Source: an optimization exercise on an open RTL-to-GDS flow (aim: small area, a short achievable clock period and few clock cycles per item). Production flows keep margins and buffers that such runs may drop. At most, simulation tests tie the RTL to the original design; equivalence was not proved. Some runs may be left out. An edit can pass the tests and still lose a function that they never use. For runs 2 to 4 and 6, only the layout was checked, not whether the RTL still works.

## flow/design.v in outline (module list and top-level ports)
// module me_fa: 4 lines
// module me_ha: 4 lines
// module me_fa1: 4 lines
// module me_xnor2: 3 lines
// module me_or2: 3 lines
// module me_sq: 1425 lines
// module me_sqc: 1459 lines
// module me_mulc: 3147 lines
// module me_suma: 388 lines
// module me_sumnb: 192 lines
// module me_esct: 295 lines
// module me_por: 83 lines
// module me_addbk: 214 lines
// module me_addbk21: 203 lines
// module me_addp: 9 lines
// module me_pand: 83 lines
// module mandel_engine: 195 lines
module mandel_engine (
    input             clk,
    input             reset,      
    input             start,      
    input  [31:0]     x,          
    input  [31:0]     y,          
    input  [20:0]     delta,      
    output            busy,       
    output reg        wr_en,      
    output reg [8:0]  wr_addr,    
    output reg [15:0] wr_data     
);
  // ...
==> flow/flow/run.sh <==
#!/bin/bash
# Standard ORFS layout, with two changes to how it is made (the SDC, the
# period and the constraints are the standard flow's, unchanged):
#  - timing repair is asked to leave MARGIN ns of setup slack, so it
#    optimises the paths as if the clock were faster than the 20 ns it is
#    signed off at;
#  - the port buffers that the standard flow inserts on every input and
#    output are plain buf cells (buffer_ports -buffer_cell).
# Each make run writes its full output to its own log here; ORFS keeps the
# per-step logs under orfs/logs.
set -euo pipefail
MARGIN=${MARGIN:-15}
PORTBUF=${PORTBUF:-sky130_fd_sc_hd__buf_1}
bash standard.sh synth > synth.log 2>&1
bash standard.sh SETUP_SLACK_MARGIN=$MARGIN "BUFFER_PORTS_ARGS=-buffer_cell $PORTBUF" finish > layout.log 2>&1
==> flow/standard.sh <==
#!/bin/bash
# synth_recipe.tcl (not shown) runs the flow's synth.tcl, then flattens the netlist and writes it again
# the make line also repeats each setting of config.mk as NAME=value (left out here)
make -C /OpenROAD-flow-scripts/flow DESIGN_CONFIG=/design/flow/config.mk WORK_HOME=/design/flow/orfs CLKGATE_MAP_FILE= SYNTH_SCRIPT=/design/flow/synth_recipe.tcl "${@:-finish}"
==> flow/config.mk <==
export PLATFORM = sky130hd
export DESIGN_NAME = mandel_engine
export DESIGN_NICKNAME = mandel_engine
export VERILOG_FILES = /design/flow/design.v
export SDC_FILE = /design/flow/constraint.sdc
export NUM_CORES = 4
export LEC_CHECK = 0
export CAP_MARGIN = 20
export CORE_MARGIN = 2
export CORE_UTILIZATION = 50
export CTS_CLUSTER_DIAMETER = 100
export CTS_CLUSTER_SIZE = 25
export SLEW_MARGIN = 20
export SYNTH_HIERARCHICAL = 1
export SYNTH_MINIMUM_KEEP_SIZE = 0
==> flow/constraint.sdc <==
create_clock -name core_clock -period 20.0 [get_ports {clk}]
set_input_delay 4.0000 -clock core_clock [delete_from_list [all_inputs] [get_ports {clk}]]
set_output_delay 4.0000 -clock core_clock [all_outputs]
set_load 0.01 [all_outputs]
==> run_1/routing.png <==
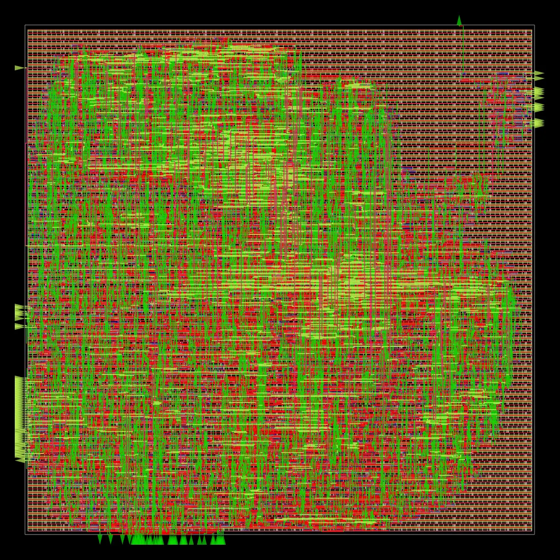
WL/cell: 24.9 microns
Met2 Wirelength: 101,000 microns
vias after detailed routing: 49,900
met3 routed WL: 18,100 microns
M1 WL: 92,700 microns

==> run_1/wires.png <==
Only two layers are drawn.
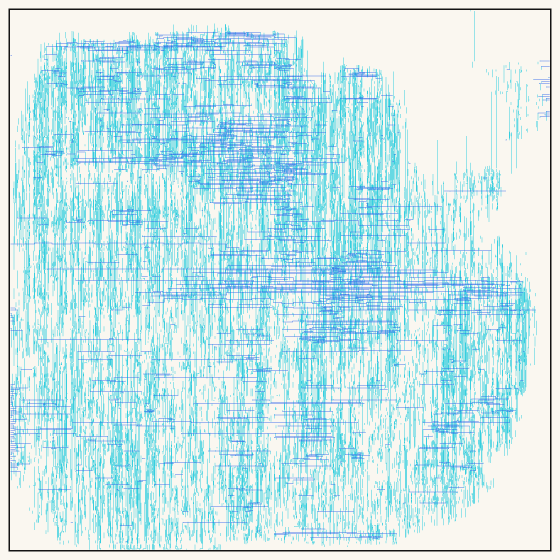
Blue is metal 3, wire length 18,100 microns. Cyan is metal 2, wire length 101 mm.

==> run_1/logic_types.png <==
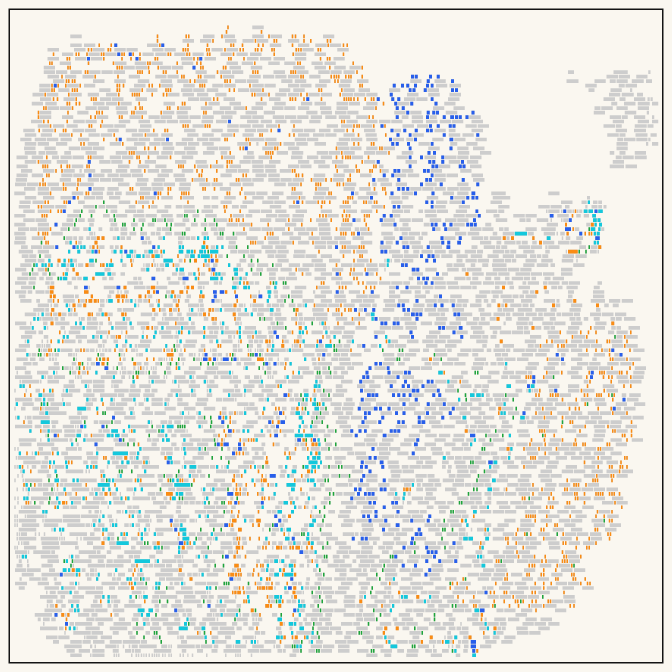
Cyan is aoi and oai cells, cells 583, most used a21oi_1. Blue is and/or cells, cells 457, most used and2_1. Orange is nand cells, cells 1,441, most used nand2_1, where widely spread. Green is inv cells, cells 368, most used inv_1.
most common cell after layout, fill and taps aside: fa_1
fin cells: 8,818
multi-input combinational area share: 0.705

==> metrics.md, run 1 <==
| Metric | Value |
|---|---|
| Hold Path Depth | `0` |
| Die Span Y | `around 400 microns` |
| Clock transition at path regs | `~0.10 ns` |
| Top Layer Used | `met4` |
| Syn-to-layout area delta | `-1.06%` |
| First-pass GRT wire length | `335,000 microns` |
| Post-Syn Nets | `between 9,000 and 10,000` |
| Startpoint types | `flop` |
| CTS root buffer | `clkbuf_16` |
| DRC violations left | `0` |
| Crit path cell chain | `buf_6` |
| Core Area | `152,000 sq um` |
| Synth Area per Inst | `10.3 sq um` |
| GRT Total Usage | `0.286` |
| CP peak stage delay | `~0.37 ns` |
| Synth warn | `7` |
| Placed cell area | `~74,000 sq um` |
| Max Cap Violations | `0` |
| Flop-to-flop setup slack | `roughly 15 ns` |
| Fmax | `approximately 190 MHz` |
| DP Wirelength | `between 150,000 and 200,000 microns` |
| Antenna viol nets, final | `0` |
| Drt pass-1 iters | `6` |
| Setup tns final | `0 ns` |
| Setup Crit Path Kind | `flop to primary output` |
| Largest net degree at the start of global routing | `~110` |
| Gpl congestion | `~0.93` |
| Final min period | `~5.2 ns` |
| I/O Pins | `115` |
| Clock Skew | `0.0521 ns` |
| Latest clock arrival within the worst-skew pair | `roughly 0.69 ns` |
| Initial Util | `0.504` |
| Class of the worst hold path | `flop to flop` |
| Final WL | `220,000 microns` |
| Std-Cell Rows | `between 100 and 150` |
| Stages on the worst setup path | `1` |
| Crit-path slowest cell | `dfxtp_2` |
| Final Hold Fails | `0` |
| Crit path capture type | `primary output` |
| Setup violators final | `0` |
| Number of buffers and inverters on the critical path | `1` |
| CTS Buf Count | `42` |
| DR vias/cell | `around 5.7` |
| Fraction of layout cells with a size suffix above 1 | `0.0675` |
| Chip width | `395 microns` |
| DRT iter0 DRCs | `approximately 3,800` |
| Period utilisation layout | `0.258` |
| WHS | `0.307 ns` |
| Clock buffer depth | `3` |
| Final core occ | `0.498` |
| H-tree level count | `2` |
| WP data arrival | `~1.2 ns` |
| Delay-heaviest family, CP | `flip-flops` |
| # nets final | `about 8,600` |
| Hold_buf cts | `0` |
| CTS tree | `yes` |
| RSZ-0062 raised after global routing | `true` |
| Worst EP required | `16.00 ns` |
| Worst slew margin | `0.253` |
| # clock sinks | `approximately 740` |
| Mapped cell area | `76,600 sq um` |
| Result of the run | `finished clean` |
| Syn Inst Count | `roughly 7,400` |
| Die area | `156,000 sq um` |
| FF-to-FF path depth | `9` |
| Total gr overflow | `0` |
| Port Buffers | `114` |
| Slew @ Worst Pin | `between 1 and 1.5 ns` |
| Post-route cell area | `between 70,000 and 80,000 sq um` |
| Vias in the first global route | `53,400` |
| Critical path peak fanout | `1` |
| Slew Limit Fails | `0` |
| Initial antenna violation count | `7` |
Testbench counts for the RTL of run 1, summed over its fixed seeds: cycles 4,240,632, pixels 98,304.
## run 1: metrics by stage
step / setup slack (ns) / std cells
floorplan: 15.47 / 7437
global placement: 14.76 / 8748
detailed placement: 14.75 / 8748
CTS: 14.80 / 8816
global route: 14.81 / 8818
finish: 14.85 / 8818
## run 1: cell type report
type / count / area, sq um
clock inverters: 20 / 270
repair buffers: 202 / 1310
diodes: 1 / 2.50
fillers: 13900 / 76300
inverters: 368 / 1380
multi-input cells: 5413 / 53400
flip-flops and latches: 736 / 15700
well taps: 2030 / 2540
clock buffers: 48 / 1090
## run 1: layer usage
metal | vias up | track usage
met5 | - | 0
met4 | 0 | 0.0924
met3 | 424 | 0.0541
met2 | 2010 | 0.451
met1 | 25700 | 0.398
li1 | 21800 | -
## run 1: timing repair
item	in CTS	in global routing
buffers inserted	0	1
setup endpoints to repair	45	78
gates resized for setup	51	47
## run 1: cell usage in the layout, fill, tap and decap left out, drive strengths merged, types with 48 or more instances in the layout
master  instances
and2          348
a21oi         282
nand4          53
a21o           66
edfxtp         94
clkbuf         48
inv           377
buf           202
dfxtp         642
xnor2         339
nand3          51
fa           1335
nor2          296
o21ai         173
mux2          116
ha            428
nand2        1267
nand2b         48
xor2          149
mux2i          67
==> run_1/layer_met1.png <==
Supply wires on this layer in grey.
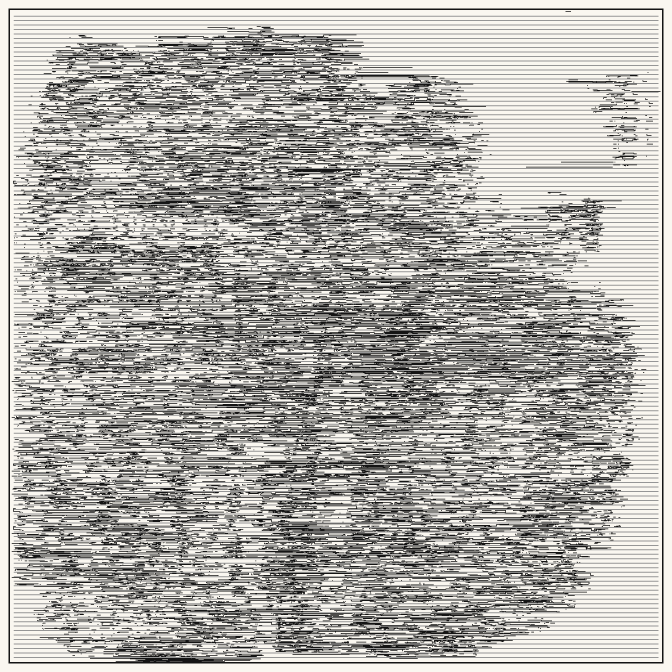

--- run 2 (diff from run 1) ---
--- a/flow/design.v
+++ b/flow/design.v
@@ -7425,4 +7425,134 @@
 module me_addp (input [31:0] x, input [31:0] y, output [31:0] S, output [31:0] P);
-assign S = x + y;
 wire [31:0] h = x ^ y;
+wire [31:0] gg = x & y;
+wire G0_1 = gg[1] | (h[1] & gg[0]);
+wire G0_3 = gg[3] | (h[3] & gg[2]);
+wire P0_3 = h[3] & h[2];
+wire G0_5 = gg[5] | (h[5] & gg[4]);
+wire P0_5 = h[5] & h[4];
+wire G0_7 = gg[7] | (h[7] & gg[6]);
+wire P0_7 = h[7] & h[6];
+wire G0_9 = gg[9] | (h[9] & gg[8]);
+wire P0_9 = h[9] & h[8];
+wire G0_11 = gg[11] | (h[11] & gg[10]);
+wire P0_11 = h[11] & h[10];
+wire G0_13 = gg[13] | (h[13] & gg[12]);
+wire P0_13 = h[13] & h[12];
+wire G0_15 = gg[15] | (h[15] & gg[14]);
+wire P0_15 = h[15] & h[14];
+wire G0_17 = gg[17] | (h[17] & gg[16]);
+wire P0_17 = h[17] & h[16];
+wire G0_19 = gg[19] | (h[19] & gg[18]);
+wire P0_19 = h[19] & h[18];
+wire G0_21 = gg[21] | (h[21] & gg[20]);
+wire P0_21 = h[21] & h[20];
+wire G0_23 = gg[23] | (h[23] & gg[22]);
+wire P0_23 = h[23] & h[22];
+wire G0_25 = gg[25] | (h[25] & gg[24]);
+wire P0_25 = h[25] & h[24];
+wire G0_27 = gg[27] | (h[27] & gg[26]);
+wire P0_27 = h[27] & h[26];
+wire G0_29 = gg[29] | (h[29] & gg[28]);
+wire P0_29 = h[29] & h[28];
+wire G0_31 = gg[31] | (h[31] & gg[30]);
+wire P0_31 = h[31] & h[30];
+wire G1_2 = gg[2] | (h[2] & G0_1);
+wire G1_3 = G0_3 | (P0_3 & G0_1);
+wire G1_6 = gg[6] | (h[6] & G0_5);
+wire P1_6 = h[6] & P0_5;
+wire G1_7 = G0_7 | (P0_7 & G0_5);
+wire P1_7 = P0_7 & P0_5;
+wire G1_10 = gg[10] | (h[10] & G0_9);
+wire P1_10 = h[10] & P0_9;
+wire G1_11 = G0_11 | (P0_11 & G0_9);
+wire P1_11 = P0_11 & P0_9;
+wire G1_14 = gg[14] | (h[14] & G0_13);
+wire P1_14 = h[14] & P0_13;
+wire G1_15 = G0_15 | (P0_15 & G0_13);
+wire P1_15 = P0_15 & P0_13;
+wire G1_18 = gg[18] | (h[18] & G0_17);
+wire P1_18 = h[18] & P0_17;
+wire G1_19 = G0_19 | (P0_19 & G0_17);
+wire P1_19 = P0_19 & P0_17;
+wire G1_22 = gg[22] | (h[22] & G0_21);
+wire P1_22 = h[22] & P0_21;
+wire G1_23 = G0_23 | (P0_23 & G0_21);
+wire P1_23 = P0_23 & P0_21;
+wire G1_26 = gg[26] | (h[26] & G0_25);
+wire P1_26 = h[26] & P0_25;
+wire G1_27 = G0_27 | (P0_27 & G0_25);
+wire P1_27 = P0_27 & P0_25;
+wire G1_30 = gg[30] | (h[30] & G0_29);
+wire P1_30 = h[30] & P0_29;
+wire G1_31 = G0_31 | (P0_31 & G0_29);
+wire P1_31 = P0_31 & P0_29;
+wire G2_4 = gg[4] | (h[4] & G1_3);
+wire G2_5 = G0_5 | (P0_5 & G1_3);
+wire G2_6 = G1_6 | (P1_6 & G1_3);
+wire G2_7 = G1_7 | (P1_7 & G1_3);
+wire G2_12 = gg[12] | (h[12] & G1_11);
+wire P2_12 = h[12] & P1_11;
+wire G2_13 = G0_13 | (P0_13 & G1_11);
+wire P2_13 = P0_13 & P1_11;
+wire G2_14 = G1_14 | (P1_14 & G1_11);
+wire P2_14 = P1_14 & P1_11;
+wire G2_15 = G1_15 | (P1_15 & G1_11);
+wire P2_15 = P1_15 & P1_11;
+wire G2_20 = gg[20] | (h[20] & G1_19);
+wire P2_20 = h[20] & P1_19;
+wire G2_21 = G0_21 | (P0_21 & G1_19);
+wire P2_21 = P0_21 & P1_19;
+wire G2_22 = G1_22 | (P1_22 & G1_19);
+wire P2_22 = P1_22 & P1_19;
+wire G2_23 = G1_23 | (P1_23 & G1_19);
+wire P2_23 = P1_23 & P1_19;
+wire G2_28 = gg[28] | (h[28] & G1_27);
+wire P2_28 = h[28] & P1_27;
+wire G2_29 = G0_29 | (P0_29 & G1_27);
+wire P2_29 = P0_29 & P1_27;
+wire G2_30 = G1_30 | (P1_30 & G1_27);
+wire P2_30 = P1_30 & P1_27;
+wire G2_31 = G1_31 | (P1_31 & G1_27);
+wire P2_31 = P1_31 & P1_27;
+wire G3_8 = gg[8] | (h[8] & G2_7);
+wire G3_9 = G0_9 | (P0_9 & G2_7);
+wire G3_10 = G1_10 | (P1_10 & G2_7);
+wire G3_11 = G1_11 | (P1_11 & G2_7);
+wire G3_12 = G2_12 | (P2_12 & G2_7);
+wire G3_13 = G2_13 | (P2_13 & G2_7);
+wire G3_14 = G2_14 | (P2_14 & G2_7);
+wire G3_15 = G2_15 | (P2_15 & G2_7);
+wire G3_24 = gg[24] | (h[24] & G2_23);
+wire P3_24 = h[24] & P2_23;
+wire G3_25 = G0_25 | (P0_25 & G2_23);
+wire P3_25 = P0_25 & P2_23;
+wire G3_26 = G1_26 | (P1_26 & G2_23);
+wire P3_26 = P1_26 & P2_23;
+wire G3_27 = G1_27 | (P1_27 & G2_23);
+wire P3_27 = P1_27 & P2_23;
+wire G3_28 = G2_28 | (P2_28 & G2_23);
+wire P3_28 = P2_28 & P2_23;
+wire G3_29 = G2_29 | (P2_29 & G2_23);
+wire P3_29 = P2_29 & P2_23;
+wire G3_30 = G2_30 | (P2_30 & G2_23);
+wire P3_30 = P2_30 & P2_23;
+wire G3_31 = G2_31 | (P2_31 & G2_23);
+wire P3_31 = P2_31 & P2_23;
+wire G4_16 = gg[16] | (h[16] & G3_15);
+wire G4_17 = G0_17 | (P0_17 & G3_15);
+wire G4_18 = G1_18 | (P1_18 & G3_15);
+wire G4_19 = G1_19 | (P1_19 & G3_15);
+wire G4_20 = G2_20 | (P2_20 & G3_15);
+wire G4_21 = G2_21 | (P2_21 & G3_15);
+wire G4_22 = G2_22 | (P2_22 & G3_15);
+wire G4_23 = G2_23 | (P2_23 & G3_15);
+wire G4_24 = G3_24 | (P3_24 & G3_15);
+wire G4_25 = G3_25 | (P3_25 & G3_15);
+wire G4_26 = G3_26 | (P3_26 & G3_15);
+wire G4_27 = G3_27 | (P3_27 & G3_15);
+wire G4_28 = G3_28 | (P3_28 & G3_15);
+wire G4_29 = G3_29 | (P3_29 & G3_15);
+wire G4_30 = G3_30 | (P3_30 & G3_15);
+wire G4_31 = G3_31 | (P3_31 & G3_15);
+assign S = h ^ {G4_30, G4_29, G4_28, G4_27, G4_26, G4_25, G4_24, G4_23, G4_22, G4_21, G4_20, G4_19, G4_18, G4_17, G4_16, G3_15, G3_14, G3_13, G3_12, G3_11, G3_10, G3_9, G3_8, G2_7, G2_6, G2_5, G2_4, G1_3, G1_2, G0_1, gg[0], 1'b0};
 wire [31:0] o = x | y;
==> run_2/layer_met1.png <==
Supply wires on this layer in grey.
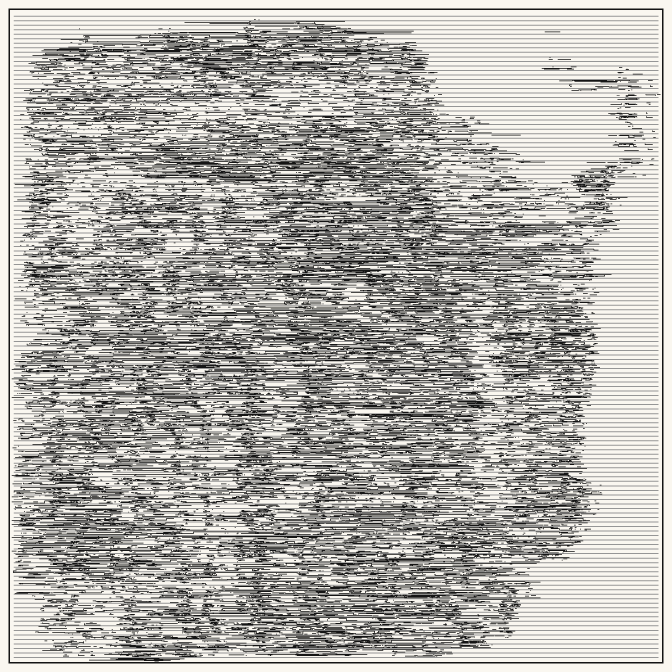
The longest straight run is 121 microns. The wires run mostly horizontal. 7,625 nets have wire on it.

==> run_2/wires.png <==
Only two layers are drawn.
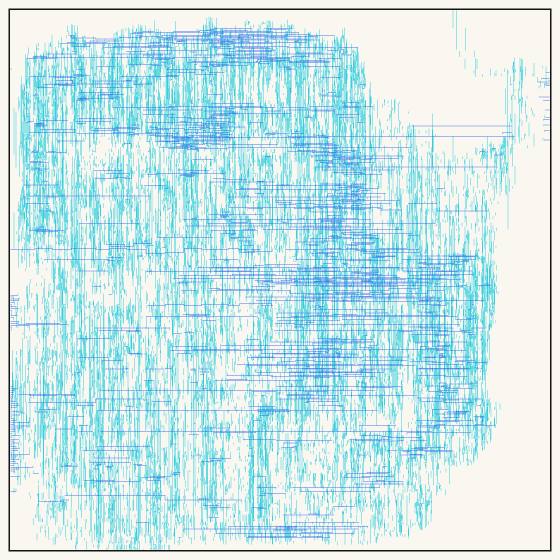
Blue is metal 3, wire length 20.3 mm. Cyan is metal 2, wire length 95.7 mm.

==> run_2/routing.png <==
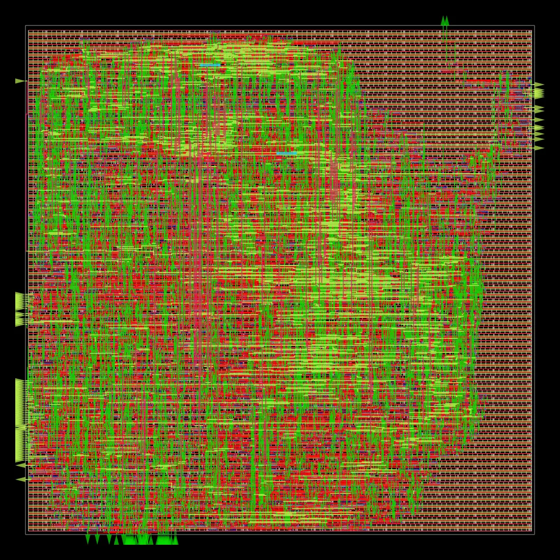
Met2 Wirelength: 95,700 microns
M1 WL: 90,200 microns
WL/cell: 24.8 microns
vias after detailed routing: 48,700

==> run 2 against run 1 <==
Net effect:
- still clean on timing, DRC and antenna
- final cell count down 1.5%
- utilization up 0.44 points
- sequential share of layout area up 0.13 points
- via count down 2.4%
==> metrics.md, run 2 <==
| Metric | Value |
|---|---|
| Clock Skew | `0.0520 ns (was 0.0521 ns)` |
| Final min period | `5.15 ns (about the same)` |
| Fmax | `194 MHz (about the same)` |
| Syn Inst Count | `7,246 (was 7,437)` |
| Post-route cell area | `75,400 sq um (was 75,800 sq um)` |
| Setup Crit Path Kind | `flop to primary output (unchanged)` |
| Vias in the first global route | `52,100 (was 53,400)` |
| Final core occ | `0.503 (was 0.498)` |
| I/O Pins | `115 (unchanged)` |
| Placed cell count | `8,594 (was 8,748)` |
| Critical path peak fanout | `1 (unchanged)` |
| Delay-heaviest family, CP | `flip-flops (unchanged)` |
| Post-Syn Nets | `9,103 (was 9,288)` |
| CP peak stage delay | `0.34 ns (was 0.37 ns)` |
| Initial antenna violation count | `5 (was 7)` |
| Mapped cell area | `75,600 sq um (was 76,600 sq um)` |
| Fraction of layout cells with a size suffix above 1 | `0.0773 (was 0.0675)` |
| # nets final | `8,494 (was 8,614)` |
| Die Span Y | `393 microns (was 395 microns)` |
| Core Area | `150,000 sq um (was 152,000 sq um)` |
| Clock buffer depth | `3 (unchanged)` |
| CTS tree | `yes (unchanged)` |
| RSZ-0062 raised after global routing | `true (unchanged)` |
| DRC violations left | `0 (unchanged)` |
| Worst setup margin | `14.85 ns (about the same)` |
| Number of buffers and inverters on the critical path | `1 (unchanged)` |
| GRT Total Usage | `0.284 (was 0.286)` |
| DP Wirelength | `159,000 microns (was 164,000 microns)` |
| Hold Path Depth | `0 (unchanged)` |
| Chip width | `393 microns (was 395 microns)` |
| Crit-path slowest cell | `dfxtp_2 (unchanged)` |
| Most frequent cells in the layout | `1,340 x fa_1, 1,239 x nand2_1, 588 x dfxtp_1, 417 x ha_1, 378 x inv_1 (was 1,335 x fa_1, 1,266 x nand2_1, 595 x dfxtp_1, 428 x ha_1, 363 x inv_1)` |
| Setup tns final | `0 ns (unchanged)` |
| DRT iter0 DRCs | `3,661 (was 3,840)` |
| Max Cap Violations | `0 (unchanged)` |
| CTS Buf Count | `43 (was 42)` |
| Std-Cell Rows | `142 (was 143)` |
| Period utilisation layout | `0.257 (was 0.258)` |
| Worst slew margin | `0.241 (was 0.253)` |
| Fin cells | `8,688 (was 8,818)` |
| Flop-to-flop setup slack | `15.07 ns (was 15.09 ns)` |
| Result of the run | `finished clean (unchanged)` |
| Crit path cell chain | `buf_6 (unchanged)` |
| WP data arrival | `1.15 ns (about the same)` |
| Clock transition at path regs | `0.10 ns (about the same)` |
| First-pass GRT wire length | `325,000 microns (was 335,000 microns)` |
| Largest net degree at the start of global routing | `91 (was 114)` |
| # clock sinks | `736 (unchanged)` |
| Startpoint types | `flop (unchanged)` |
| WHS | `0.324 ns (was 0.307 ns)` |
| CTS root buffer | `clkbuf_16 (unchanged)` |
| Die area | `154,000 sq um (was 156,000 sq um)` |
| Worst EP required | `16.00 ns (about the same)` |
| FF-to-FF path depth | `9 (unchanged)` |
| Crit path capture type | `primary output (unchanged)` |
| Slew Limit Fails | `0 (unchanged)` |
| Class of the worst hold path | `flop to flop (unchanged)` |
| Syn-to-layout area delta | `-0.224% (was -1.06%)` |
| Gpl congestion | `0.924 (was 0.929)` |
| Placed cell area | `73,300 sq um (was 74,100 sq um)` |
| Slew @ Worst Pin | `1.14 ns (was 1.12 ns)` |
| Synth Area per Inst | `10.4 sq um (was 10.3 sq um)` |
| Total gr overflow | `0 (unchanged)` |
| Antenna viol nets, final | `0 (unchanged)` |
| Final Hold Fails | `0 (unchanged)` |
| Place WS | `14.41 ns (was 14.75 ns)` |
| Final WL | `215,000 microns (was 220,000 microns)` |
| Initial Util | `0.504 (about the same)` |
| Drt pass-1 iters | `5 (was 6)` |
| Stages on the worst setup path | `1 (unchanged)` |
| Setup violators final | `0 (unchanged)` |
| DR vias/cell | `5.61 (was 5.66)` |
| Hold_buf cts | `0 (unchanged)` |
| Most common cell after layout, fill and taps aside | `fa_1 (unchanged)` |
| Port Buffers | `114 (unchanged)` |
-- run 2: timing repair --
| action | CTS | global route |
|---|---|---|
| pin swaps | 0 | 12 |
| endpoints found under the setup margin | 93 | 105 |
| gates resized for setup | 53 | 72 |
| gates cloned | 0 | 2 |
| setup buffers | 0 | 12 |
-- run 2: metal layers --
| metal | vias to the layer above | GRT usage | share of wire |
|---|---|---|---|
| li1 | 21200 | - | - |
| met1 | 25100 | 0.391 | 0.42 |
| met2 | 2111 | 0.437 | 0.44 |
| met3 | 388 | 0.0696 | 0.094 |
| met4 | 4 | 0.105 | 0.042 |
| met5 | - | 0 | 0.00013 |
-- run 2: cell type report --
| class | count | area, sq um |
|---|---|---|
| fillers | 13600 | 74600 |
| multi-input cells | 5246 | 52700 |
| flip-flops and latches | 736 | 15800 |
| well taps | 2016 | 2520 |
| repair buffers | 226 | 1520 |
| inverters | 384 | 1440 |
| clock buffers | 49 | 1120 |
| clock inverters | 23 | 308 |
| diodes | 8 | 20.0 |
==> run_2/layer_met4.png <==
Supply wires on this layer in grey.
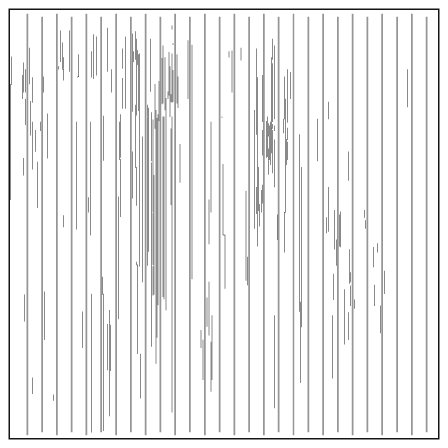

--- run 3 (diff from run 2) ---
--- a/flow/design.v
+++ b/flow/design.v
@@ -7667,2 +7667,6 @@
 assign busy = running;
+wire [31:0] sum_c;       
+wire       row_end = (gw[3:0] == 4'd15);
+wire       dir     = gw[4];
+wire [8:0] gwa     = {gw[8:4], dir ? ~gw[3:0] : gw[3:0]};
 reg [30:0] ra, rb;        
@@ -7673,2 +7677,3 @@
 reg        e0;            
+reg        f0;            
 reg [63:0] sv0;           
@@ -7683,6 +7688,6 @@
 reg        cab;
+reg        z1;                
 reg        cyc1;
 reg [31:0] c1, d1;
-reg [7:0]  k1;
-reg        e1;
+reg [7:0]  k1;                
 reg [63:0] sv1;
@@ -7696,5 +7701,2 @@
 me_mulc mab (.r(ra), .D(dab), .X(txab), .Y(tyab));   
-wire [63:0] st = {sa, ra, sb, rb};
-wire cmp_en = (k0[7:3] != 5'd0);
-wire save   = (k0[2:0] == 3'd7);
 wire tca  = (txa[1] & tya[1])   | ((txa[1] | tya[1])   & txa[0] & tya[0]);
@@ -7702,14 +7704,56 @@
 wire tcab = (~txab[1] & ~tyab[1]) | ((~txab[1] | ~tyab[1]) & ~txab[0] & ~tyab[0]);
+wire fin  = act0 & f0;                        
+wire last = (pi0 == 2'd3);
+wire take = (~act0 | (fin & last)) & gv;      
+wire nw   = fin | take;                       
+wire inword = act0 & ~last;
+wire [7:0] kk = k0;
+wire [3:0] pm = (kk > 8'd133) ? 4'd15 : (
+                (kk > 8'd96)  ? 4'd14 : (
+                (kk > 8'd69)  ? 4'd13 : (
+                (kk > 8'd50)  ? 4'd12 : (
+                (kk > 8'd36)  ? 4'd11 : (
+                (kk > 8'd26)  ? 4'd10 : (
+                (kk > 8'd19)  ? 4'd9  : (
+                (kk > 8'd13)  ? 4'd8  : (
+                (kk > 8'd10)  ? 4'd7  : (
+                (kk >= 8'd7)  ? 4'd6  : (
+                (kk >= 8'd5)  ? 4'd5  : kk[3:0] ))))))))));
+wire [3:0] pix = e0 ? pm : 4'd0;
+wire [63:0] st = {sa, ra, sb, rb};
+wire cmp_en = (k0[7:3] != 5'd0) & ~nw;
+wire save   = (k0[2:0] == 3'd7);
 always @(posedge clk) begin
-    xa   <= txa[33:2];  ya  <= tya[33:2];  ca  <= tca;
+    xa   <= txa[33:2];  ya   <= tya[33:2];  ca  <= tca;
     xbn  <= txb[33:2];  ybn  <= tyb[33:2];  cb  <= tcb;
     xabn <= txab[32:2]; yabn <= tyab[32:2]; cab <= tcab;
+    z1   <= nw;
     cyc1 <= cmp_en & (st == sv0);
     sv1  <= save ? st : sv0;
-    c1   <= c0;   d1  <= d0;
-    k1   <= k0;   pi1 <= pi0;
-    e1   <= e0;
-    wa1  <= wa0;  p31 <= p30;
-    act1 <= reset ? 1'b0 : act0;
+    if (nw) begin
+        c1 <= inword ? sum_c : gc;
+        d1 <= inword ? d0 : gdn;
+        k1 <= 8'd0;
+    end else begin
+        c1 <= c0;
+        d1 <= d0;
+        k1 <= k0 + 8'd1;
+    end
+    pi1  <= take ? 2'd0 : (fin ? pi0 + 2'd1 : pi0);
+    wa1  <= take ? gwa : wa0;
+    p31  <= fin ? {p30[7:0], pix} : p30;
+    act1 <= reset ? 1'b0 : (take | (act0 & ~(fin & last)));
+    wr_en   <= ~reset & fin & last;
+    wr_addr <= wa0;
+    wr_data <= {p30, pix};
 end
+wire [31:0] xa_g   = xa & {32{~z1}};
+wire [31:0] ya_g   = ya & {32{~z1}};
+wire [31:0] xbn_g  = xbn | {32{z1}};
+wire [31:0] ybn_g  = ybn | {32{z1}};
+wire [30:0] xabn_g = xabn | {31{z1}};
+wire [30:0] yabn_g = yabn | {31{z1}};
+wire ca_g  = ca & ~z1;
+wire cb_g  = cb & ~z1;
+wire cab_g = cab & ~z1;
 wire [33:0] eu, ev;
@@ -7724,6 +7768,6 @@
 wire [4:0] ek = {oa & ob, oa ^ ob, 3'd0};
-wire esc = e29[29] ? (eh1 != ek) : (eh0 != ek);
+wire esc = ~z1 & (e29[29] ? (eh1 != ek) : (eh0 != ek));
 wire [31:0] au, av, bu, bv;
-me_suma  suma  (.xa(xa), .ya(ya), .xbn(xbn), .ybn(ybn), .c(c1), .ca(ca), .cbn(~cb), .U(au), .V(av));
-me_sumnb sumnb (.xn(xabn), .yn(yabn), .dn(d1), .cabn(~cab), .U(bu), .V(bv));
+me_suma  suma  (.xa(xa_g), .ya(ya_g), .xbn(xbn_g), .ybn(ybn_g), .c(c1), .ca(ca_g), .cbn(~cb_g), .U(au), .V(av));
+me_sumnb sumnb (.xn(xabn_g), .yn(yabn_g), .dn(d1), .cabn(~cab_g), .U(bu), .V(bv));
 wire [31:0] an, nbn, pan, pnb;
@@ -7735,64 +7779,22 @@
 wire [31:0] dab_n  = nbn ^ ({32{~an[31]}} & pnb);                
-wire done = act1 & (e1 | cyc1 | (k1 == 8'd255));
-wire last = (pi1 == 2'd3);
-wire take = (~act1 | (done & last)) & gv;
-wire inword = act1 & ~last;
-wire [31:0] c1dr;
-me_addbk21 addc (.a(c1), .b(dr), .ci(1'b0), .s(c1dr));
-wire [31:0] nc = inword ? c1dr : gc;
-wire [31:0] ndn = inword ? d1 : gdn;               
-wire [31:0] nd = ~ndn;
-wire [31:0] pnc, pnd;
-me_por  porc (.x(nc), .P(pnc));
-me_pand pord (.x(ndn), .P(pnd));
-wire [31:0] nnd = ndn ^ pnd;                       
-wire [30:0] nc_abs = nc[30:0] ^ ({31{nc[31]}} & pnc[30:0]);
-wire [30:0] nd_abs = nd[31] ? nnd[30:0] : nd[30:0];
-wire [31:0] dab_i  = nc[31] ? nnd : nd;
-wire [7:0] kk = k1;
-wire [3:0] pm = (kk > 8'd133) ? 4'd15 : (
-                (kk > 8'd96)  ? 4'd14 : (
-                (kk > 8'd69)  ? 4'd13 : (
-                (kk > 8'd50)  ? 4'd12 : (
-                (kk > 8'd36)  ? 4'd11 : (
-                (kk > 8'd26)  ? 4'd10 : (
-                (kk > 8'd19)  ? 4'd9  : (
-                (kk > 8'd13)  ? 4'd8  : (
-                (kk > 8'd10)  ? 4'd7  : (
-                (kk >= 8'd7)  ? 4'd6  : (
-                (kk >= 8'd5)  ? 4'd5  : kk[3:0] ))))))))));
-wire [3:0] pix = e1 ? pm : 4'd0;
-wire ld = done | take;
 always @(posedge clk) begin
-    if (ld) begin
-        ra  <= nc_abs;  sa <= nc[31];
-        rb  <= nd_abs;  sb <= nd[31];
-        dab <= dab_i;
-        c0  <= nc;      d0 <= ndn;
-        k0  <= 8'd0;
-        e0  <= 1'b0;
-    end else begin
-        ra  <= an_abs;  sa <= an[31];
-        rb  <= bn_abs;  sb <= bn[31];
-        dab <= dab_n;
-        c0  <= c1;      d0 <= d1;
-        k0  <= k1 + 8'd1;
-        e0  <= esc;
-    end
+    ra  <= an_abs;  sa <= an[31];
+    rb  <= bn_abs;  sb <= bn[31];
+    dab <= dab_n;
+    c0  <= c1;      d0 <= d1;
+    k0  <= k1;
+    e0  <= esc;
+    f0  <= esc | cyc1 | (k1 == 8'd255);
     sv0 <= sv1;
-    pi0 <= take ? 2'd0 : (done ? pi1 + 2'd1 : pi1);
-    wa0 <= take ? gwa : wa1;
-    p30 <= done ? {p31[7:0], pix} : p31;
-    act0 <= reset ? 1'b0 : (take | (act1 & ~(done & last)));
-    wr_en   <= ~reset & done & last;
-    wr_addr <= wa1;
-    wr_data <= {p31, pix};
+    pi0 <= pi1;
+    wa0 <= wa1;
+    p30 <= p31;
+    act0 <= reset ? 1'b0 : act1;
 end
-wire       row_end = (gw[3:0] == 4'd15);
-wire       dir     = gw[4];
-wire [8:0] gwa     = {gw[8:4], dir ? ~gw[3:0] : gw[3:0]};
 wire        cneg = ini | dir;
 wire [31:0] cm   = ini ? {6'd0, dr, 5'd0} : {9'd0, dr, 2'd0};
-wire [31:0] gc_n, gd_n;
-me_addbk addgc (.a(gc), .b(cm ^ {32{cneg}}), .ci(cneg), .s(gc_n));
+wire        use_c = fin & inword;
+wire [31:0] gd_n;
+me_addbk addgc (.a(use_c ? c0 : gc), .b(use_c ? {11'd0, dr} : (cm ^ {32{cneg}})),
+                .ci(~use_c & cneg), .s(sum_c));
 wire [31:0] dm   = ini ? {7'd0, dr, 4'd0} : {11'd0, dr};
@@ -7831,3 +7833,3 @@
         if (ini || (take && !row_end))
-            gc <= gc_n;
+            gc <= sum_c;
         if (ini || (take && row_end))
==> run_3/layer_met4.png <==
Supply wires on this layer in grey.
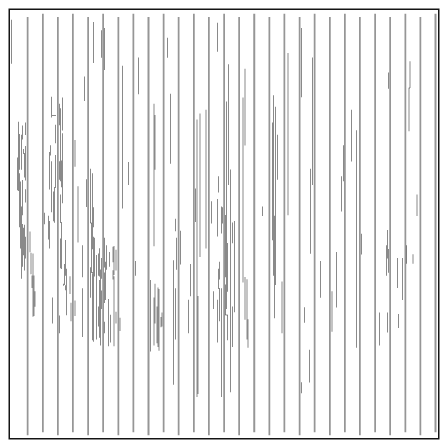
The wires run mostly vertical. The layer holds 3.8% of the routed length. The longest straight run is 249 microns.

==> run_3/layer_met1.png <==
Supply wires on this layer in grey.
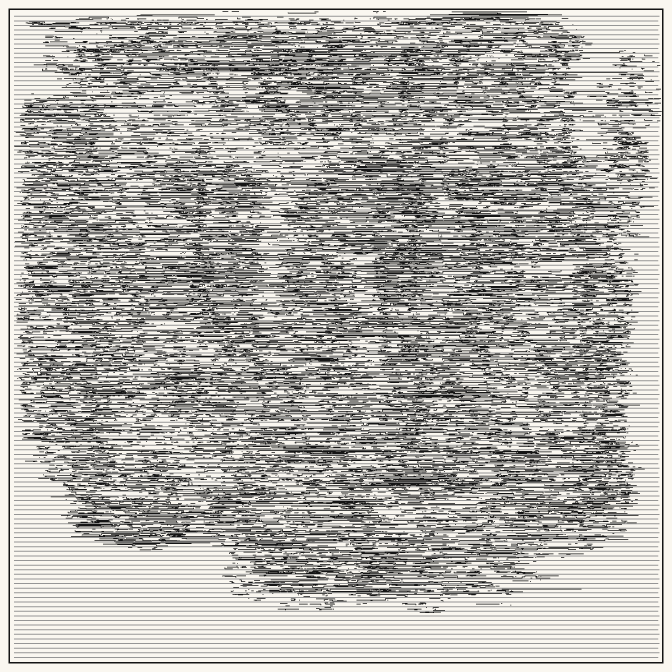
The longest straight run is 174 microns. The layer carries 89.6 mm of wire. The layer holds 43% of the routed length. 7,258 nets have wire on it.
vias after detailed routing: 45,900
met1 GRT Util: 0.403
final WL: 207,000 microns

==> run_3/chip.png <==
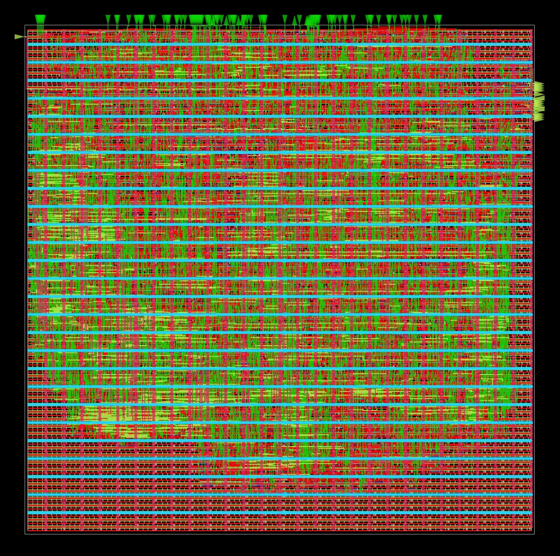
chip width: 385 microns
post-route cell area: 73,400 sq um
Std-Cell Rows: 139
die area: 148,000 sq um
Die Span Y: 385 microns

==> run 3 against run 2 <==
Net effect:
- worst hold slack worse by 0.0021 ns
- die area shrank 4.1%
- largest cell class unchanged
- still clean
- non-clock buffer count up 22
- final area fell by 2.6%
- register-to-register slack got worse by 0.08 ns
- maximum frequency up 0.24%
- final cell count down 5.9%
- critical path type unchanged
- utilization grew 0.86 points
==> metrics.md, run 3 <==
| Metric | Value |
|---|---|
| Clock transition at path regs | `0.10 ns (about the same)` |
| Clock Skew | `0.0628 ns (was 0.0520 ns)` |
| Max Cap Violations | `0 (unchanged)` |
| Core Area | `144,000 sq um (was 150,000 sq um)` |
| M1 WL | `89,600 microns (was 90,200 microns)` |
| # nets final | `8,062 (was 8,494)` |
| CP peak stage delay | `0.34 ns (about the same)` |
| Worst slew margin | `0.191 (was 0.241)` |
| DRT iter0 DRCs | `3,702 (was 3,661)` |
| Worst EP required | `16.00 ns (about the same)` |
| Final Hold Fails | `0 (unchanged)` |
| Number of buffers and inverters on the critical path | `1 (unchanged)` |
| Class of the worst hold path | `flop to flop (unchanged)` |
| DR vias/cell | `5.62 (was 5.61)` |
| Worst setup margin | `14.87 ns (was 14.85 ns)` |
| Latest clock arrival within the worst-skew pair | `0.69 ns (was 0.70 ns)` |
| Synth warn | `7 (unchanged)` |
| Most frequent cells in the layout | `1,321 x fa_1, 1,264 x nand2_1, 601 x dfxtp_1, 377 x ha_1, 332 x and2_1 (was 1,340 x fa_1, 1,239 x nand2_1, 588 x dfxtp_1, 417 x ha_1, 378 x inv_1)` |
| Syn-to-layout area delta | `1.46% (was -0.224%)` |
| Slew @ Worst Pin | `1.21 ns (was 1.14 ns)` |
| Crit path capture type | `primary output (unchanged)` |
| Syn Inst Count | `6,759 (was 7,246)` |
| Synth Area per Inst | `10.7 sq um (was 10.4 sq um)` |
| CTS tree | `yes (unchanged)` |
| WHS | `0.322 ns (was 0.324 ns)` |
| Clock buffer depth | `3 (unchanged)` |
| H-tree level count | `2 (unchanged)` |
| Vias in the first global route | `49,500 (was 52,100)` |
| Gpl congestion | `0.909 (was 0.924)` |
| Setup Crit Path Kind | `flop to primary output (unchanged)` |
| Largest net degree at the start of global routing | `86 (was 91)` |
| Met2 Wirelength | `92,800 microns (was 95,700 microns)` |
| Post-Syn Nets | `8,581 (was 9,103)` |
| Fmax | `195 MHz (was 194 MHz)` |
| Period utilisation layout | `0.257 (about the same)` |
| Fin cells | `8,172 (was 8,688)` |
| Startpoint types | `flop (unchanged)` |
| Place WS | `13.56 ns (was 14.41 ns)` |
| RSZ-0062 raised after global routing | `true (unchanged)` |
| Initial Util | `0.504 (about the same)` |
| WP data arrival | `1.13 ns (was 1.15 ns)` |
| Initial antenna violation count | `7 (was 5)` |
| DRC violations left | `0 (unchanged)` |
| # clock sinks | `737 (was 736)` |
| Setup violators final | `0 (unchanged)` |
| WL/cell | `25.3 microns (was 24.8 microns)` |
| Placed cell area | `70,700 sq um (was 73,300 sq um)` |
| Flop-to-flop setup slack | `14.99 ns (was 15.07 ns)` |
| Final core occ | `0.511 (was 0.503)` |
| DP Wirelength | `145,000 microns (was 159,000 microns)` |
| Crit path cell chain | `buf_6 (unchanged)` |
| Drt pass-1 iters | `17 (was 5)` |
| I/O Pins | `115 (unchanged)` |
| Slew Limit Fails | `0 (unchanged)` |
| Most common cell after layout, fill and taps aside | `fa_1 (unchanged)` |
| Stages on the worst setup path | `1 (unchanged)` |
| Met3 routed WL | `16,300 microns (was 20,300 microns)` |
| Crit-path slowest cell | `dfxtp_2 (unchanged)` |
| Critical path peak fanout | `1 (unchanged)` |
| CTS root buffer | `clkbuf_16 (unchanged)` |
| Fillers | `12,800 (was 13,600)` |
| Mapped cell area | `72,400 sq um (was 75,600 sq um)` |
| Top Layer Used | `met4 (was met5)` |
| Hold Path Depth | `0 (unchanged)` |
| Port Buffers | `114 (unchanged)` |
| Delay-heaviest family, CP | `flip-flops (unchanged)` |
| First-pass GRT wire length | `312,000 microns (was 325,000 microns)` |
| FF-to-FF path depth | `19 (was 9)` |
| Total gr overflow | `0 (unchanged)` |
| CTS Buf Count | `40 (was 43)` |
| Antenna viol nets, final | `0 (unchanged)` |
| Setup tns final | `0 ns (unchanged)` |
| Placed cell count | `8,060 (was 8,594)` |
| Result of the run | `finished clean (unchanged)` |
| Fraction of layout cells with a size suffix above 1 | `0.108 (was 0.0773)` |
| Final min period | `5.13 ns (was 5.15 ns)` |
| GRT Total Usage | `0.282 (was 0.284)` |
[run 3: cell count changes in the layout (fill, tap and decap cells not counted), moves of 30 or more]
| cell | delta |
|---|---|
| mux2i_1 | -30 |
| ha_1 | -40 |
| inv_1 | -103 |
| or2_2 | +122 |
| xor2_1 | -92 |
| mux2_2 | +33 |
| o21ai_0 | +49 |
| nor2_1 | -207 |
| nor2b_1 | +70 |
| a21oi_1 | -142 |
| o21ai_1 | -52 |
[run 3: timing repair]
item,CTS,global route
buffers inserted,10,13
gates resized for setup,92,93
pin swaps,12,38
hold buffers,0,0
endpoints found under the setup margin,169,137
cloned,6,12
[run 3: final cells by class]
cell class / count / area (sq um) / area share
sequential: 737 / 15800 / 0.215
timing repair buffer: 248 / 2020 / 0.0275
antenna: 2 / 5.00 / 0.0000681
clock buffer: 53 / 1090 / 0.0149
clock inverter: 16 / 284 / 0.00387
inverter: 285 / 1070 / 0.0146
tap: 1903 / 2380 / 0.0324
multi-input combinational: 4928 / 50800 / 0.692
[run 3: worst reg2reg max path, cell delays in order (launching register included)]
cell and delay (ns):
dfxtp_4 0.41, buf_12 0.15, clkbuf_16 0.17, or2_2 0.33, ha_4 0.25, fa_1 0.47
fa_1 0.52, inv_1 0.08, ha_4 0.31, nand4_4 0.14, nor3_4 0.26, o2111ai_4 0.20
a2111oi_4 0.53, nor3_4 0.07, a21oi_2 0.17, xnor2_2 0.09, buf_12 0.19, clkbuf_16 0.20
nand2b_1 0.16, xnor2_1 0.13
[run 3: metal layers]
| metal | vias up | track usage |
|---|---|---|
| met5 | - | 0 |
| met4 | 0 | 0.0893 |
| met3 | 432 | 0.0511 |
| met2 | 1966 | 0.438 |
| met1 | 23800 | 0.403 |
| li1 | 19700 | - |
==> run_3/wires.png <==
Only two layers are drawn.
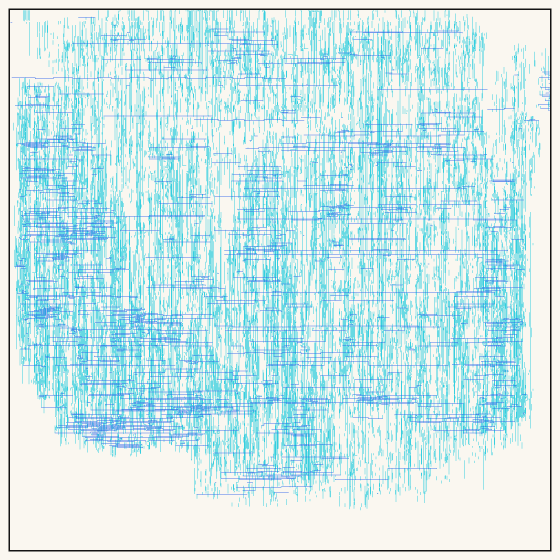

--- run 4 (diff from run 3) ---
--- a/flow/design.v
+++ b/flow/design.v
@@ -7704,3 +7704,6 @@
 wire tcab = (~txab[1] & ~tyab[1]) | ((~txab[1] | ~tyab[1]) & ~txab[0] & ~tyab[0]);
-wire fin  = act0 & f0;                        
+wire big_a = (ra >= 31'h10100000) & (ra < 31'h2D000000);
+wire big_b = (rb >= 31'h10100000) & (rb < 31'h2D000000);
+wire ee   = act0 & ~f0 & (big_a | big_b);     
+wire fin  = (act0 & f0) | ee;                 
 wire last = (pi0 == 2'd3);
@@ -7709,3 +7712,4 @@
 wire inword = act0 & ~last;
-wire [7:0] kk = k0;
+wire [7:0] k0p1 = k0 + 8'd1;
+wire [7:0] kk = f0 ? k0 : k0p1;
 wire [3:0] pm = (kk > 8'd133) ? 4'd15 : (
@@ -7721,3 +7725,3 @@
                 (kk >= 8'd5)  ? 4'd5  : kk[3:0] ))))))))));
-wire [3:0] pix = e0 ? pm : 4'd0;
+wire [3:0] pix = (f0 & ~e0) ? 4'd0 : pm;
 wire [63:0] st = {sa, ra, sb, rb};
@@ -7739,3 +7743,3 @@
         d1 <= d0;
-        k1 <= k0 + 8'd1;
+        k1 <= k0p1;
     end
==> run_4/wires.png <==
Only two layers are drawn.
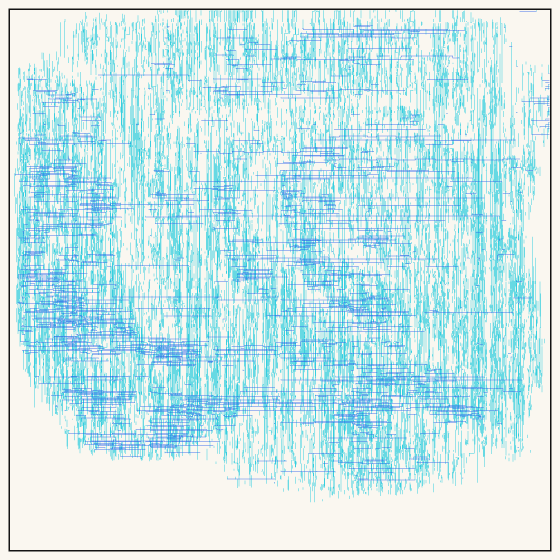
Blue is metal 3, wire length 17,800 microns. Cyan is metal 2, wire length 96.4 mm.

==> run_4/chip.png <==
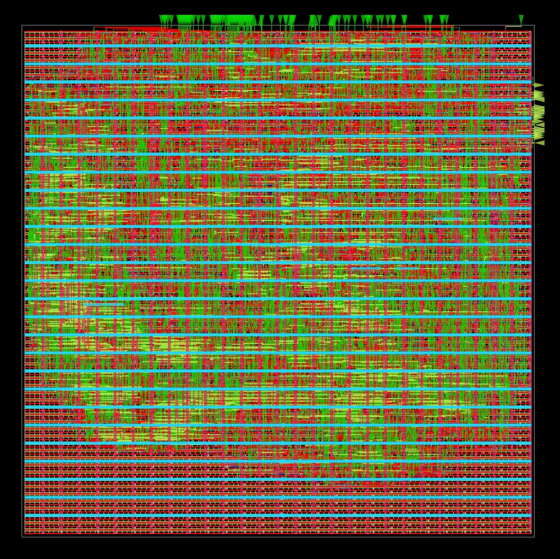
post-route cell area: 74,800 sq um
die area: 149,000 sq um
chip width: 385 microns

==> run 4 against run 3 <==
Net effect:
- synthesized area increased by 0.50%
- die area increased by 0.49%
- count of clock-buffer cells in the layout increased by 2
- via count increased by 1.2%
- critical endpoint is now wr_en
==> metrics.md, run 4 <==
| Metric | Value |
|---|---|
| Crit path capture type | `primary output (unchanged)` |
| Final min period | `5.14 ns (was 5.13 ns)` |
| Setup Crit Path Kind | `flop to primary output (unchanged)` |
| Worst slew margin | `0.193 (was 0.191)` |
| CTS tree | `yes (unchanged)` |
| Antenna viol nets, final | `0 (unchanged)` |
| DP Wirelength | `147,000 microns (was 145,000 microns)` |
| Class of the worst hold path | `flop to flop (unchanged)` |
| # nets final | `8,098 (was 8,062)` |
| Fin cells | `8,214 (was 8,172)` |
| DR vias/cell | `5.65 (was 5.62)` |
| Final core occ | `0.519 (was 0.511)` |
| Max Cap Violations | `0 (unchanged)` |
| Period utilisation layout | `0.257 (about the same)` |
| Clock buffer depth | `3 (unchanged)` |
| Placed cell area | `71,000 sq um (was 70,700 sq um)` |
| H-tree level count | `2 (unchanged)` |
| Placed cell count | `8,058 (was 8,060)` |
| I/O Pins | `115 (unchanged)` |
| CP peak stage delay | `0.36 ns (was 0.34 ns)` |
| DRC violations left | `0 (unchanged)` |
| Startpoint types | `flop (unchanged)` |
| Port Buffers | `114 (unchanged)` |
| Critical path peak fanout | `1 (unchanged)` |
| Slew Limit Fails | `0 (unchanged)` |
| DRT iter0 DRCs | `3,884 (was 3,702)` |
| Synth warn | `7 (unchanged)` |
| Flop-to-flop setup slack | `14.97 ns (was 14.99 ns)` |
| Setup violators final | `0 (unchanged)` |
| Slew @ Worst Pin | `1.20 ns (was 1.21 ns)` |
| Std-Cell Rows | `139 (unchanged)` |
| Gpl congestion | `0.888 (was 0.909)` |
| Initial antenna violation count | `6 (was 7)` |
| Total gr overflow | `0 (unchanged)` |
| Largest net degree at the start of global routing | `90 (was 86)` |
| CTS Buf Count | `41 (was 40)` |
| Core Area | `144,000 sq um (about the same)` |
| Vias in the first global route | `49,700 (was 49,500)` |
| Drt pass-1 iters | `5 (was 17)` |
| Setup tns final | `0 ns (unchanged)` |
| First-pass GRT wire length | `310,000 microns (was 312,000 microns)` |
| Fmax | `195 MHz (about the same)` |
| Hold Path Depth | `0 (unchanged)` |
| WHS | `0.288 ns (was 0.322 ns)` |
| Mapped cell area | `72,800 sq um (was 72,400 sq um)` |
| Latest clock arrival within the worst-skew pair | `0.67 ns (was 0.69 ns)` |
| Worst EP required | `16.00 ns (about the same)` |
| Final Hold Fails | `0 (unchanged)` |
| Clock transition at path regs | `0.10 ns (about the same)` |
| Syn-to-layout area delta | `2.80% (was 1.46%)` |
| Delay-heaviest family, CP | `flip-flops (unchanged)` |
| Number of buffers and inverters on the critical path | `1 (unchanged)` |
| Crit-path slowest cell | `dfxtp_2 (unchanged)` |
| # clock sinks | `737 (unchanged)` |
| Fraction of layout cells with a size suffix above 1 | `0.127 (was 0.108)` |
| Crit path cell chain | `buf_6 (unchanged)` |
| Syn Inst Count | `6,755 (was 6,759)` |
| Initial Util | `0.505 (was 0.504)` |
| Result of the run | `finished clean (unchanged)` |
| CTS root buffer | `clkbuf_16 (unchanged)` |
| WP data arrival | `1.14 ns (was 1.13 ns)` |
| Worst setup margin | `14.86 ns (was 14.87 ns)` |
| RSZ-0062 raised after global routing | `true (unchanged)` |
| Clock Skew | `0.0582 ns (was 0.0628 ns)` |
| Hold_buf cts | `0 (unchanged)` |
| Most common cell after layout, fill and taps aside | `fa_1 (unchanged)` |
| Place WS | `14.04 ns (was 13.56 ns)` |
| Most frequent cells in the layout | `1,309 x fa_1, 1,136 x nand2_1, 590 x dfxtp_1, 371 x ha_1, 327 x and2_1 (was 1,321 x fa_1, 1,264 x nand2_1, 601 x dfxtp_1, 377 x ha_1, 332 x and2_1)` |
| Stages on the worst setup path | `1 (unchanged)` |
| FF-to-FF path depth | `18 (was 19)` |
| WL/cell | `25.6 microns (was 25.3 microns)` |
| Post-Syn Nets | `8,574 (was 8,581)` |
| Synth Area per Inst | `10.8 sq um (was 10.7 sq um)` |
==> run_4/routing.png <==
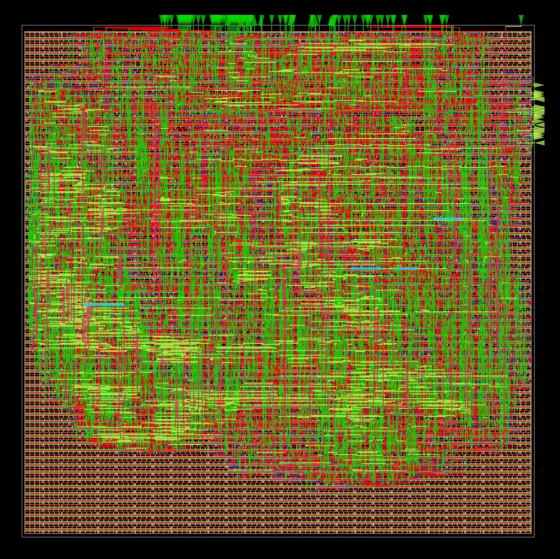
vias after detailed routing: 46,400
final WL: 210,000 microns
GRT Total Usage: 0.279

run 4: area by class of cell:
cell class | count | area (sq um)
inverters | 290 | 1090
clock buffers | 55 | 1110
clock inverters | 17 | 240
repair buffers | 294 | 2680
diodes | 3 | 7.51
flip-flops and latches | 737 | 15800
fillers | 12700 | 69200
well taps | 1903 | 2380
multi-input cells | 4915 | 51500
run 4: per-layer routing:
| metal | track usage | wire length (microns) | vias to the layer above |
|---|---|---|---|
| met5 | 0 | 81 | - |
| met2 | 0.448 | 96400 | 2082 |
| met1 | 0.387 | 88200 | 24000 |
| met4 | 0.0812 | 7760 | 8 |
| met3 | 0.0522 | 17800 | 440 |
| li1 | - | - | 19900 |
run 4: timing repair:
action / 4_1_cts / 5_1_grt
setup buffers: 15 / 45
pin swaps: 14 / 43
gates resized for setup: 114 / 218
gates cloned: 4 / 17
endpoints found under the setup margin: 191 / 160
hold endpoints to repair: 0 / 0
==> run_4/layer_met1.png <==
Supply wires on this layer in grey.
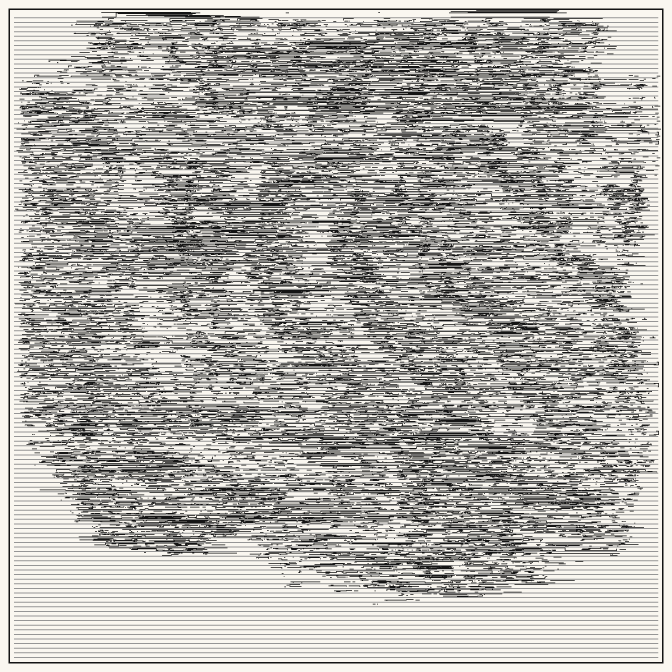

--- run 5 (diff from run 4) ---
--- a/flow/design.v
+++ b/flow/design.v
@@ -7667,3 +7667,2 @@
 assign busy = running;
-wire [31:0] sum_c;       
 wire       row_end = (gw[3:0] == 4'd15);
@@ -7704,6 +7703,3 @@
 wire tcab = (~txab[1] & ~tyab[1]) | ((~txab[1] | ~tyab[1]) & ~txab[0] & ~tyab[0]);
-wire big_a = (ra >= 31'h10100000) & (ra < 31'h2D000000);
-wire big_b = (rb >= 31'h10100000) & (rb < 31'h2D000000);
-wire ee   = act0 & ~f0 & (big_a | big_b);     
-wire fin  = (act0 & f0) | ee;                 
+wire fin  = act0 & f0;                        
 wire last = (pi0 == 2'd3);
@@ -7712,4 +7708,3 @@
 wire inword = act0 & ~last;
-wire [7:0] k0p1 = k0 + 8'd1;
-wire [7:0] kk = f0 ? k0 : k0p1;
+wire [7:0] kk = k0;
 wire [3:0] pm = (kk > 8'd133) ? 4'd15 : (
@@ -7725,3 +7720,5 @@
                 (kk >= 8'd5)  ? 4'd5  : kk[3:0] ))))))))));
-wire [3:0] pix = (f0 & ~e0) ? 4'd0 : pm;
+wire [3:0] pix = e0 ? pm : 4'd0;
+wire [31:0] c0dr;
+me_addbk21 addc (.a(c0), .b(dr), .ci(1'b0), .s(c0dr));
 wire [63:0] st = {sa, ra, sb, rb};
@@ -7737,3 +7734,3 @@
     if (nw) begin
-        c1 <= inword ? sum_c : gc;
+        c1 <= inword ? c0dr : gc;
         d1 <= inword ? d0 : gdn;
@@ -7743,3 +7740,3 @@
         d1 <= d0;
-        k1 <= k0p1;
+        k1 <= k0 + 8'd1;
     end
@@ -7799,6 +7796,4 @@
 wire [31:0] cm   = ini ? {6'd0, dr, 5'd0} : {9'd0, dr, 2'd0};
-wire        use_c = fin & inword;
-wire [31:0] gd_n;
-me_addbk addgc (.a(use_c ? c0 : gc), .b(use_c ? {11'd0, dr} : (cm ^ {32{cneg}})),
-                .ci(~use_c & cneg), .s(sum_c));
+wire [31:0] gc_n, gd_n;
+me_addbk addgc (.a(gc), .b(cm ^ {32{cneg}}), .ci(cneg), .s(gc_n));
 wire [31:0] dm   = ini ? {7'd0, dr, 4'd0} : {11'd0, dr};
@@ -7837,3 +7832,3 @@
         if (ini || (take && !row_end))
-            gc <= sum_c;
+            gc <= gc_n;
         if (ini || (take && row_end))
==> run_5/layer_met1.png <==
Supply wires on this layer in grey.
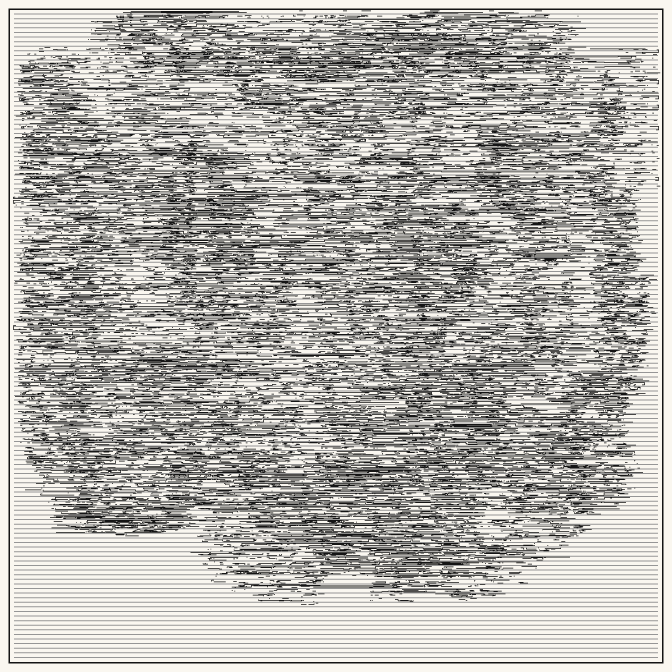
The layer carries 85.7 mm of wire. The wires run mostly horizontal. The layer holds 40% of the routed length. The longest straight run is 128 microns. 7,336 nets have wire on it.
met1 GRT Util: 0.382
vias after detailed routing: 46,700
final WL: 212,000 microns

==> run_5/layer_met4.png <==
Supply wires on this layer in grey.
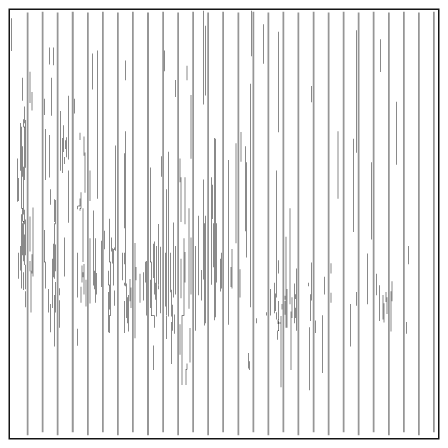
The layer holds 4.2% of the routed length. The longest straight run is 201 microns. The layer carries 8,920 microns of wire. The wires run mostly vertical.

==> run_5/routing.png <==
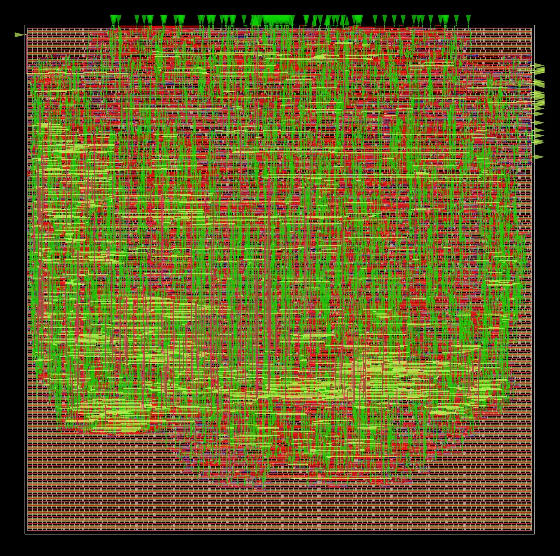
WL/cell: 25.8 microns
Met2 Wirelength: 98,400 microns

==> run 5 against run 4 <==
Net effect:
- count of clock-buffer cells in the layout fell by 3
- critical path depth unchanged
- maximum frequency about the same
- clock skew fell by 0.019 ns
- worst hold slack improved by 0.031 ns
- synthesized area is 0.25% higher
- first-iteration DRC count decreased by 7.4%
- highest routed layer is now met4
==> metrics.md, run 5 <==
| Metric | Value |
|---|---|
| CP peak stage delay | `0.34 ns (was 0.36 ns)` |
| Synth Area per Inst | `10.8 sq um (about the same)` |
| DRT iter0 DRCs | `3,598 (was 3,884)` |
| GRT Total Usage | `0.286 (was 0.279)` |
| Worst slew margin | `0.275 (was 0.193)` |
| Clock buffer depth | `3 (unchanged)` |
| Crit path capture type | `primary output (unchanged)` |
| Syn Inst Count | `6,770 (was 6,755)` |
| DRC violations left | `0 (unchanged)` |
| Place WS | `13.65 ns (was 14.04 ns)` |
| Period utilisation layout | `0.257 (about the same)` |
| Fillers | `13,000 (was 12,700)` |
| Flop-to-flop setup slack | `14.99 ns (was 14.97 ns)` |
| WP data arrival | `1.13 ns (was 1.14 ns)` |
| CTS root buffer | `clkbuf_16 (unchanged)` |
| Final core occ | `0.511 (was 0.519)` |
| # clock sinks | `737 (unchanged)` |
| Post-Syn Nets | `8,628 (was 8,574)` |
| Slew @ Worst Pin | `1.09 ns (was 1.20 ns)` |
| Die area | `149,000 sq um (about the same)` |
| H-tree level count | `2 (unchanged)` |
| Most common cell after layout, fill and taps aside | `fa_1 (unchanged)` |
| Hold_buf cts | `0 (unchanged)` |
| RSZ-0062 raised after global routing | `true (unchanged)` |
| Worst setup margin | `14.87 ns (was 14.86 ns)` |
| Core Area | `145,000 sq um (was 144,000 sq um)` |
| Port Buffers | `114 (unchanged)` |
| Synth warn | `7 (unchanged)` |
| Fraction of layout cells with a size suffix above 1 | `0.118 (was 0.127)` |
| DP Wirelength | `148,000 microns (was 147,000 microns)` |
| Number of buffers and inverters on the critical path | `1 (unchanged)` |
| WHS | `0.320 ns (was 0.288 ns)` |
| Setup tns final | `0 ns (unchanged)` |
| Critical path peak fanout | `1 (unchanged)` |
| Placed cell count | `8,096 (was 8,058)` |
| Class of the worst hold path | `flop to flop (unchanged)` |
| Placed cell area | `71,300 sq um (was 71,000 sq um)` |
| Die Span Y | `386 microns (was 385 microns)` |
| Worst EP required | `16.00 ns (about the same)` |
| Final Hold Fails | `0 (unchanged)` |
| Stages on the worst setup path | `1 (unchanged)` |
| Delay-heaviest family, CP | `flip-flops (unchanged)` |
| Clock Skew | `0.0391 ns (was 0.0582 ns)` |
| Vias in the first global route | `50,000 (was 49,700)` |
| FF-to-FF path depth | `10 (was 18)` |
| Startpoint types | `flop (unchanged)` |
| Clock transition at path regs | `0.10 ns (about the same)` |
| Chip width | `386 microns (was 385 microns)` |
| Std-Cell Rows | `140 (was 139)` |
| Most frequent cells in the layout | `1,335 x fa_1, 1,128 x nand2_1, 591 x dfxtp_1, 404 x ha_1, 332 x and2_1 (was 1,309 x fa_1, 1,136 x nand2_1, 590 x dfxtp_1, 371 x ha_1, 327 x and2_1)` |
| Initial Util | `0.502 (was 0.505)` |
| Gpl congestion | `0.926 (was 0.888)` |
| Antenna viol nets, final | `0 (unchanged)` |
| # nets final | `8,114 (was 8,098)` |
| DR vias/cell | `5.69 (was 5.65)` |
| CTS Buf Count | `40 (was 41)` |
| Slew Limit Fails | `0 (unchanged)` |
| Syn-to-layout area delta | `1.73% (was 2.80%)` |
| Result of the run | `finished clean (unchanged)` |
| Final min period | `5.13 ns (was 5.14 ns)` |
| Setup violators final | `0 (unchanged)` |
| Hold Path Depth | `0 (unchanged)` |
| Initial antenna violation count | `4 (was 6)` |
| Crit-path slowest cell | `dfxtp_2 (unchanged)` |
| Latest clock arrival within the worst-skew pair | `0.68 ns (was 0.67 ns)` |
Testbench counts for the RTL of run 5, summed over its fixed seeds: cycles 4,261,994, pixels 98,304.
run 5: final cells by class:
cell class	count	area (sq um)	share of cell area
multi-input cells	4925	51600	0.695
flip-flops and latches	737	15800	0.213
well taps	1917	2400	0.0323
repair buffers	242	1940	0.0262
inverters	310	1160	0.0157
clock buffers	52	1080	0.0146
clock inverters	18	235	0.00317
diodes	6	15.0	0.000202
run 5: timing repair:
action / CTS / global route
gates cloned: 3 / 11
setup endpoints to repair: 151 / 140
setup buffers: 11 / 10
resized for setup: 72 / 183
pin swaps: 8 / 32
run 5: per-layer routing:
metal / vias up / track usage / share of wire
met4: 0 / 0.0995 / 0.042
met5: - / 0 / 0
met2: 2151 / 0.465 / 0.46
met3: 527 / 0.0579 / 0.088
met1: 24200 / 0.382 / 0.40
li1: 19800 / - / -
==> run_5/wires.png <==
Only two layers are drawn.
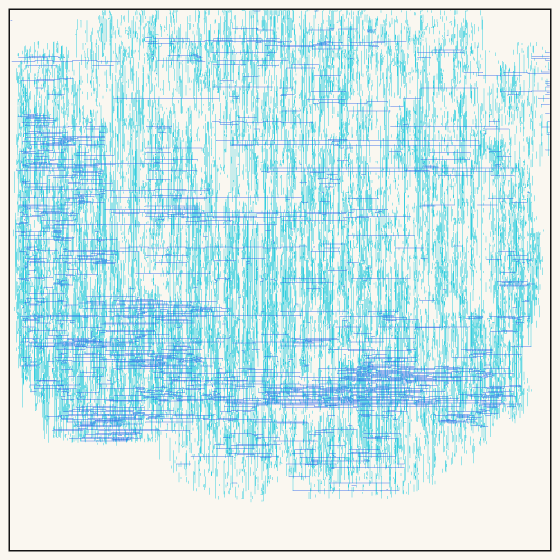

--- run 6: outline of the changes from run 5 ---
flow/design.v: 7842 -> 6422 lines; modules unchanged: 14
  me_esct: edited, 295 -> 295 lines
  mandel_engine: edited, 196 -> 201 lines
  removed: me_sq
==> module mandel_engine as of run 6 <==
module mandel_engine (
    input             clk,
    input             reset,      
    input             start,      
    input  [31:0]     x,          
    input  [31:0]     y,          
    input  [20:0]     delta,      
    output            busy,       
    output reg        wr_en,      
    output reg [8:0]  wr_addr,    
    output reg [15:0] wr_data     
);
reg        running;       
reg        idle;          
reg        ini;           
reg [31:0] gc;            
reg [31:0] gdn;           
reg [20:0] dr;            
reg [8:0]  gw;            
reg        gv;            
assign busy = running;
wire [31:0] sum_c;       
wire       row_end = (gw[3:0] == 4'd15);
wire       dir     = gw[4];
wire [8:0] gwa     = {gw[8:4], dir ? ~gw[3:0] : gw[3:0]};
reg [30:0] ra, rb;        
reg [31:0] dab;           
reg [31:0] c0, d0;        
reg [7:0]  k0;            
reg        e0;            
reg        f0;            
reg [62:0] sv0;           
reg [1:0]  pi0;           
reg [8:0]  wa0;           
reg [11:0] p30;           
reg        act0;
reg [31:0] xan, yan;          
reg [31:0] xbn, ybn;          
reg        ca, cb;            
reg [30:0] xabn, yabn;        
reg        cab;
reg        z1;                
reg        cyc1;
reg [31:0] c1, d1;
reg [7:0]  k1;                
reg [62:0] sv1;
reg [1:0]  pi1;
reg [8:0]  wa1;
reg [11:0] p31;
reg        act1;
wire [33:0] txa, tya, txb, tyb, txab, tyab;
me_sqc  sqa (.r(ra), .X(txa), .Y(tya));            
me_sqc  sqb (.r(rb), .X(txb), .Y(tyb));            
me_mulc mab (.r(ra), .D(dab), .X(txab), .Y(tyab));   
wire tca  = (~txa[1] & ~tya[1])   | ((~txa[1] | ~tya[1])   & ~txa[0] & ~tya[0]);
wire tcb  = (~txb[1] & ~tyb[1])   | ((~txb[1] | ~tyb[1])   & ~txb[0] & ~tyb[0]);
wire tcab = (~txab[1] & ~tyab[1]) | ((~txab[1] | ~tyab[1]) & ~txab[0] & ~tyab[0]);
wire big_a = (ra >= 31'h10100000) & (ra < 31'h2D000000);
wire big_b = (rb >= 31'h10100000) & (rb < 31'h2D000000);
wire ee   = act0 & ~f0 & (big_a | big_b);     
wire fin  = (act0 & f0) | ee;                 
wire last = (pi0 == 2'd3);
wire take = (~act0 | (fin & last)) & gv;      
wire nw   = fin | take;                       
wire inword = act0 & ~last;
wire [7:0] k0p1 = k0 + 8'd1;
wire [7:0] kk = f0 ? k0 : k0p1;
wire [3:0] pm = (kk > 8'd133) ? 4'd15 : (
                (kk > 8'd96)  ? 4'd14 : (
                (kk > 8'd69)  ? 4'd13 : (
                (kk > 8'd50)  ? 4'd12 : (
                (kk > 8'd36)  ? 4'd11 : (
                (kk > 8'd26)  ? 4'd10 : (
                (kk > 8'd19)  ? 4'd9  : (
                (kk > 8'd13)  ? 4'd8  : (
                (kk > 8'd10)  ? 4'd7  : (
                (kk >= 8'd7)  ? 4'd6  : (
                (kk >= 8'd5)  ? 4'd5  : kk[3:0] ))))))))));
wire [3:0] pix = (f0 & ~e0) ? 4'd0 : pm;
wire [62:0] st = {ra, dab};
wire cmp_en = (k0[7:3] != 5'd0) & ~nw;
wire save   = (k0[2:0] == 3'd7);
always @(posedge clk) begin
    xan  <= txa[33:2];  yan  <= tya[33:2];  ca  <= tca;
    xbn  <= txb[33:2];  ybn  <= tyb[33:2];  cb  <= tcb;
    xabn <= txab[32:2]; yabn <= tyab[32:2]; cab <= tcab;
    z1   <= nw;
    cyc1 <= cmp_en & (st == sv0);
    sv1  <= save ? st : sv0;
    if (nw) begin
        c1 <= inword ? sum_c : gc;
        d1 <= inword ? d0 : gdn;
        k1 <= 8'd0;
    end else begin
        c1 <= c0;
        d1 <= d0;
        k1 <= k0p1;
    end
    pi1  <= take ? 2'd0 : (fin ? pi0 + 2'd1 : pi0);
    wa1  <= take ? gwa : wa0;
    p31  <= fin ? {p30[7:0], pix} : p30;
    act1 <= reset ? 1'b0 : (take | (act0 & ~(fin & last)));
    wr_en   <= ~reset & fin & last;
    wr_addr <= wa0;
    wr_data <= {p30, pix};
end
wire [31:0] xa_g   = ~(xan | {32{z1}});
wire [31:0] ya_g   = ~(yan | {32{z1}});
wire [31:0] xbn_g  = xbn | {32{z1}};
wire [31:0] ybn_g  = ybn | {32{z1}};
wire [30:0] xabn_g = xabn | {31{z1}};
wire [30:0] yabn_g = yabn | {31{z1}};
wire ca_g  = ca & ~z1;
wire cb_g  = cb & ~z1;
wire cab_g = cab & ~z1;
wire [33:0] eun, evn;
me_esct esct (.xan(xan), .yan(yan), .xbn(xbn), .ybn(ybn), .can(~ca), .cbn(~cb), .U(eun), .V(evn));
wire [29:0] e29n = {1'b0, eun[28:0]} + {1'b0, evn[28:0]} + 30'd1;
wire [29:0] e29 = {~e29n[29], 29'd0};
wire [4:0]  eh0 = ~eun[33:29] + ~evn[33:29];
wire [4:0]  eh1 = ~eun[33:29] + ~evn[33:29] + 5'd1;
wire [32:0] oa32 = {1'b0, xan} + {1'b0, yan} + {32'd0, ~ca};
wire [32:0] ob32 = {1'b0, xbn} + {1'b0, ybn} + {32'd0, ~cb};
wire oa = ~oa32[32];
wire ob = ~ob32[32];
wire [4:0] ek = {oa & ob, oa ^ ob, 3'd0};
wire esc = ~z1 & (e29[29] ? (eh1 != ek) : (eh0 != ek));
wire [31:0] au, av, bu, bv;
me_suma  suma  (.xa(xa_g), .ya(ya_g), .xbn(xbn_g), .ybn(ybn_g), .c(c1), .ca(ca_g), .cbn(~cb_g), .U(au), .V(av));
me_sumnb sumnb (.xn(xabn_g), .yn(yabn_g), .dn(d1), .cabn(~cab_g), .U(bu), .V(bv));
wire [31:0] an, nbn, pan, pnb;
me_addp adda (.x(au), .y(av), .S(an), .P(pan));      
me_addp addb (.x(bu), .y(bv), .S(nbn), .P(pnb));     
wire [31:0] bn = nbn ^ pnb;                        
wire [30:0] an_abs = an[30:0]  ^ ({31{an[31]}}  & pan[30:0]);
wire [30:0] bn_abs = nbn[30:0] ^ ({31{nbn[31]}} & pnb[30:0]);    
wire [31:0] dab_n  = nbn ^ ({32{~an[31]}} & pnb);                
always @(posedge clk) begin
    ra  <= an_abs;
    rb  <= bn_abs;
    dab <= dab_n;
    c0  <= c1;      d0 <= d1;
    k0  <= k1;
    e0  <= esc;
    f0  <= esc | cyc1 | (k1 == 8'd255);
    sv0 <= sv1;
    pi0 <= pi1;
    wa0 <= wa1;
    p30 <= p31;
    act0 <= reset ? 1'b0 : act1;
end
wire        cneg = ini | dir;
wire [31:0] cm   = ini ? {6'd0, dr, 5'd0} : {9'd0, dr, 2'd0};
wire        use_c = fin & inword;
wire [31:0] gd_n;
me_addbk addgc (.a(use_c ? c0 : gc), .b(use_c ? {11'd0, dr} : (cm ^ {32{cneg}})),
                .ci(~use_c & cneg), .s(sum_c));
wire [31:0] dm   = ini ? {7'd0, dr, 4'd0} : {11'd0, dr};
me_addbk addgd (.a(gdn), .b(dm ^ {32{ini}}), .ci(ini), .s(gd_n));
always @(posedge clk) begin
    if (reset) begin
        running <= 1'b0;
        idle    <= 1'b1;
        ini     <= 1'b0;
        gv      <= 1'b0;
    end else if (idle) begin
        if (start) begin
            running <= 1'b1;
            idle    <= 1'b0;
            ini     <= 1'b1;
        end
    end else begin
        ini <= 1'b0;
        if (ini) begin
            gv <= 1'b1;
        end else if (take && gw == 9'd511) begin
            gv <= 1'b0;
        end
        if (!ini && !gv && !act0 && !act1) begin
            running <= 1'b0;
            idle    <= 1'b1;
        end
    end
end
always @(posedge clk) begin
    if (idle) begin
        gc  <= x;
        gdn <= ~y;
        dr  <= delta;
    end else begin
        if (ini || (take && !row_end))
            gc <= sum_c;
        if (ini || (take && row_end))
            gdn <= gd_n;
        if (ini)
            gw <= 9'd0;
        else if (take)
            gw <= gw + 9'd1;
    end
end
endmodule
==> run_6/wires.png <==
Only two layers are drawn.
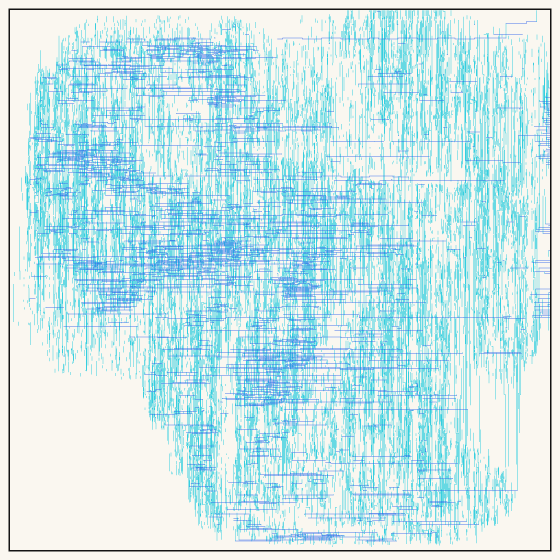
Blue is metal 3, wire length 19,900 microns. Cyan is metal 2, wire length 96.2 mm.
vias after detailed routing: 47,300
WL/cell: 25.9 microns

==> run_6/layer_met4.png <==
Supply wires on this layer in grey.
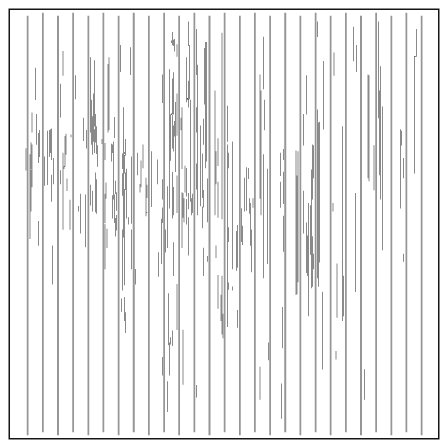
The layer holds 4.5% of the routed length. 121 nets have wire on it. The longest straight run is 174 microns. The layer carries 9,580 microns of wire.

==> run_6/logic_types.png <==
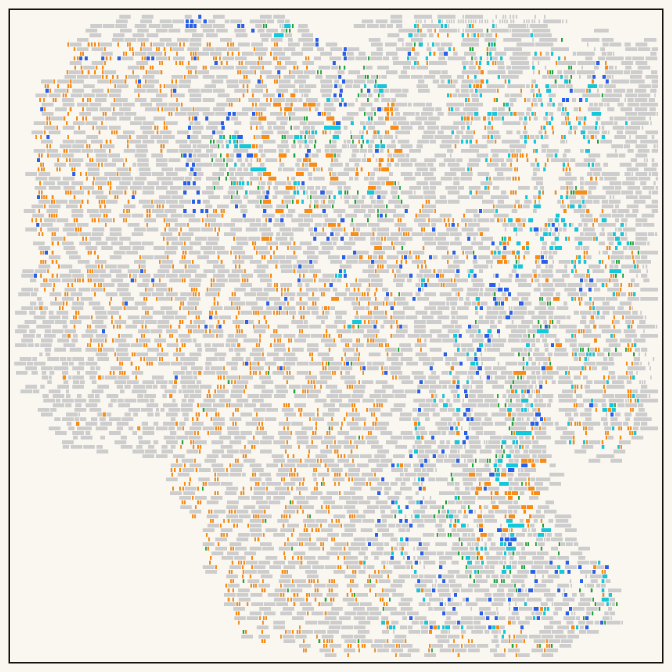
Cyan is aoi and oai cells, cells 366, most used o21ai_0. Blue is and/or cells, cells 304, most used or2_2. Orange is nand cells, cells 1,711, most used nand2_1, where widely spread. Green is inv cells, cells 247, most used inv_1.
multi-input combinational area share: 0.687
fin cells: 8,276

==> run 6 against run 5 <==
Net effect:
- via count is 1.3% higher
- register-to-register slack hardly changed
- highest routed layer is now met5
- count of clock-buffer cells in the layout is 4 higher
- die area is 1.3% lower
- final cell count rose by 0.84%
- critical path type unchanged
- global-route usage is 0.74 points higher
- synthesized cell count grew 0.83%
- worst hold slack better by 0.0011 ns
- maximum frequency decreased by 0.35%
==> metrics.md, run 6 <==
| Metric | Value |
|---|---|
| Syn Inst Count | `6,826 (was 6,770)` |
| Port Buffers | `114 (unchanged)` |
| Gpl congestion | `0.906 (was 0.926)` |
| Hold_buf cts | `0 (unchanged)` |
| Clock transition at path regs | `0.10 ns (about the same)` |
| Slew Limit Fails | `0 (unchanged)` |
| Fmax | `194 MHz (was 195 MHz)` |
| Critical path peak fanout | `2 (was 1)` |
| Met2 Wirelength | `96,200 microns (was 98,400 microns)` |
| Slew @ Worst Pin | `1.12 ns (was 1.09 ns)` |
| Post-Syn Nets | `8,601 (was 8,628)` |
| Worst slew margin | `0.251 (was 0.275)` |
| Flop-to-flop setup slack | `14.99 ns (about the same)` |
| Die Span Y | `383 microns (was 386 microns)` |
| Largest net degree at the start of global routing | `82 (was 70)` |
| GRT Total Usage | `0.294 (was 0.286)` |
| Initial Util | `0.502 (about the same)` |
| FF-to-FF path depth | `20 (was 10)` |
| CP peak stage delay | `0.34 ns (about the same)` |
| Latest clock arrival within the worst-skew pair | `0.70 ns (was 0.68 ns)` |
| RSZ-0062 raised after global routing | `true (unchanged)` |
| H-tree level count | `2 (unchanged)` |
| Synth Area per Inst | `10.5 sq um (was 10.8 sq um)` |
| CTS tree | `yes (unchanged)` |
| Final min period | `5.15 ns (was 5.13 ns)` |
| # nets final | `8,109 (was 8,114)` |
| Delay-heaviest family, CP | `flip-flops (unchanged)` |
| Core Area | `143,000 sq um (was 145,000 sq um)` |
| Most common cell after layout, fill and taps aside | `nand2_1 (was fa_1)` |
| CTS Buf Count | `44 (was 40)` |
| Final WL | `214,000 microns (was 212,000 microns)` |
| Stages on the worst setup path | `1 (unchanged)` |
| DRC violations left | `0 (unchanged)` |
| DP Wirelength | `151,000 microns (was 148,000 microns)` |
| Setup violators final | `0 (unchanged)` |
| Startpoint types | `flop (unchanged)` |
| Syn-to-layout area delta | `3.29% (was 1.73%)` |
| Fraction of layout cells with a size suffix above 1 | `0.127 (was 0.118)` |
| Setup tns final | `0 ns (unchanged)` |
| CTS root buffer | `clkbuf_16 (unchanged)` |
| Max Cap Violations | `0 (unchanged)` |
| Hold Path Depth | `0 (unchanged)` |
| Final Hold Fails | `0 (unchanged)` |
| Most frequent cells in the layout | `1,546 x nand2_1, 1,314 x fa_1, 592 x dfxtp_1, 324 x ha_1, 296 x xnor2_1 (was 1,335 x fa_1, 1,128 x nand2_1, 591 x dfxtp_1, 404 x ha_1, 332 x and2_1)` |
| Result of the run | `finished clean (unchanged)` |
| Class of the worst hold path | `flop to flop (unchanged)` |
| Die area | `147,000 sq um (was 149,000 sq um)` |
| Clock buffer depth | `3 (unchanged)` |
| Number of buffers and inverters on the critical path | `1 (unchanged)` |
| Crit path capture type | `primary output (unchanged)` |
| Crit-path slowest cell | `dfxtp_2 (unchanged)` |
| Clock Skew | `0.0564 ns (was 0.0391 ns)` |
| Crit path cell chain | `buf_6 (unchanged)` |
| Total gr overflow | `0 (unchanged)` |
| DR vias/cell | `5.71 (was 5.69)` |
| WP data arrival | `1.15 ns (was 1.13 ns)` |
| Setup Crit Path Kind | `flop to primary output (unchanged)` |
| Std-Cell Rows | `139 (was 140)` |
| DRT iter0 DRCs | `3,782 (was 3,598)` |
| Period utilisation layout | `0.258 (was 0.257)` |
| Top Layer Used | `met5 (was met4)` |
| I/O Pins | `115 (unchanged)` |
| Mapped cell area | `72,000 sq um (was 72,900 sq um)` |
| M1 WL | `88,600 microns (was 85,700 microns)` |
| Synth warn | `7 (unchanged)` |
| Worst EP required | `16.00 ns (about the same)` |
| Initial antenna violation count | `7 (was 4)` |
| First-pass GRT wire length | `322,000 microns (was 316,000 microns)` |
| Chip width | `383 microns (was 386 microns)` |
| Vias in the first global route | `50,400 (was 50,000)` |
| Drt pass-1 iters | `6 (unchanged)` |
| # clock sinks | `733 (was 737)` |
| Met3 routed WL | `19,900 microns (was 18,600 microns)` |
| Antenna viol nets, final | `0 (unchanged)` |
## run 6: per-layer routing
layer  track usage  vias up
met1         0.396    24400
met4         0.107        2
met3        0.0726      534
met5             0        -
met2         0.461     2264
li1              -    20000
## run 6: area by class of cell
cell class                 count  area [sq um]
clock buffer                  56          1190
inverter                     247           927
tap                         1903          2380
sequential                   733         15700
timing repair buffer         289          2710
clock inverter                24           348
multi-input combinational   5019         51100
fill                       12600         69000
antenna                        5          12.5
## run 6: per-stage QoR
step | utilization | std cells | hold WS [ns] | instance area, sq um | setup slack (ns)
after CTS | 0.510 | 8233 | 0.328 | 73100 | 14.80
after floorplan | - | 6826 | 0.310 | 72000 | 15.03
after global placement | 0.489 | 8108 | 0.310 | 70000 | 13.75
final | 0.519 | 8276 | 0.321 | 74300 | 14.85
after detailed placement | 0.489 | 8108 | 0.312 | 70000 | 13.60
after global routing | 0.519 | 8271 | 0.337 | 74300 | 14.80
## run 6: what timing repair did
| item | 4_1_cts | 5_1_grt |
|---|---|---|
| pin swaps | 29 | 66 |
| hold endpoints to repair | 0 | 0 |
| cloned | 14 | 6 |
| buffers inserted | 31 | 30 |
| setup endpoints to repair | 168 | 134 |
| gates resized for setup | 190 | 163 |
==> run_6/layer_met1.png <==
Supply wires on this layer in grey.
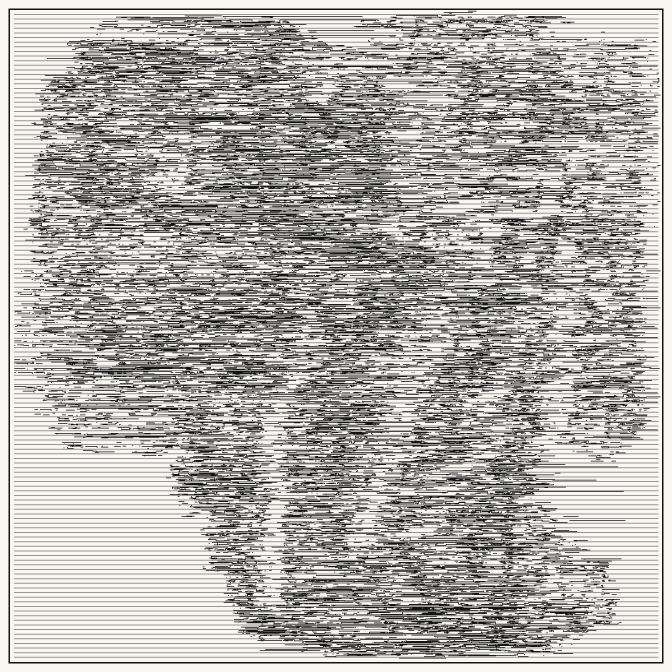

--- run 7 (diff from run 6) ---
--- a/flow/design.v
+++ b/flow/design.v
@@ -6247,2 +6247,3 @@
 reg [30:0] ra, rb;        
+reg        sa, sb;        
 reg [31:0] dab;           
@@ -6252,3 +6253,3 @@
 reg        f0;            
-reg [62:0] sv0;           
+reg [63:0] sv0;           
 reg [1:0]  pi0;           
@@ -6266,3 +6267,3 @@
 reg [7:0]  k1;                
-reg [62:0] sv1;
+reg [63:0] sv1;
 reg [1:0]  pi1;
@@ -6300,3 +6301,3 @@
 wire [3:0] pix = (f0 & ~e0) ? 4'd0 : pm;
-wire [62:0] st = {ra, dab};
+wire [63:0] st = {sa, ra, sb, rb};
 wire cmp_en = (k0[7:3] != 5'd0) & ~nw;
@@ -6359,4 +6360,4 @@
 always @(posedge clk) begin
-    ra  <= an_abs;
-    rb  <= bn_abs;
+    ra  <= an_abs;  sa <= an[31];
+    rb  <= bn_abs;  sb <= bn[31];
     dab <= dab_n;
--- a/flow/config.mk
+++ b/flow/config.mk
@@ -15 +15,2 @@
 export SYNTH_MINIMUM_KEEP_SIZE = 0
+export TNS_END_PERCENT = 10
==> run_7/layer_met1.png <==
Supply wires on this layer in grey.
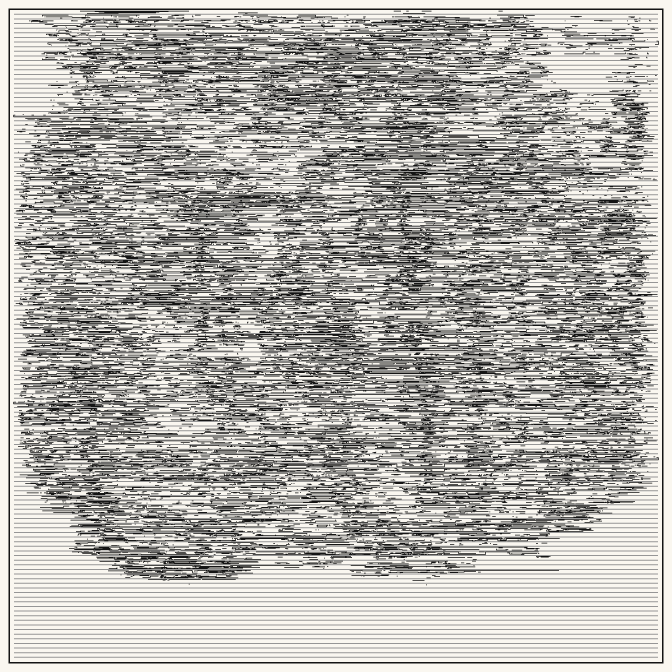
The layer holds 43% of the routed length. The wires run mostly horizontal. The longest straight run is 99.4 microns. 7,303 nets have wire on it.
vias after detailed routing: 46,400
met1 GRT Util: 0.395
final WL: 206,000 microns

==> run_7/layer_met4.png <==
Supply wires on this layer in grey.
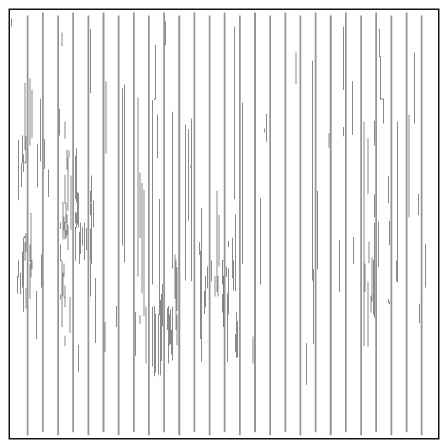
99 nets have wire on it. The layer carries 7,640 microns of wire. The layer holds 3.7% of the routed length. The longest straight run is 201 microns.

==> run 7 against run 6 <==
Net effect:
- still clean
- final area is 1.7% lower
- via count shrank 1.9%
- worst hold slack lost 0.0027 ns
- clock skew is 0.0087 ns lower
- utilization is 0.84 points lower
- routed wire length is 4.0% lower
- die area hardly changed
- non-clock buffer count decreased by 11
- largest cell class unchanged
- highest routed layer unchanged
==> metrics.md, run 7 <==
| Metric | Value |
|---|---|
| DRC violations left | `0 (unchanged)` |
| Slew Limit Fails | `0 (unchanged)` |
| First-pass GRT wire length | `308,000 microns (was 322,000 microns)` |
| Clock buffer depth | `3 (unchanged)` |
| Worst slew margin | `0.132 (was 0.251)` |
| Port Buffers | `114 (unchanged)` |
| Gpl congestion | `0.913 (was 0.906)` |
| Drt pass-1 iters | `6 (unchanged)` |
| RSZ-0062 raised after global routing | `true (unchanged)` |
| Number of buffers and inverters on the critical path | `1 (unchanged)` |
| Syn Inst Count | `6,810 (was 6,826)` |
| Antenna viol nets, final | `0 (unchanged)` |
| DRT iter0 DRCs | `3,692 (was 3,782)` |
| CTS root buffer | `clkbuf_16 (unchanged)` |
| Worst EP required | `16.00 ns (about the same)` |
| Stages on the worst setup path | `1 (unchanged)` |
| Latest clock arrival within the worst-skew pair | `0.66 ns (was 0.70 ns)` |
| Die Span Y | `383 microns (about the same)` |
| Final min period | `5.11 ns (was 5.15 ns)` |
| # clock sinks | `737 (was 733)` |
| Flop-to-flop setup slack | `14.98 ns (was 14.99 ns)` |
| Synth warn | `7 (unchanged)` |
| WP data arrival | `1.11 ns (was 1.15 ns)` |
| Crit-path slowest cell | `dfxtp_2 (unchanged)` |
| FF-to-FF path depth | `19 (was 20)` |
| DR vias/cell | `5.64 (was 5.71)` |
| Slew @ Worst Pin | `1.30 ns (was 1.12 ns)` |
| Place WS | `13.72 ns (was 13.60 ns)` |
| Syn-to-layout area delta | `1.55% (was 3.29%)` |
| Largest net degree at the start of global routing | `75 (was 82)` |
| Clock Skew | `0.0477 ns (was 0.0564 ns)` |
| # nets final | `8,081 (was 8,109)` |
| I/O Pins | `115 (unchanged)` |
| Post-Syn Nets | `8,585 (was 8,601)` |
| Die area | `147,000 sq um (about the same)` |
| Synth Area per Inst | `10.6 sq um (was 10.5 sq um)` |
| CTS Buf Count | `40 (was 44)` |
| Startpoint types | `flop (unchanged)` |
| Mapped cell area | `71,900 sq um (was 72,000 sq um)` |
| Fmax | `196 MHz (was 194 MHz)` |
| Hold_buf cts | `0 (unchanged)` |
| CP peak stage delay | `0.34 ns (about the same)` |
| Ant diodes | `0 (was 5)` |
| Crit path capture type | `primary output (unchanged)` |
| M3 GR Usage | `0.0524 (was 0.0726)` |
| Result of the run | `finished clean (unchanged)` |
| Worst setup margin | `14.89 ns (was 14.85 ns)` |
| Core Area | `143,000 sq um (about the same)` |
| Initial Util | `0.503 (was 0.502)` |
| Fraction of layout cells with a size suffix above 1 | `0.104 (was 0.127)` |
| Delay-heaviest family, CP | `flip-flops (unchanged)` |
| Final Hold Fails | `0 (unchanged)` |
| Class of the worst hold path | `flop to flop (unchanged)` |
| Fillers | `12,700 (was 12,600)` |
| Clock transition at path regs | `0.11 ns (was 0.10 ns)` |
| H-tree level count | `2 (unchanged)` |
| Total gr overflow | `0 (unchanged)` |
| Crit path cell chain | `buf_6 (unchanged)` |
| Critical path peak fanout | `1 (was 2)` |
| CTS tree | `yes (unchanged)` |
| Vias in the first global route | `49,300 (was 50,400)` |
| DP Wirelength | `146,000 microns (was 151,000 microns)` |
| Std-Cell Rows | `139 (unchanged)` |
| Setup tns final | `0 ns (unchanged)` |
| Chip width | `383 microns (about the same)` |
| Hold Path Depth | `0 (unchanged)` |
| Setup Crit Path Kind | `flop to primary output (unchanged)` |
| Most frequent cells in the layout | `1,570 x nand2_1, 1,317 x fa_1, 600 x dfxtp_1, 335 x ha_1, 311 x xnor2_1 (was 1,546 x nand2_1, 1,314 x fa_1, 592 x dfxtp_1, 324 x ha_1, 296 x xnor2_1)` |
| Initial antenna violation count | `3 (was 7)` |
| Most common cell after layout, fill and taps aside | `nand2_1 (unchanged)` |
| Layer with the highest usage | `met2 (unchanged)` |
| Period utilisation layout | `0.255 (was 0.258)` |
| Met2 usage | `0.435 (was 0.461)` |
| Setup violators final | `0 (unchanged)` |
| Max Cap Violations | `0 (unchanged)` |
Testbench counts for the RTL of run 7, summed over its fixed seeds: cycles 4,210,944, pixels 98,304.
==> run_7/wires.png <==
Only two layers are drawn.
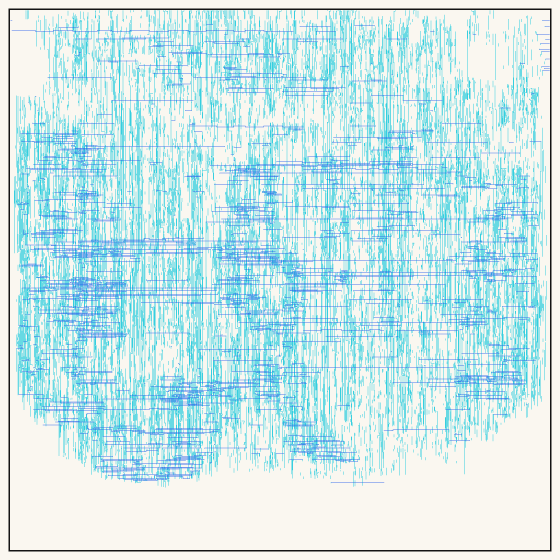
Cyan is metal 2, wire length 93.1 mm. Blue is metal 3, wire length 17,000 microns.
GRT Total Usage: 0.280
WL/cell: 25.0 microns

run 7: cell type report:
| cell class | count | area [sq um] | area share |
|---|---|---|---|
| Clock buffer | 55 | 1110 | 0.0152 |
| Clock inverter | 14 | 224 | 0.00307 |
| Inverter | 248 | 931 | 0.0127 |
| Multi-Input combinational cell | 5001 | 50200 | 0.687 |
| Sequential cell | 737 | 15800 | 0.216 |
| Tap cell | 1903 | 2380 | 0.0326 |
| Timing Repair Buffer | 278 | 2430 | 0.0332 |
run 7: through the flow:
stage,utilization,std cells,hold slack (ns),area [sq um]
after global placement,0.489,8101,0.310,70000
after floorplan,-,6810,0.310,71900
final,0.510,8236,0.318,73100
after global routing,0.510,8236,0.328,73100
after CTS,0.503,8186,0.316,71900
after detailed placement,0.489,8102,0.312,70000
run 7: worst reg2reg max path, cell delays in order (launching register included):
cell and delay [ns]:
dfxtp_4 0.38, buf_12 0.15, buf_4 0.15, clkbuf_16 0.19
or2_2 0.31, ha_1 0.31, fa_1 0.48, fa_1 0.54
inv_1 0.06, ha_2 0.37, and4_4 0.26, o2111ai_4 0.15
a2111oi_4 0.50, nor3_4 0.09, a21oi_4 0.19, xnor2_4 0.11
buf_12 0.18, clkbuf_16 0.19, nand2b_1 0.16, xnor2_1 0.12
run 7: per-layer routing:
| metal | vias up | wire length (microns) |
|---|---|---|
| li1 | 19900 | - |
| met1 | 24000 | 87700 |
| met5 | - | 149 |
| met4 | 2 | 7640 |
| met2 | 2107 | 93100 |
| met3 | 396 | 17000 |
run 7: timing repair:
item,in CTS,in global routing
pin swaps,12,55
setup buffers,10,32
gates cloned,5,18
endpoints found under the hold margin,0,0
gates resized for setup,113,125
setup endpoints to repair,204,175
==> run_7/logic_types.png <==
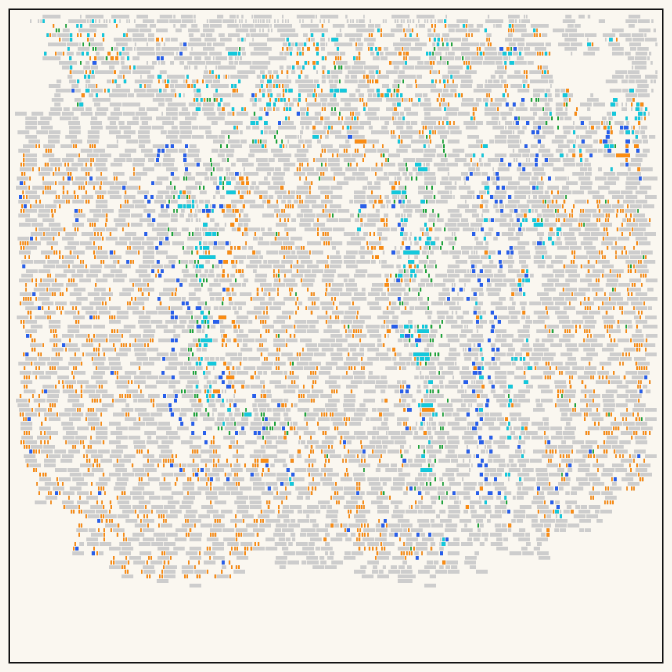

--- run 8 (diff from run 7) ---
--- a/flow/config.mk
+++ b/flow/config.mk
@@ -15,2 +15,2 @@
 export SYNTH_MINIMUM_KEEP_SIZE = 0
-export TNS_END_PERCENT = 10
+export TNS_END_PERCENT = 30
==> run_8/logic_types.png <==
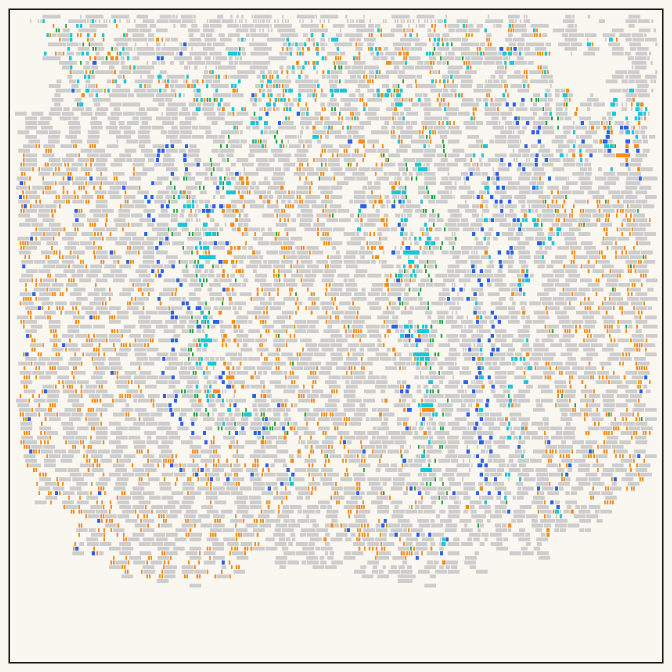
Blue is and/or cells, cells 303, most used or2_2. Orange is nand cells, cells 1,716, most used nand2_1, where widely spread. Green is inv cells, cells 248, most used inv_1. Cyan is aoi and oai cells, cells 352, most used o21ai_0.
multi-input combinational area share: 0.690
fin cells: 8,215
most common cell after layout, fill and taps aside: nand2_1

==> run_8/wires.png <==
Only two layers are drawn.
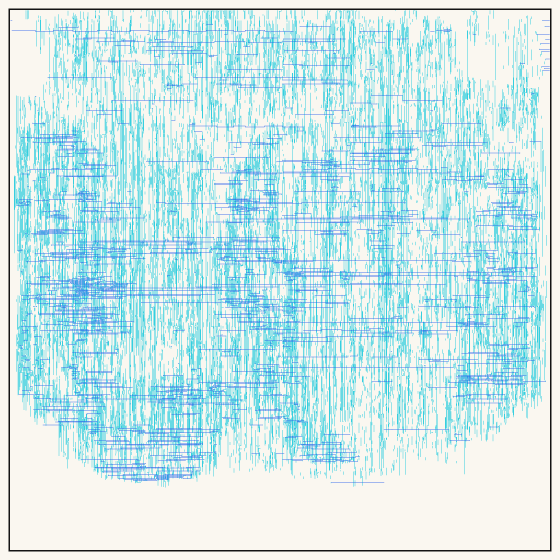
Cyan is metal 2, wire length 91.8 mm. Blue is metal 3, wire length 16,400 microns.

==> run_8/layer_met1.png <==
Supply wires on this layer in grey.
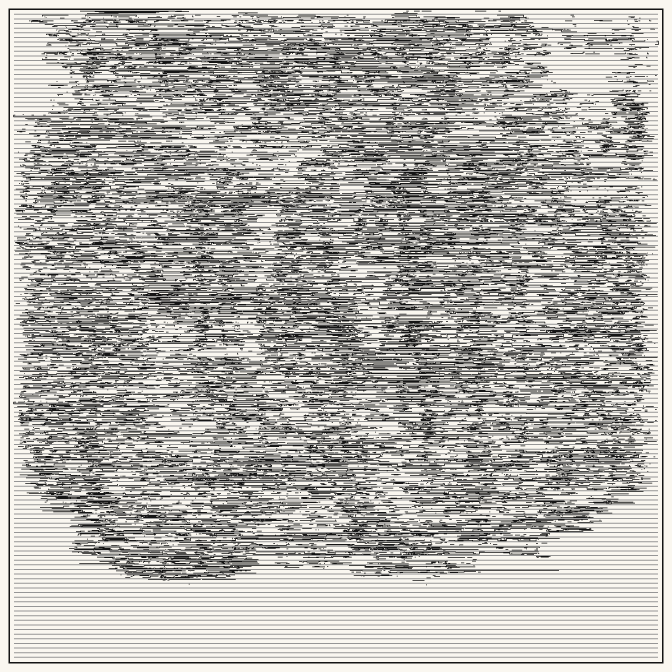
The layer carries 87.7 mm of wire. The wires run mostly horizontal. The layer holds 43% of the routed length.

==> run 8 against run 7 <==
Net effect:
- still clean
- count of clock-buffer cells in the layout is the same
- die area is the same
- clock skew decreased by 0.0042 ns
- setup slack better by 0.0077 ns
- final cell count is 0.25% lower
- via count is 0.61% lower
- global-route usage about the same
- synthesized cell count did not move
- sequential share of layout area grew 0.11 points
- first-iteration DRC count down 3.0%
==> metrics.md, run 8 <==
| Metric | Value |
|---|---|
| WL/cell | `24.8 microns (was 25.0 microns)` |
| DR vias/cell | `5.62 (was 5.64)` |
| Final min period | `5.10 ns (was 5.11 ns)` |
| Syn Inst Count | `6,810 (unchanged)` |
| Number of buffers and inverters on the critical path | `1 (unchanged)` |
| Max Cap Violations | `0 (unchanged)` |
| First-pass GRT wire length | `308,000 microns (about the same)` |
| Setup tns final | `0 ns (unchanged)` |
| # clock sinks | `737 (unchanged)` |
| Port Buffers | `114 (unchanged)` |
| Antenna viol nets, final | `0 (unchanged)` |
| Most frequent cells in the layout | `1,572 x nand2_1, 1,321 x fa_1, 604 x dfxtp_1, 339 x ha_1, 311 x xnor2_1 (was 1,570 x nand2_1, 1,317 x fa_1, 600 x dfxtp_1, 335 x ha_1, 311 x xnor2_1)` |
| Stages on the worst setup path | `1 (unchanged)` |
| Gpl congestion | `0.913 (unchanged)` |
| Initial antenna violation count | `3 (unchanged)` |
| Clock buffer depth | `3 (unchanged)` |
| H-tree level count | `2 (unchanged)` |
| CTS Buf Count | `40 (unchanged)` |
| Fillers | `12,700 (about the same)` |
| Setup violators final | `0 (unchanged)` |
| Result of the run | `finished clean (unchanged)` |
| Vias in the first global route | `49,400 (was 49,300)` |
| DRT iter0 DRCs | `3,582 (was 3,692)` |
| CP peak stage delay | `0.32 ns (was 0.34 ns)` |
| Post-Syn Nets | `8,585 (unchanged)` |
| Worst EP required | `16.00 ns (about the same)` |
| Period utilisation layout | `0.255 (about the same)` |
| Latest clock arrival within the worst-skew pair | `0.66 ns (about the same)` |
| Fraction of layout cells with a size suffix above 1 | `0.0993 (was 0.104)` |
| WP data arrival | `1.10 ns (was 1.11 ns)` |
| Mapped cell area | `71,900 sq um (unchanged)` |
| # nets final | `8,060 (was 8,081)` |
| CTS tree | `yes (unchanged)` |
| Syn-to-layout area delta | `0.967% (was 1.55%)` |
| Ant diodes | `0 (unchanged)` |
| Synth Area per Inst | `10.6 sq um (unchanged)` |
| Startpoint types | `flop (unchanged)` |
| Crit path capture type | `primary output (unchanged)` |
| Setup Crit Path Kind | `flop to primary output (unchanged)` |
| GRT Total Usage | `0.280 (about the same)` |
| Crit-path slowest cell | `dfxtp_2 (unchanged)` |
| Core Area | `143,000 sq um (unchanged)` |
| Critical path peak fanout | `1 (unchanged)` |
| Largest net degree at the start of global routing | `75 (unchanged)` |
| Delay-heaviest family, CP | `flip-flops (unchanged)` |
| Fmax | `196 MHz (about the same)` |
| Synth warn | `7 (unchanged)` |
| Chip width | `383 microns (unchanged)` |
| Worst slew margin | `0.154 (was 0.132)` |
| Register area | `15,800 sq um (about the same)` |
| Final Hold Fails | `0 (unchanged)` |
| Die area | `147,000 sq um (unchanged)` |
| DP Wirelength | `146,000 microns (unchanged)` |
| Hold Path Depth | `0 (unchanged)` |
| Flop-to-flop setup slack | `14.96 ns (was 14.98 ns)` |
| CTS root buffer | `clkbuf_16 (unchanged)` |
| Vias after detailed routing | `46,100 (was 46,400)` |
| Crit path cell chain | `buf_2 (was buf_6)` |
| DRC violations left | `0 (unchanged)` |
| Multi-input logic area | `50,100 sq um (was 50,200 sq um)` |
| Final WL | `204,000 microns (was 206,000 microns)` |
| Clock Skew | `0.0435 ns (was 0.0477 ns)` |
| Slew @ Worst Pin | `1.27 ns (was 1.30 ns)` |
| Slew Limit Fails | `0 (unchanged)` |
| RSZ-0062 raised after global routing | `true (unchanged)` |
| Class of the worst hold path | `flop to flop (unchanged)` |
| Drt pass-1 iters | `6 (unchanged)` |
| Std-Cell Rows | `139 (unchanged)` |
| I/O Pins | `115 (unchanged)` |
| Clock transition at path regs | `0.10 ns (was 0.11 ns)` |
| Total gr overflow | `0 (unchanged)` |
| Die Span Y | `383 microns (unchanged)` |
| FF-to-FF path depth | `9 (was 19)` |
| Initial Util | `0.503 (unchanged)` |
[run 8: changes by cell type in the layout (fill, tap and decap cells not counted), moves of 4 or more]
cell	delta
buf_4	-9
clkbuf_16	-9
buf_6	-7
buf_2	+4
dfxtp_1	+4
fa_1	+4
fa_2	-4
ha_1	+4
[run 8: timing repair]
item	CTS	global route
hold buffers	0	0
setup buffers	14	16
endpoints found under the hold margin	0	0
gates resized for setup	142	62
pin swaps	15	37
gates cloned	6	8
endpoints found under the setup margin	204	162
[run 8: layout make-up]
type	instances	area share
multi-input cells	5001	0.690
flip-flops and latches	737	0.217
well taps	1903	0.0328
repair buffers	257	0.0286
clock buffers	55	0.0153
inverters	248	0.0128
clock inverters	14	0.00308
[run 8: layer usage]
layer  up-vias  routed length [microns]  GRT usage
met5         -                        0          0
met3       401                    16400     0.0503
met1     23800                    87700      0.397
met2      2023                    91800      0.434
met4         0                     7690     0.0941
li1      19900                        -          -
[run 8: metrics by stage]
step | setup slack, ns | utilization | hold WS [ns] | instance area, sq um | instances
after floorplan | 14.99 | - | 0.310 | 71900 | 6810
after global placement | 13.83 | 0.489 | 0.310 | 70000 | 8101
after detailed placement | 13.72 | 0.489 | 0.312 | 70000 | 8102
after CTS | 14.86 | 0.504 | 0.316 | 72100 | 8191
after global routing | 14.84 | 0.507 | 0.328 | 72600 | 8215
final | 14.90 | 0.507 | 0.320 | 72600 | 8215
==> run_8/layer_met4.png <==
Supply wires on this layer in grey.
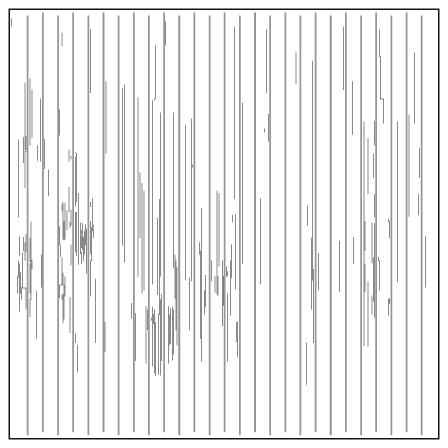

--- run 9 (diff from run 8) ---
--- a/flow/config.mk
+++ b/flow/config.mk
@@ -15,2 +15 @@
 export SYNTH_MINIMUM_KEEP_SIZE = 0
-export TNS_END_PERCENT = 30
==> run_9/layer_met4.png <==
Supply wires on this layer in grey.
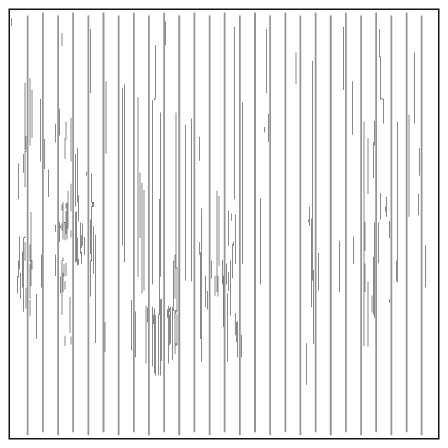
The layer carries 7,710 microns of wire. The longest straight run is 201 microns. The layer holds 3.8% of the routed length.
final WL: 204,000 microns
vias after detailed routing: 46,200

==> run_9/routing.png <==
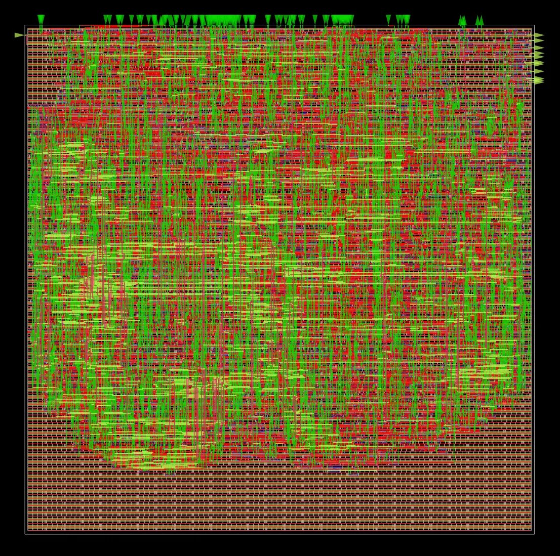
met3 routed WL: 16,400 microns
M1 WL: 87,600 microns

==> run 9 against run 8 <==
Net effect:
- still clean
- setup slack worse by 0.0014 ns
- maximum frequency about the same
- synthesized area did not move
- utilization is 0.067 points higher
==> metrics.md, run 9 <==
| Metric | Value |
|---|---|
| RSZ-0062 raised after global routing | `true (unchanged)` |
| Latest clock arrival within the worst-skew pair | `0.65 ns (was 0.66 ns)` |
| Initial antenna violation count | `3 (unchanged)` |
| Initial Util | `0.503 (unchanged)` |
| Synth Area per Inst | `10.6 sq um (unchanged)` |
| Hold_buf cts | `0 (unchanged)` |
| Fraction of layout cells with a size suffix above 1 | `0.101 (was 0.0993)` |
| WHS | `0.320 ns (about the same)` |
| Slew Limit Fails | `0 (unchanged)` |
| CP peak stage delay | `0.34 ns (was 0.32 ns)` |
| Antenna viol nets, final | `0 (unchanged)` |
| Startpoint types | `flop (unchanged)` |
| Post-Syn Nets | `8,585 (unchanged)` |
| Gpl congestion | `0.913 (unchanged)` |
| DRC violations left | `0 (unchanged)` |
| Port Buffers | `114 (unchanged)` |
| Clock transition at path regs | `0.10 ns (about the same)` |
| Number of buffers and inverters on the critical path | `1 (unchanged)` |
| Setup violators final | `0 (unchanged)` |
| Vias in the first global route | `49,400 (unchanged)` |
| Stages on the worst setup path | `1 (unchanged)` |
| Synth warn | `7 (unchanged)` |
| Setup Crit Path Kind | `flop to primary output (unchanged)` |
| # nets final | `8,060 (unchanged)` |
| Placed cell count | `8,102 (unchanged)` |
| I/O Pins | `115 (unchanged)` |
| Std-Cell Rows | `139 (unchanged)` |
| CTS tree | `yes (unchanged)` |
| Clock buffer depth | `3 (unchanged)` |
| Clock Skew | `0.0425 ns (was 0.0435 ns)` |
| Die Span Y | `383 microns (unchanged)` |
| Hold Path Depth | `0 (unchanged)` |
| Class of the worst hold path | `flop to flop (unchanged)` |
| Most frequent cells in the layout | `1,572 x nand2_1, 1,321 x fa_1, 597 x dfxtp_1, 339 x ha_1, 311 x xnor2_1 (was 1,572 x nand2_1, 1,321 x fa_1, 604 x dfxtp_1, 339 x ha_1, 311 x xnor2_1)` |
| First-pass GRT wire length | `308,000 microns (unchanged)` |
| Final min period | `5.10 ns (about the same)` |
| Critical path peak fanout | `1 (unchanged)` |
| Slew @ Worst Pin | `1.25 ns (was 1.27 ns)` |
| Chip width | `383 microns (unchanged)` |
| # clock sinks | `737 (unchanged)` |
| Result of the run | `finished clean (unchanged)` |
| Setup tns final | `0 ns (unchanged)` |
| Fmax | `196 MHz (about the same)` |
| Drt pass-1 iters | `5 (was 6)` |
| WP data arrival | `1.10 ns (about the same)` |
| Crit path capture type | `primary output (unchanged)` |
| Final Hold Fails | `0 (unchanged)` |
| Most common cell after layout, fill and taps aside | `nand2_1 (unchanged)` |
| Syn Inst Count | `6,810 (unchanged)` |
| Crit path cell chain | `buf_6 (was buf_2)` |
| Total gr overflow | `0 (unchanged)` |
| CTS Buf Count | `40 (unchanged)` |
| Period utilisation layout | `0.255 (about the same)` |
| Crit-path slowest cell | `dfxtp_2 (unchanged)` |
| DRT iter0 DRCs | `3,525 (was 3,582)` |
| Max Cap Violations | `0 (unchanged)` |
| Flop-to-flop setup slack | `14.99 ns (was 14.96 ns)` |
| Worst slew margin | `0.165 (was 0.154)` |
| Worst EP required | `16.00 ns (about the same)` |
| DP Wirelength | `146,000 microns (unchanged)` |
| Syn-to-layout area delta | `1.10% (was 0.967%)` |
| Core Area | `143,000 sq um (unchanged)` |
| Delay-heaviest family, CP | `flip-flops (unchanged)` |
| Die area | `147,000 sq um (unchanged)` |
| FF-to-FF path depth | `18 (was 9)` |
| Mapped cell area | `71,900 sq um (unchanged)` |
| DR vias/cell | `5.62 (about the same)` |
| Largest net degree at the start of global routing | `75 (unchanged)` |
| H-tree level count | `2 (unchanged)` |
==> run_9/wires.png <==
Only two layers are drawn.
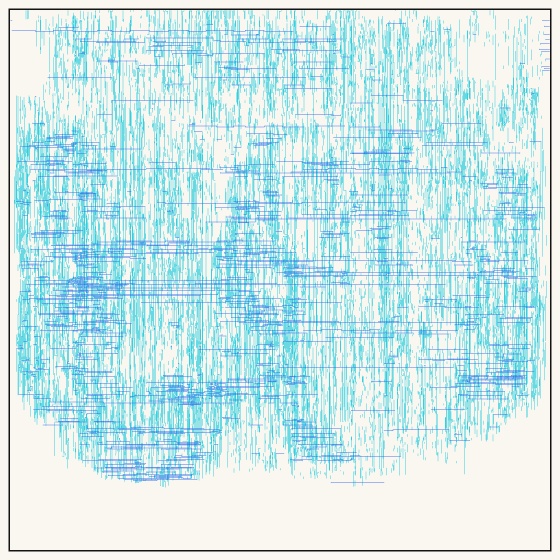
Cyan is metal 2, wire length 92.0 mm. Blue is metal 3, wire length 16,400 microns.
GRT Total Usage: 0.280
WL/cell: 24.8 microns

-- run 9: through the flow --
stage | setup WS (ns) | cell area (sq um) | util
6_report | 14.90 | 72700 | 0.508
5_1_grt | 14.85 | 72700 | 0.508
4_1_cts | 14.86 | 72100 | 0.504
3_5_place_dp | 13.72 | 70000 | 0.489
3_3_place_gp | 13.83 | 70000 | 0.489
2_1_floorplan | 14.99 | 71900 | -
-- run 9: worst reg2reg max path, delay by kind of cell (launching register included) --
family / cells / cell delay (ns)
simple gates: 5 / 0.98
buf+inv: 4 / 0.67
compound gates: 3 / 0.89
flops: 1 / 0.44
xor+xnor: 2 / 0.23
fa+ha+maj: 4 / 1.69
-- run 9: cell type report --
type	count	area (sq um)
Clock buffer	55	1110
Inverter	248	931
Timing Repair Buffer	257	2150
Antenna cell	2	5.00
Sequential cell	737	15800
Tap cell	1903	2380
Fill cell	12700	70400
Clock inverter	14	224
Multi-Input combinational cell	5001	50100
-- run 9: per-layer routing --
| layer | GRT usage | vias to the layer above | share of wire |
|---|---|---|---|
| met2 | 0.434 | 2005 | 0.45 |
| met5 | 0 | - | 0 |
| met1 | 0.397 | 23900 | 0.43 |
| met3 | 0.0503 | 414 | 0.080 |
| li1 | - | 19900 | - |
| met4 | 0.0941 | 0 | 0.038 |
-- run 9: repair_timing --
action	4_1_cts	5_1_grt
gates cloned	6	8
resized for setup	148	82
setup buffers	14	16
endpoints found under the setup margin	204	144
pin swaps	15	37

## Gallery

Top view of the die.
picture 1
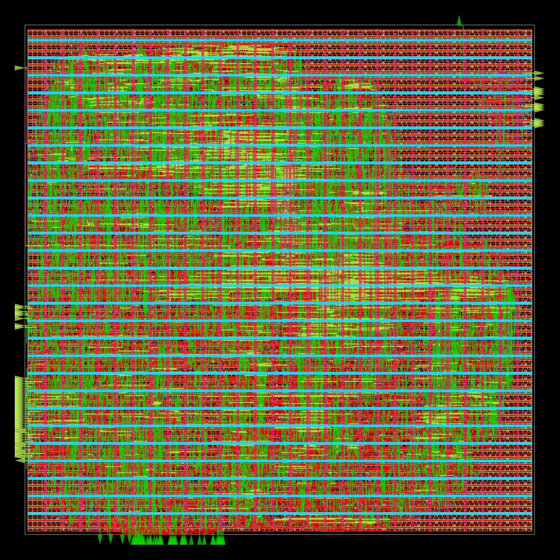
picture 2
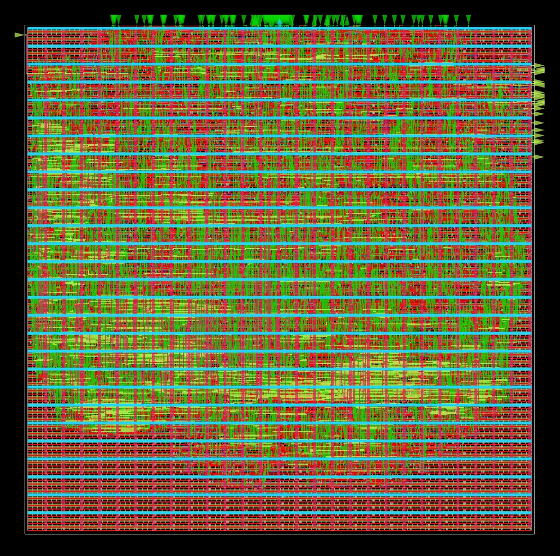
picture 3
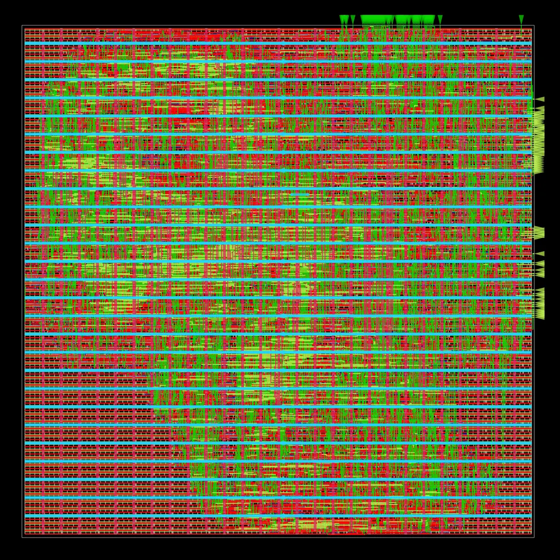
picture 4
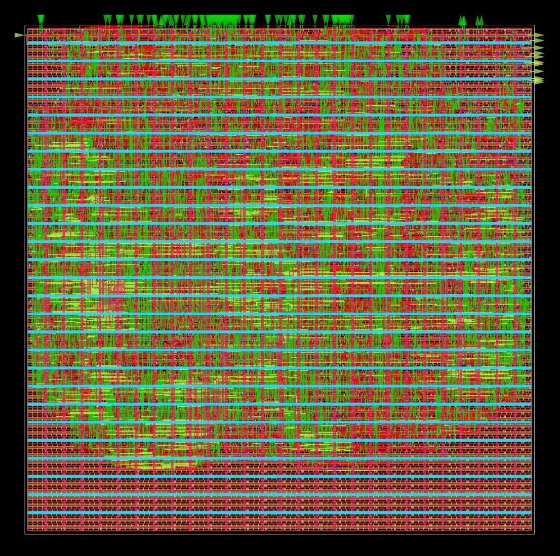
| from | picture |
|---|---|
| run 1 | picture 1 |
| run 5 | picture 2 |
| run 8 | picture 4 |
| run 6 | picture 3 |


==> screenshots <==
Top view of the die.
panel A
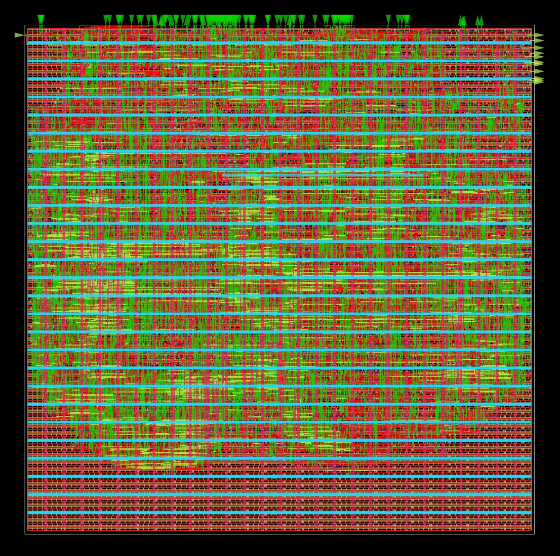
panel B
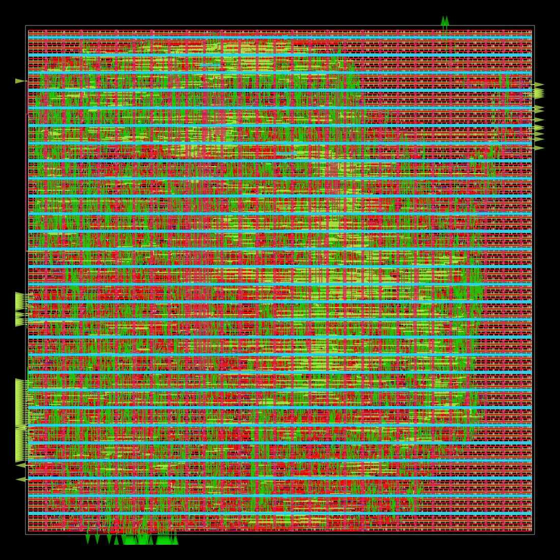
panel B -> run 2
panel A -> run 7

[static timing again, ports no longer ideal]
In the flow no input, the clock included, has a driving cell. The finished layouts below were timed again as built, in two steps.
Step 1, drivers: a clkbuf_16 drives clk and a buf_2 each remaining input, both assumed.
Step 2 times the ports against the registers' clock, not the clock port: input delays grow and output delays shrink by t, the midpoint of the rising clock arrivals with the driver on.
a / b / c = ideal / step 1 / step 2; a / b = the first two.
run	t, ns	setup WS [ns]	worst hold slack (ns)	latest minus earliest clock arrival (ns)	worst register clock-pin slew, ns
run 1	0.740	14.845 / 14.764 / 15.092	0.307 / 0.307 / 0.307	0.057 / 0.057	0.11 / 0.11
run 2	0.753	14.854 / 14.775 / 15.070	0.324 / 0.324 / 0.324	0.053 / 0.054	0.11 / 0.11
run 3	0.732	14.866 / 14.788 / 14.994	0.322 / 0.322 / 0.322	0.075 / 0.075	0.11 / 0.11
run 4	0.719	14.865 / 14.790 / 14.968	0.288 / 0.288 / 0.288	0.060 / 0.060	0.11 / 0.11
run 5	0.742	14.868 / 14.783 / 14.990	0.320 / 0.320 / 0.320	0.043 / 0.044	0.11 / 0.11
run 6	0.760	14.850 / 14.769 / 14.985	0.321 / 0.321 / 0.321	0.066 / 0.066	0.11 / 0.11
run 7	0.724	14.891 / 14.808 / 14.980	0.318 / 0.318 / 0.318	0.055 / 0.055	0.11 / 0.11
run 8	0.720	14.899 / 14.815 / 14.964	0.320 / 0.320 / 0.320	0.049 / 0.049	0.11 / 0.11
run 9	0.720	14.897 / 14.814 / 14.986	0.320 / 0.320 / 0.320	0.050 / 0.050	0.11 / 0.11
After both steps every run listed still meets setup and hold.
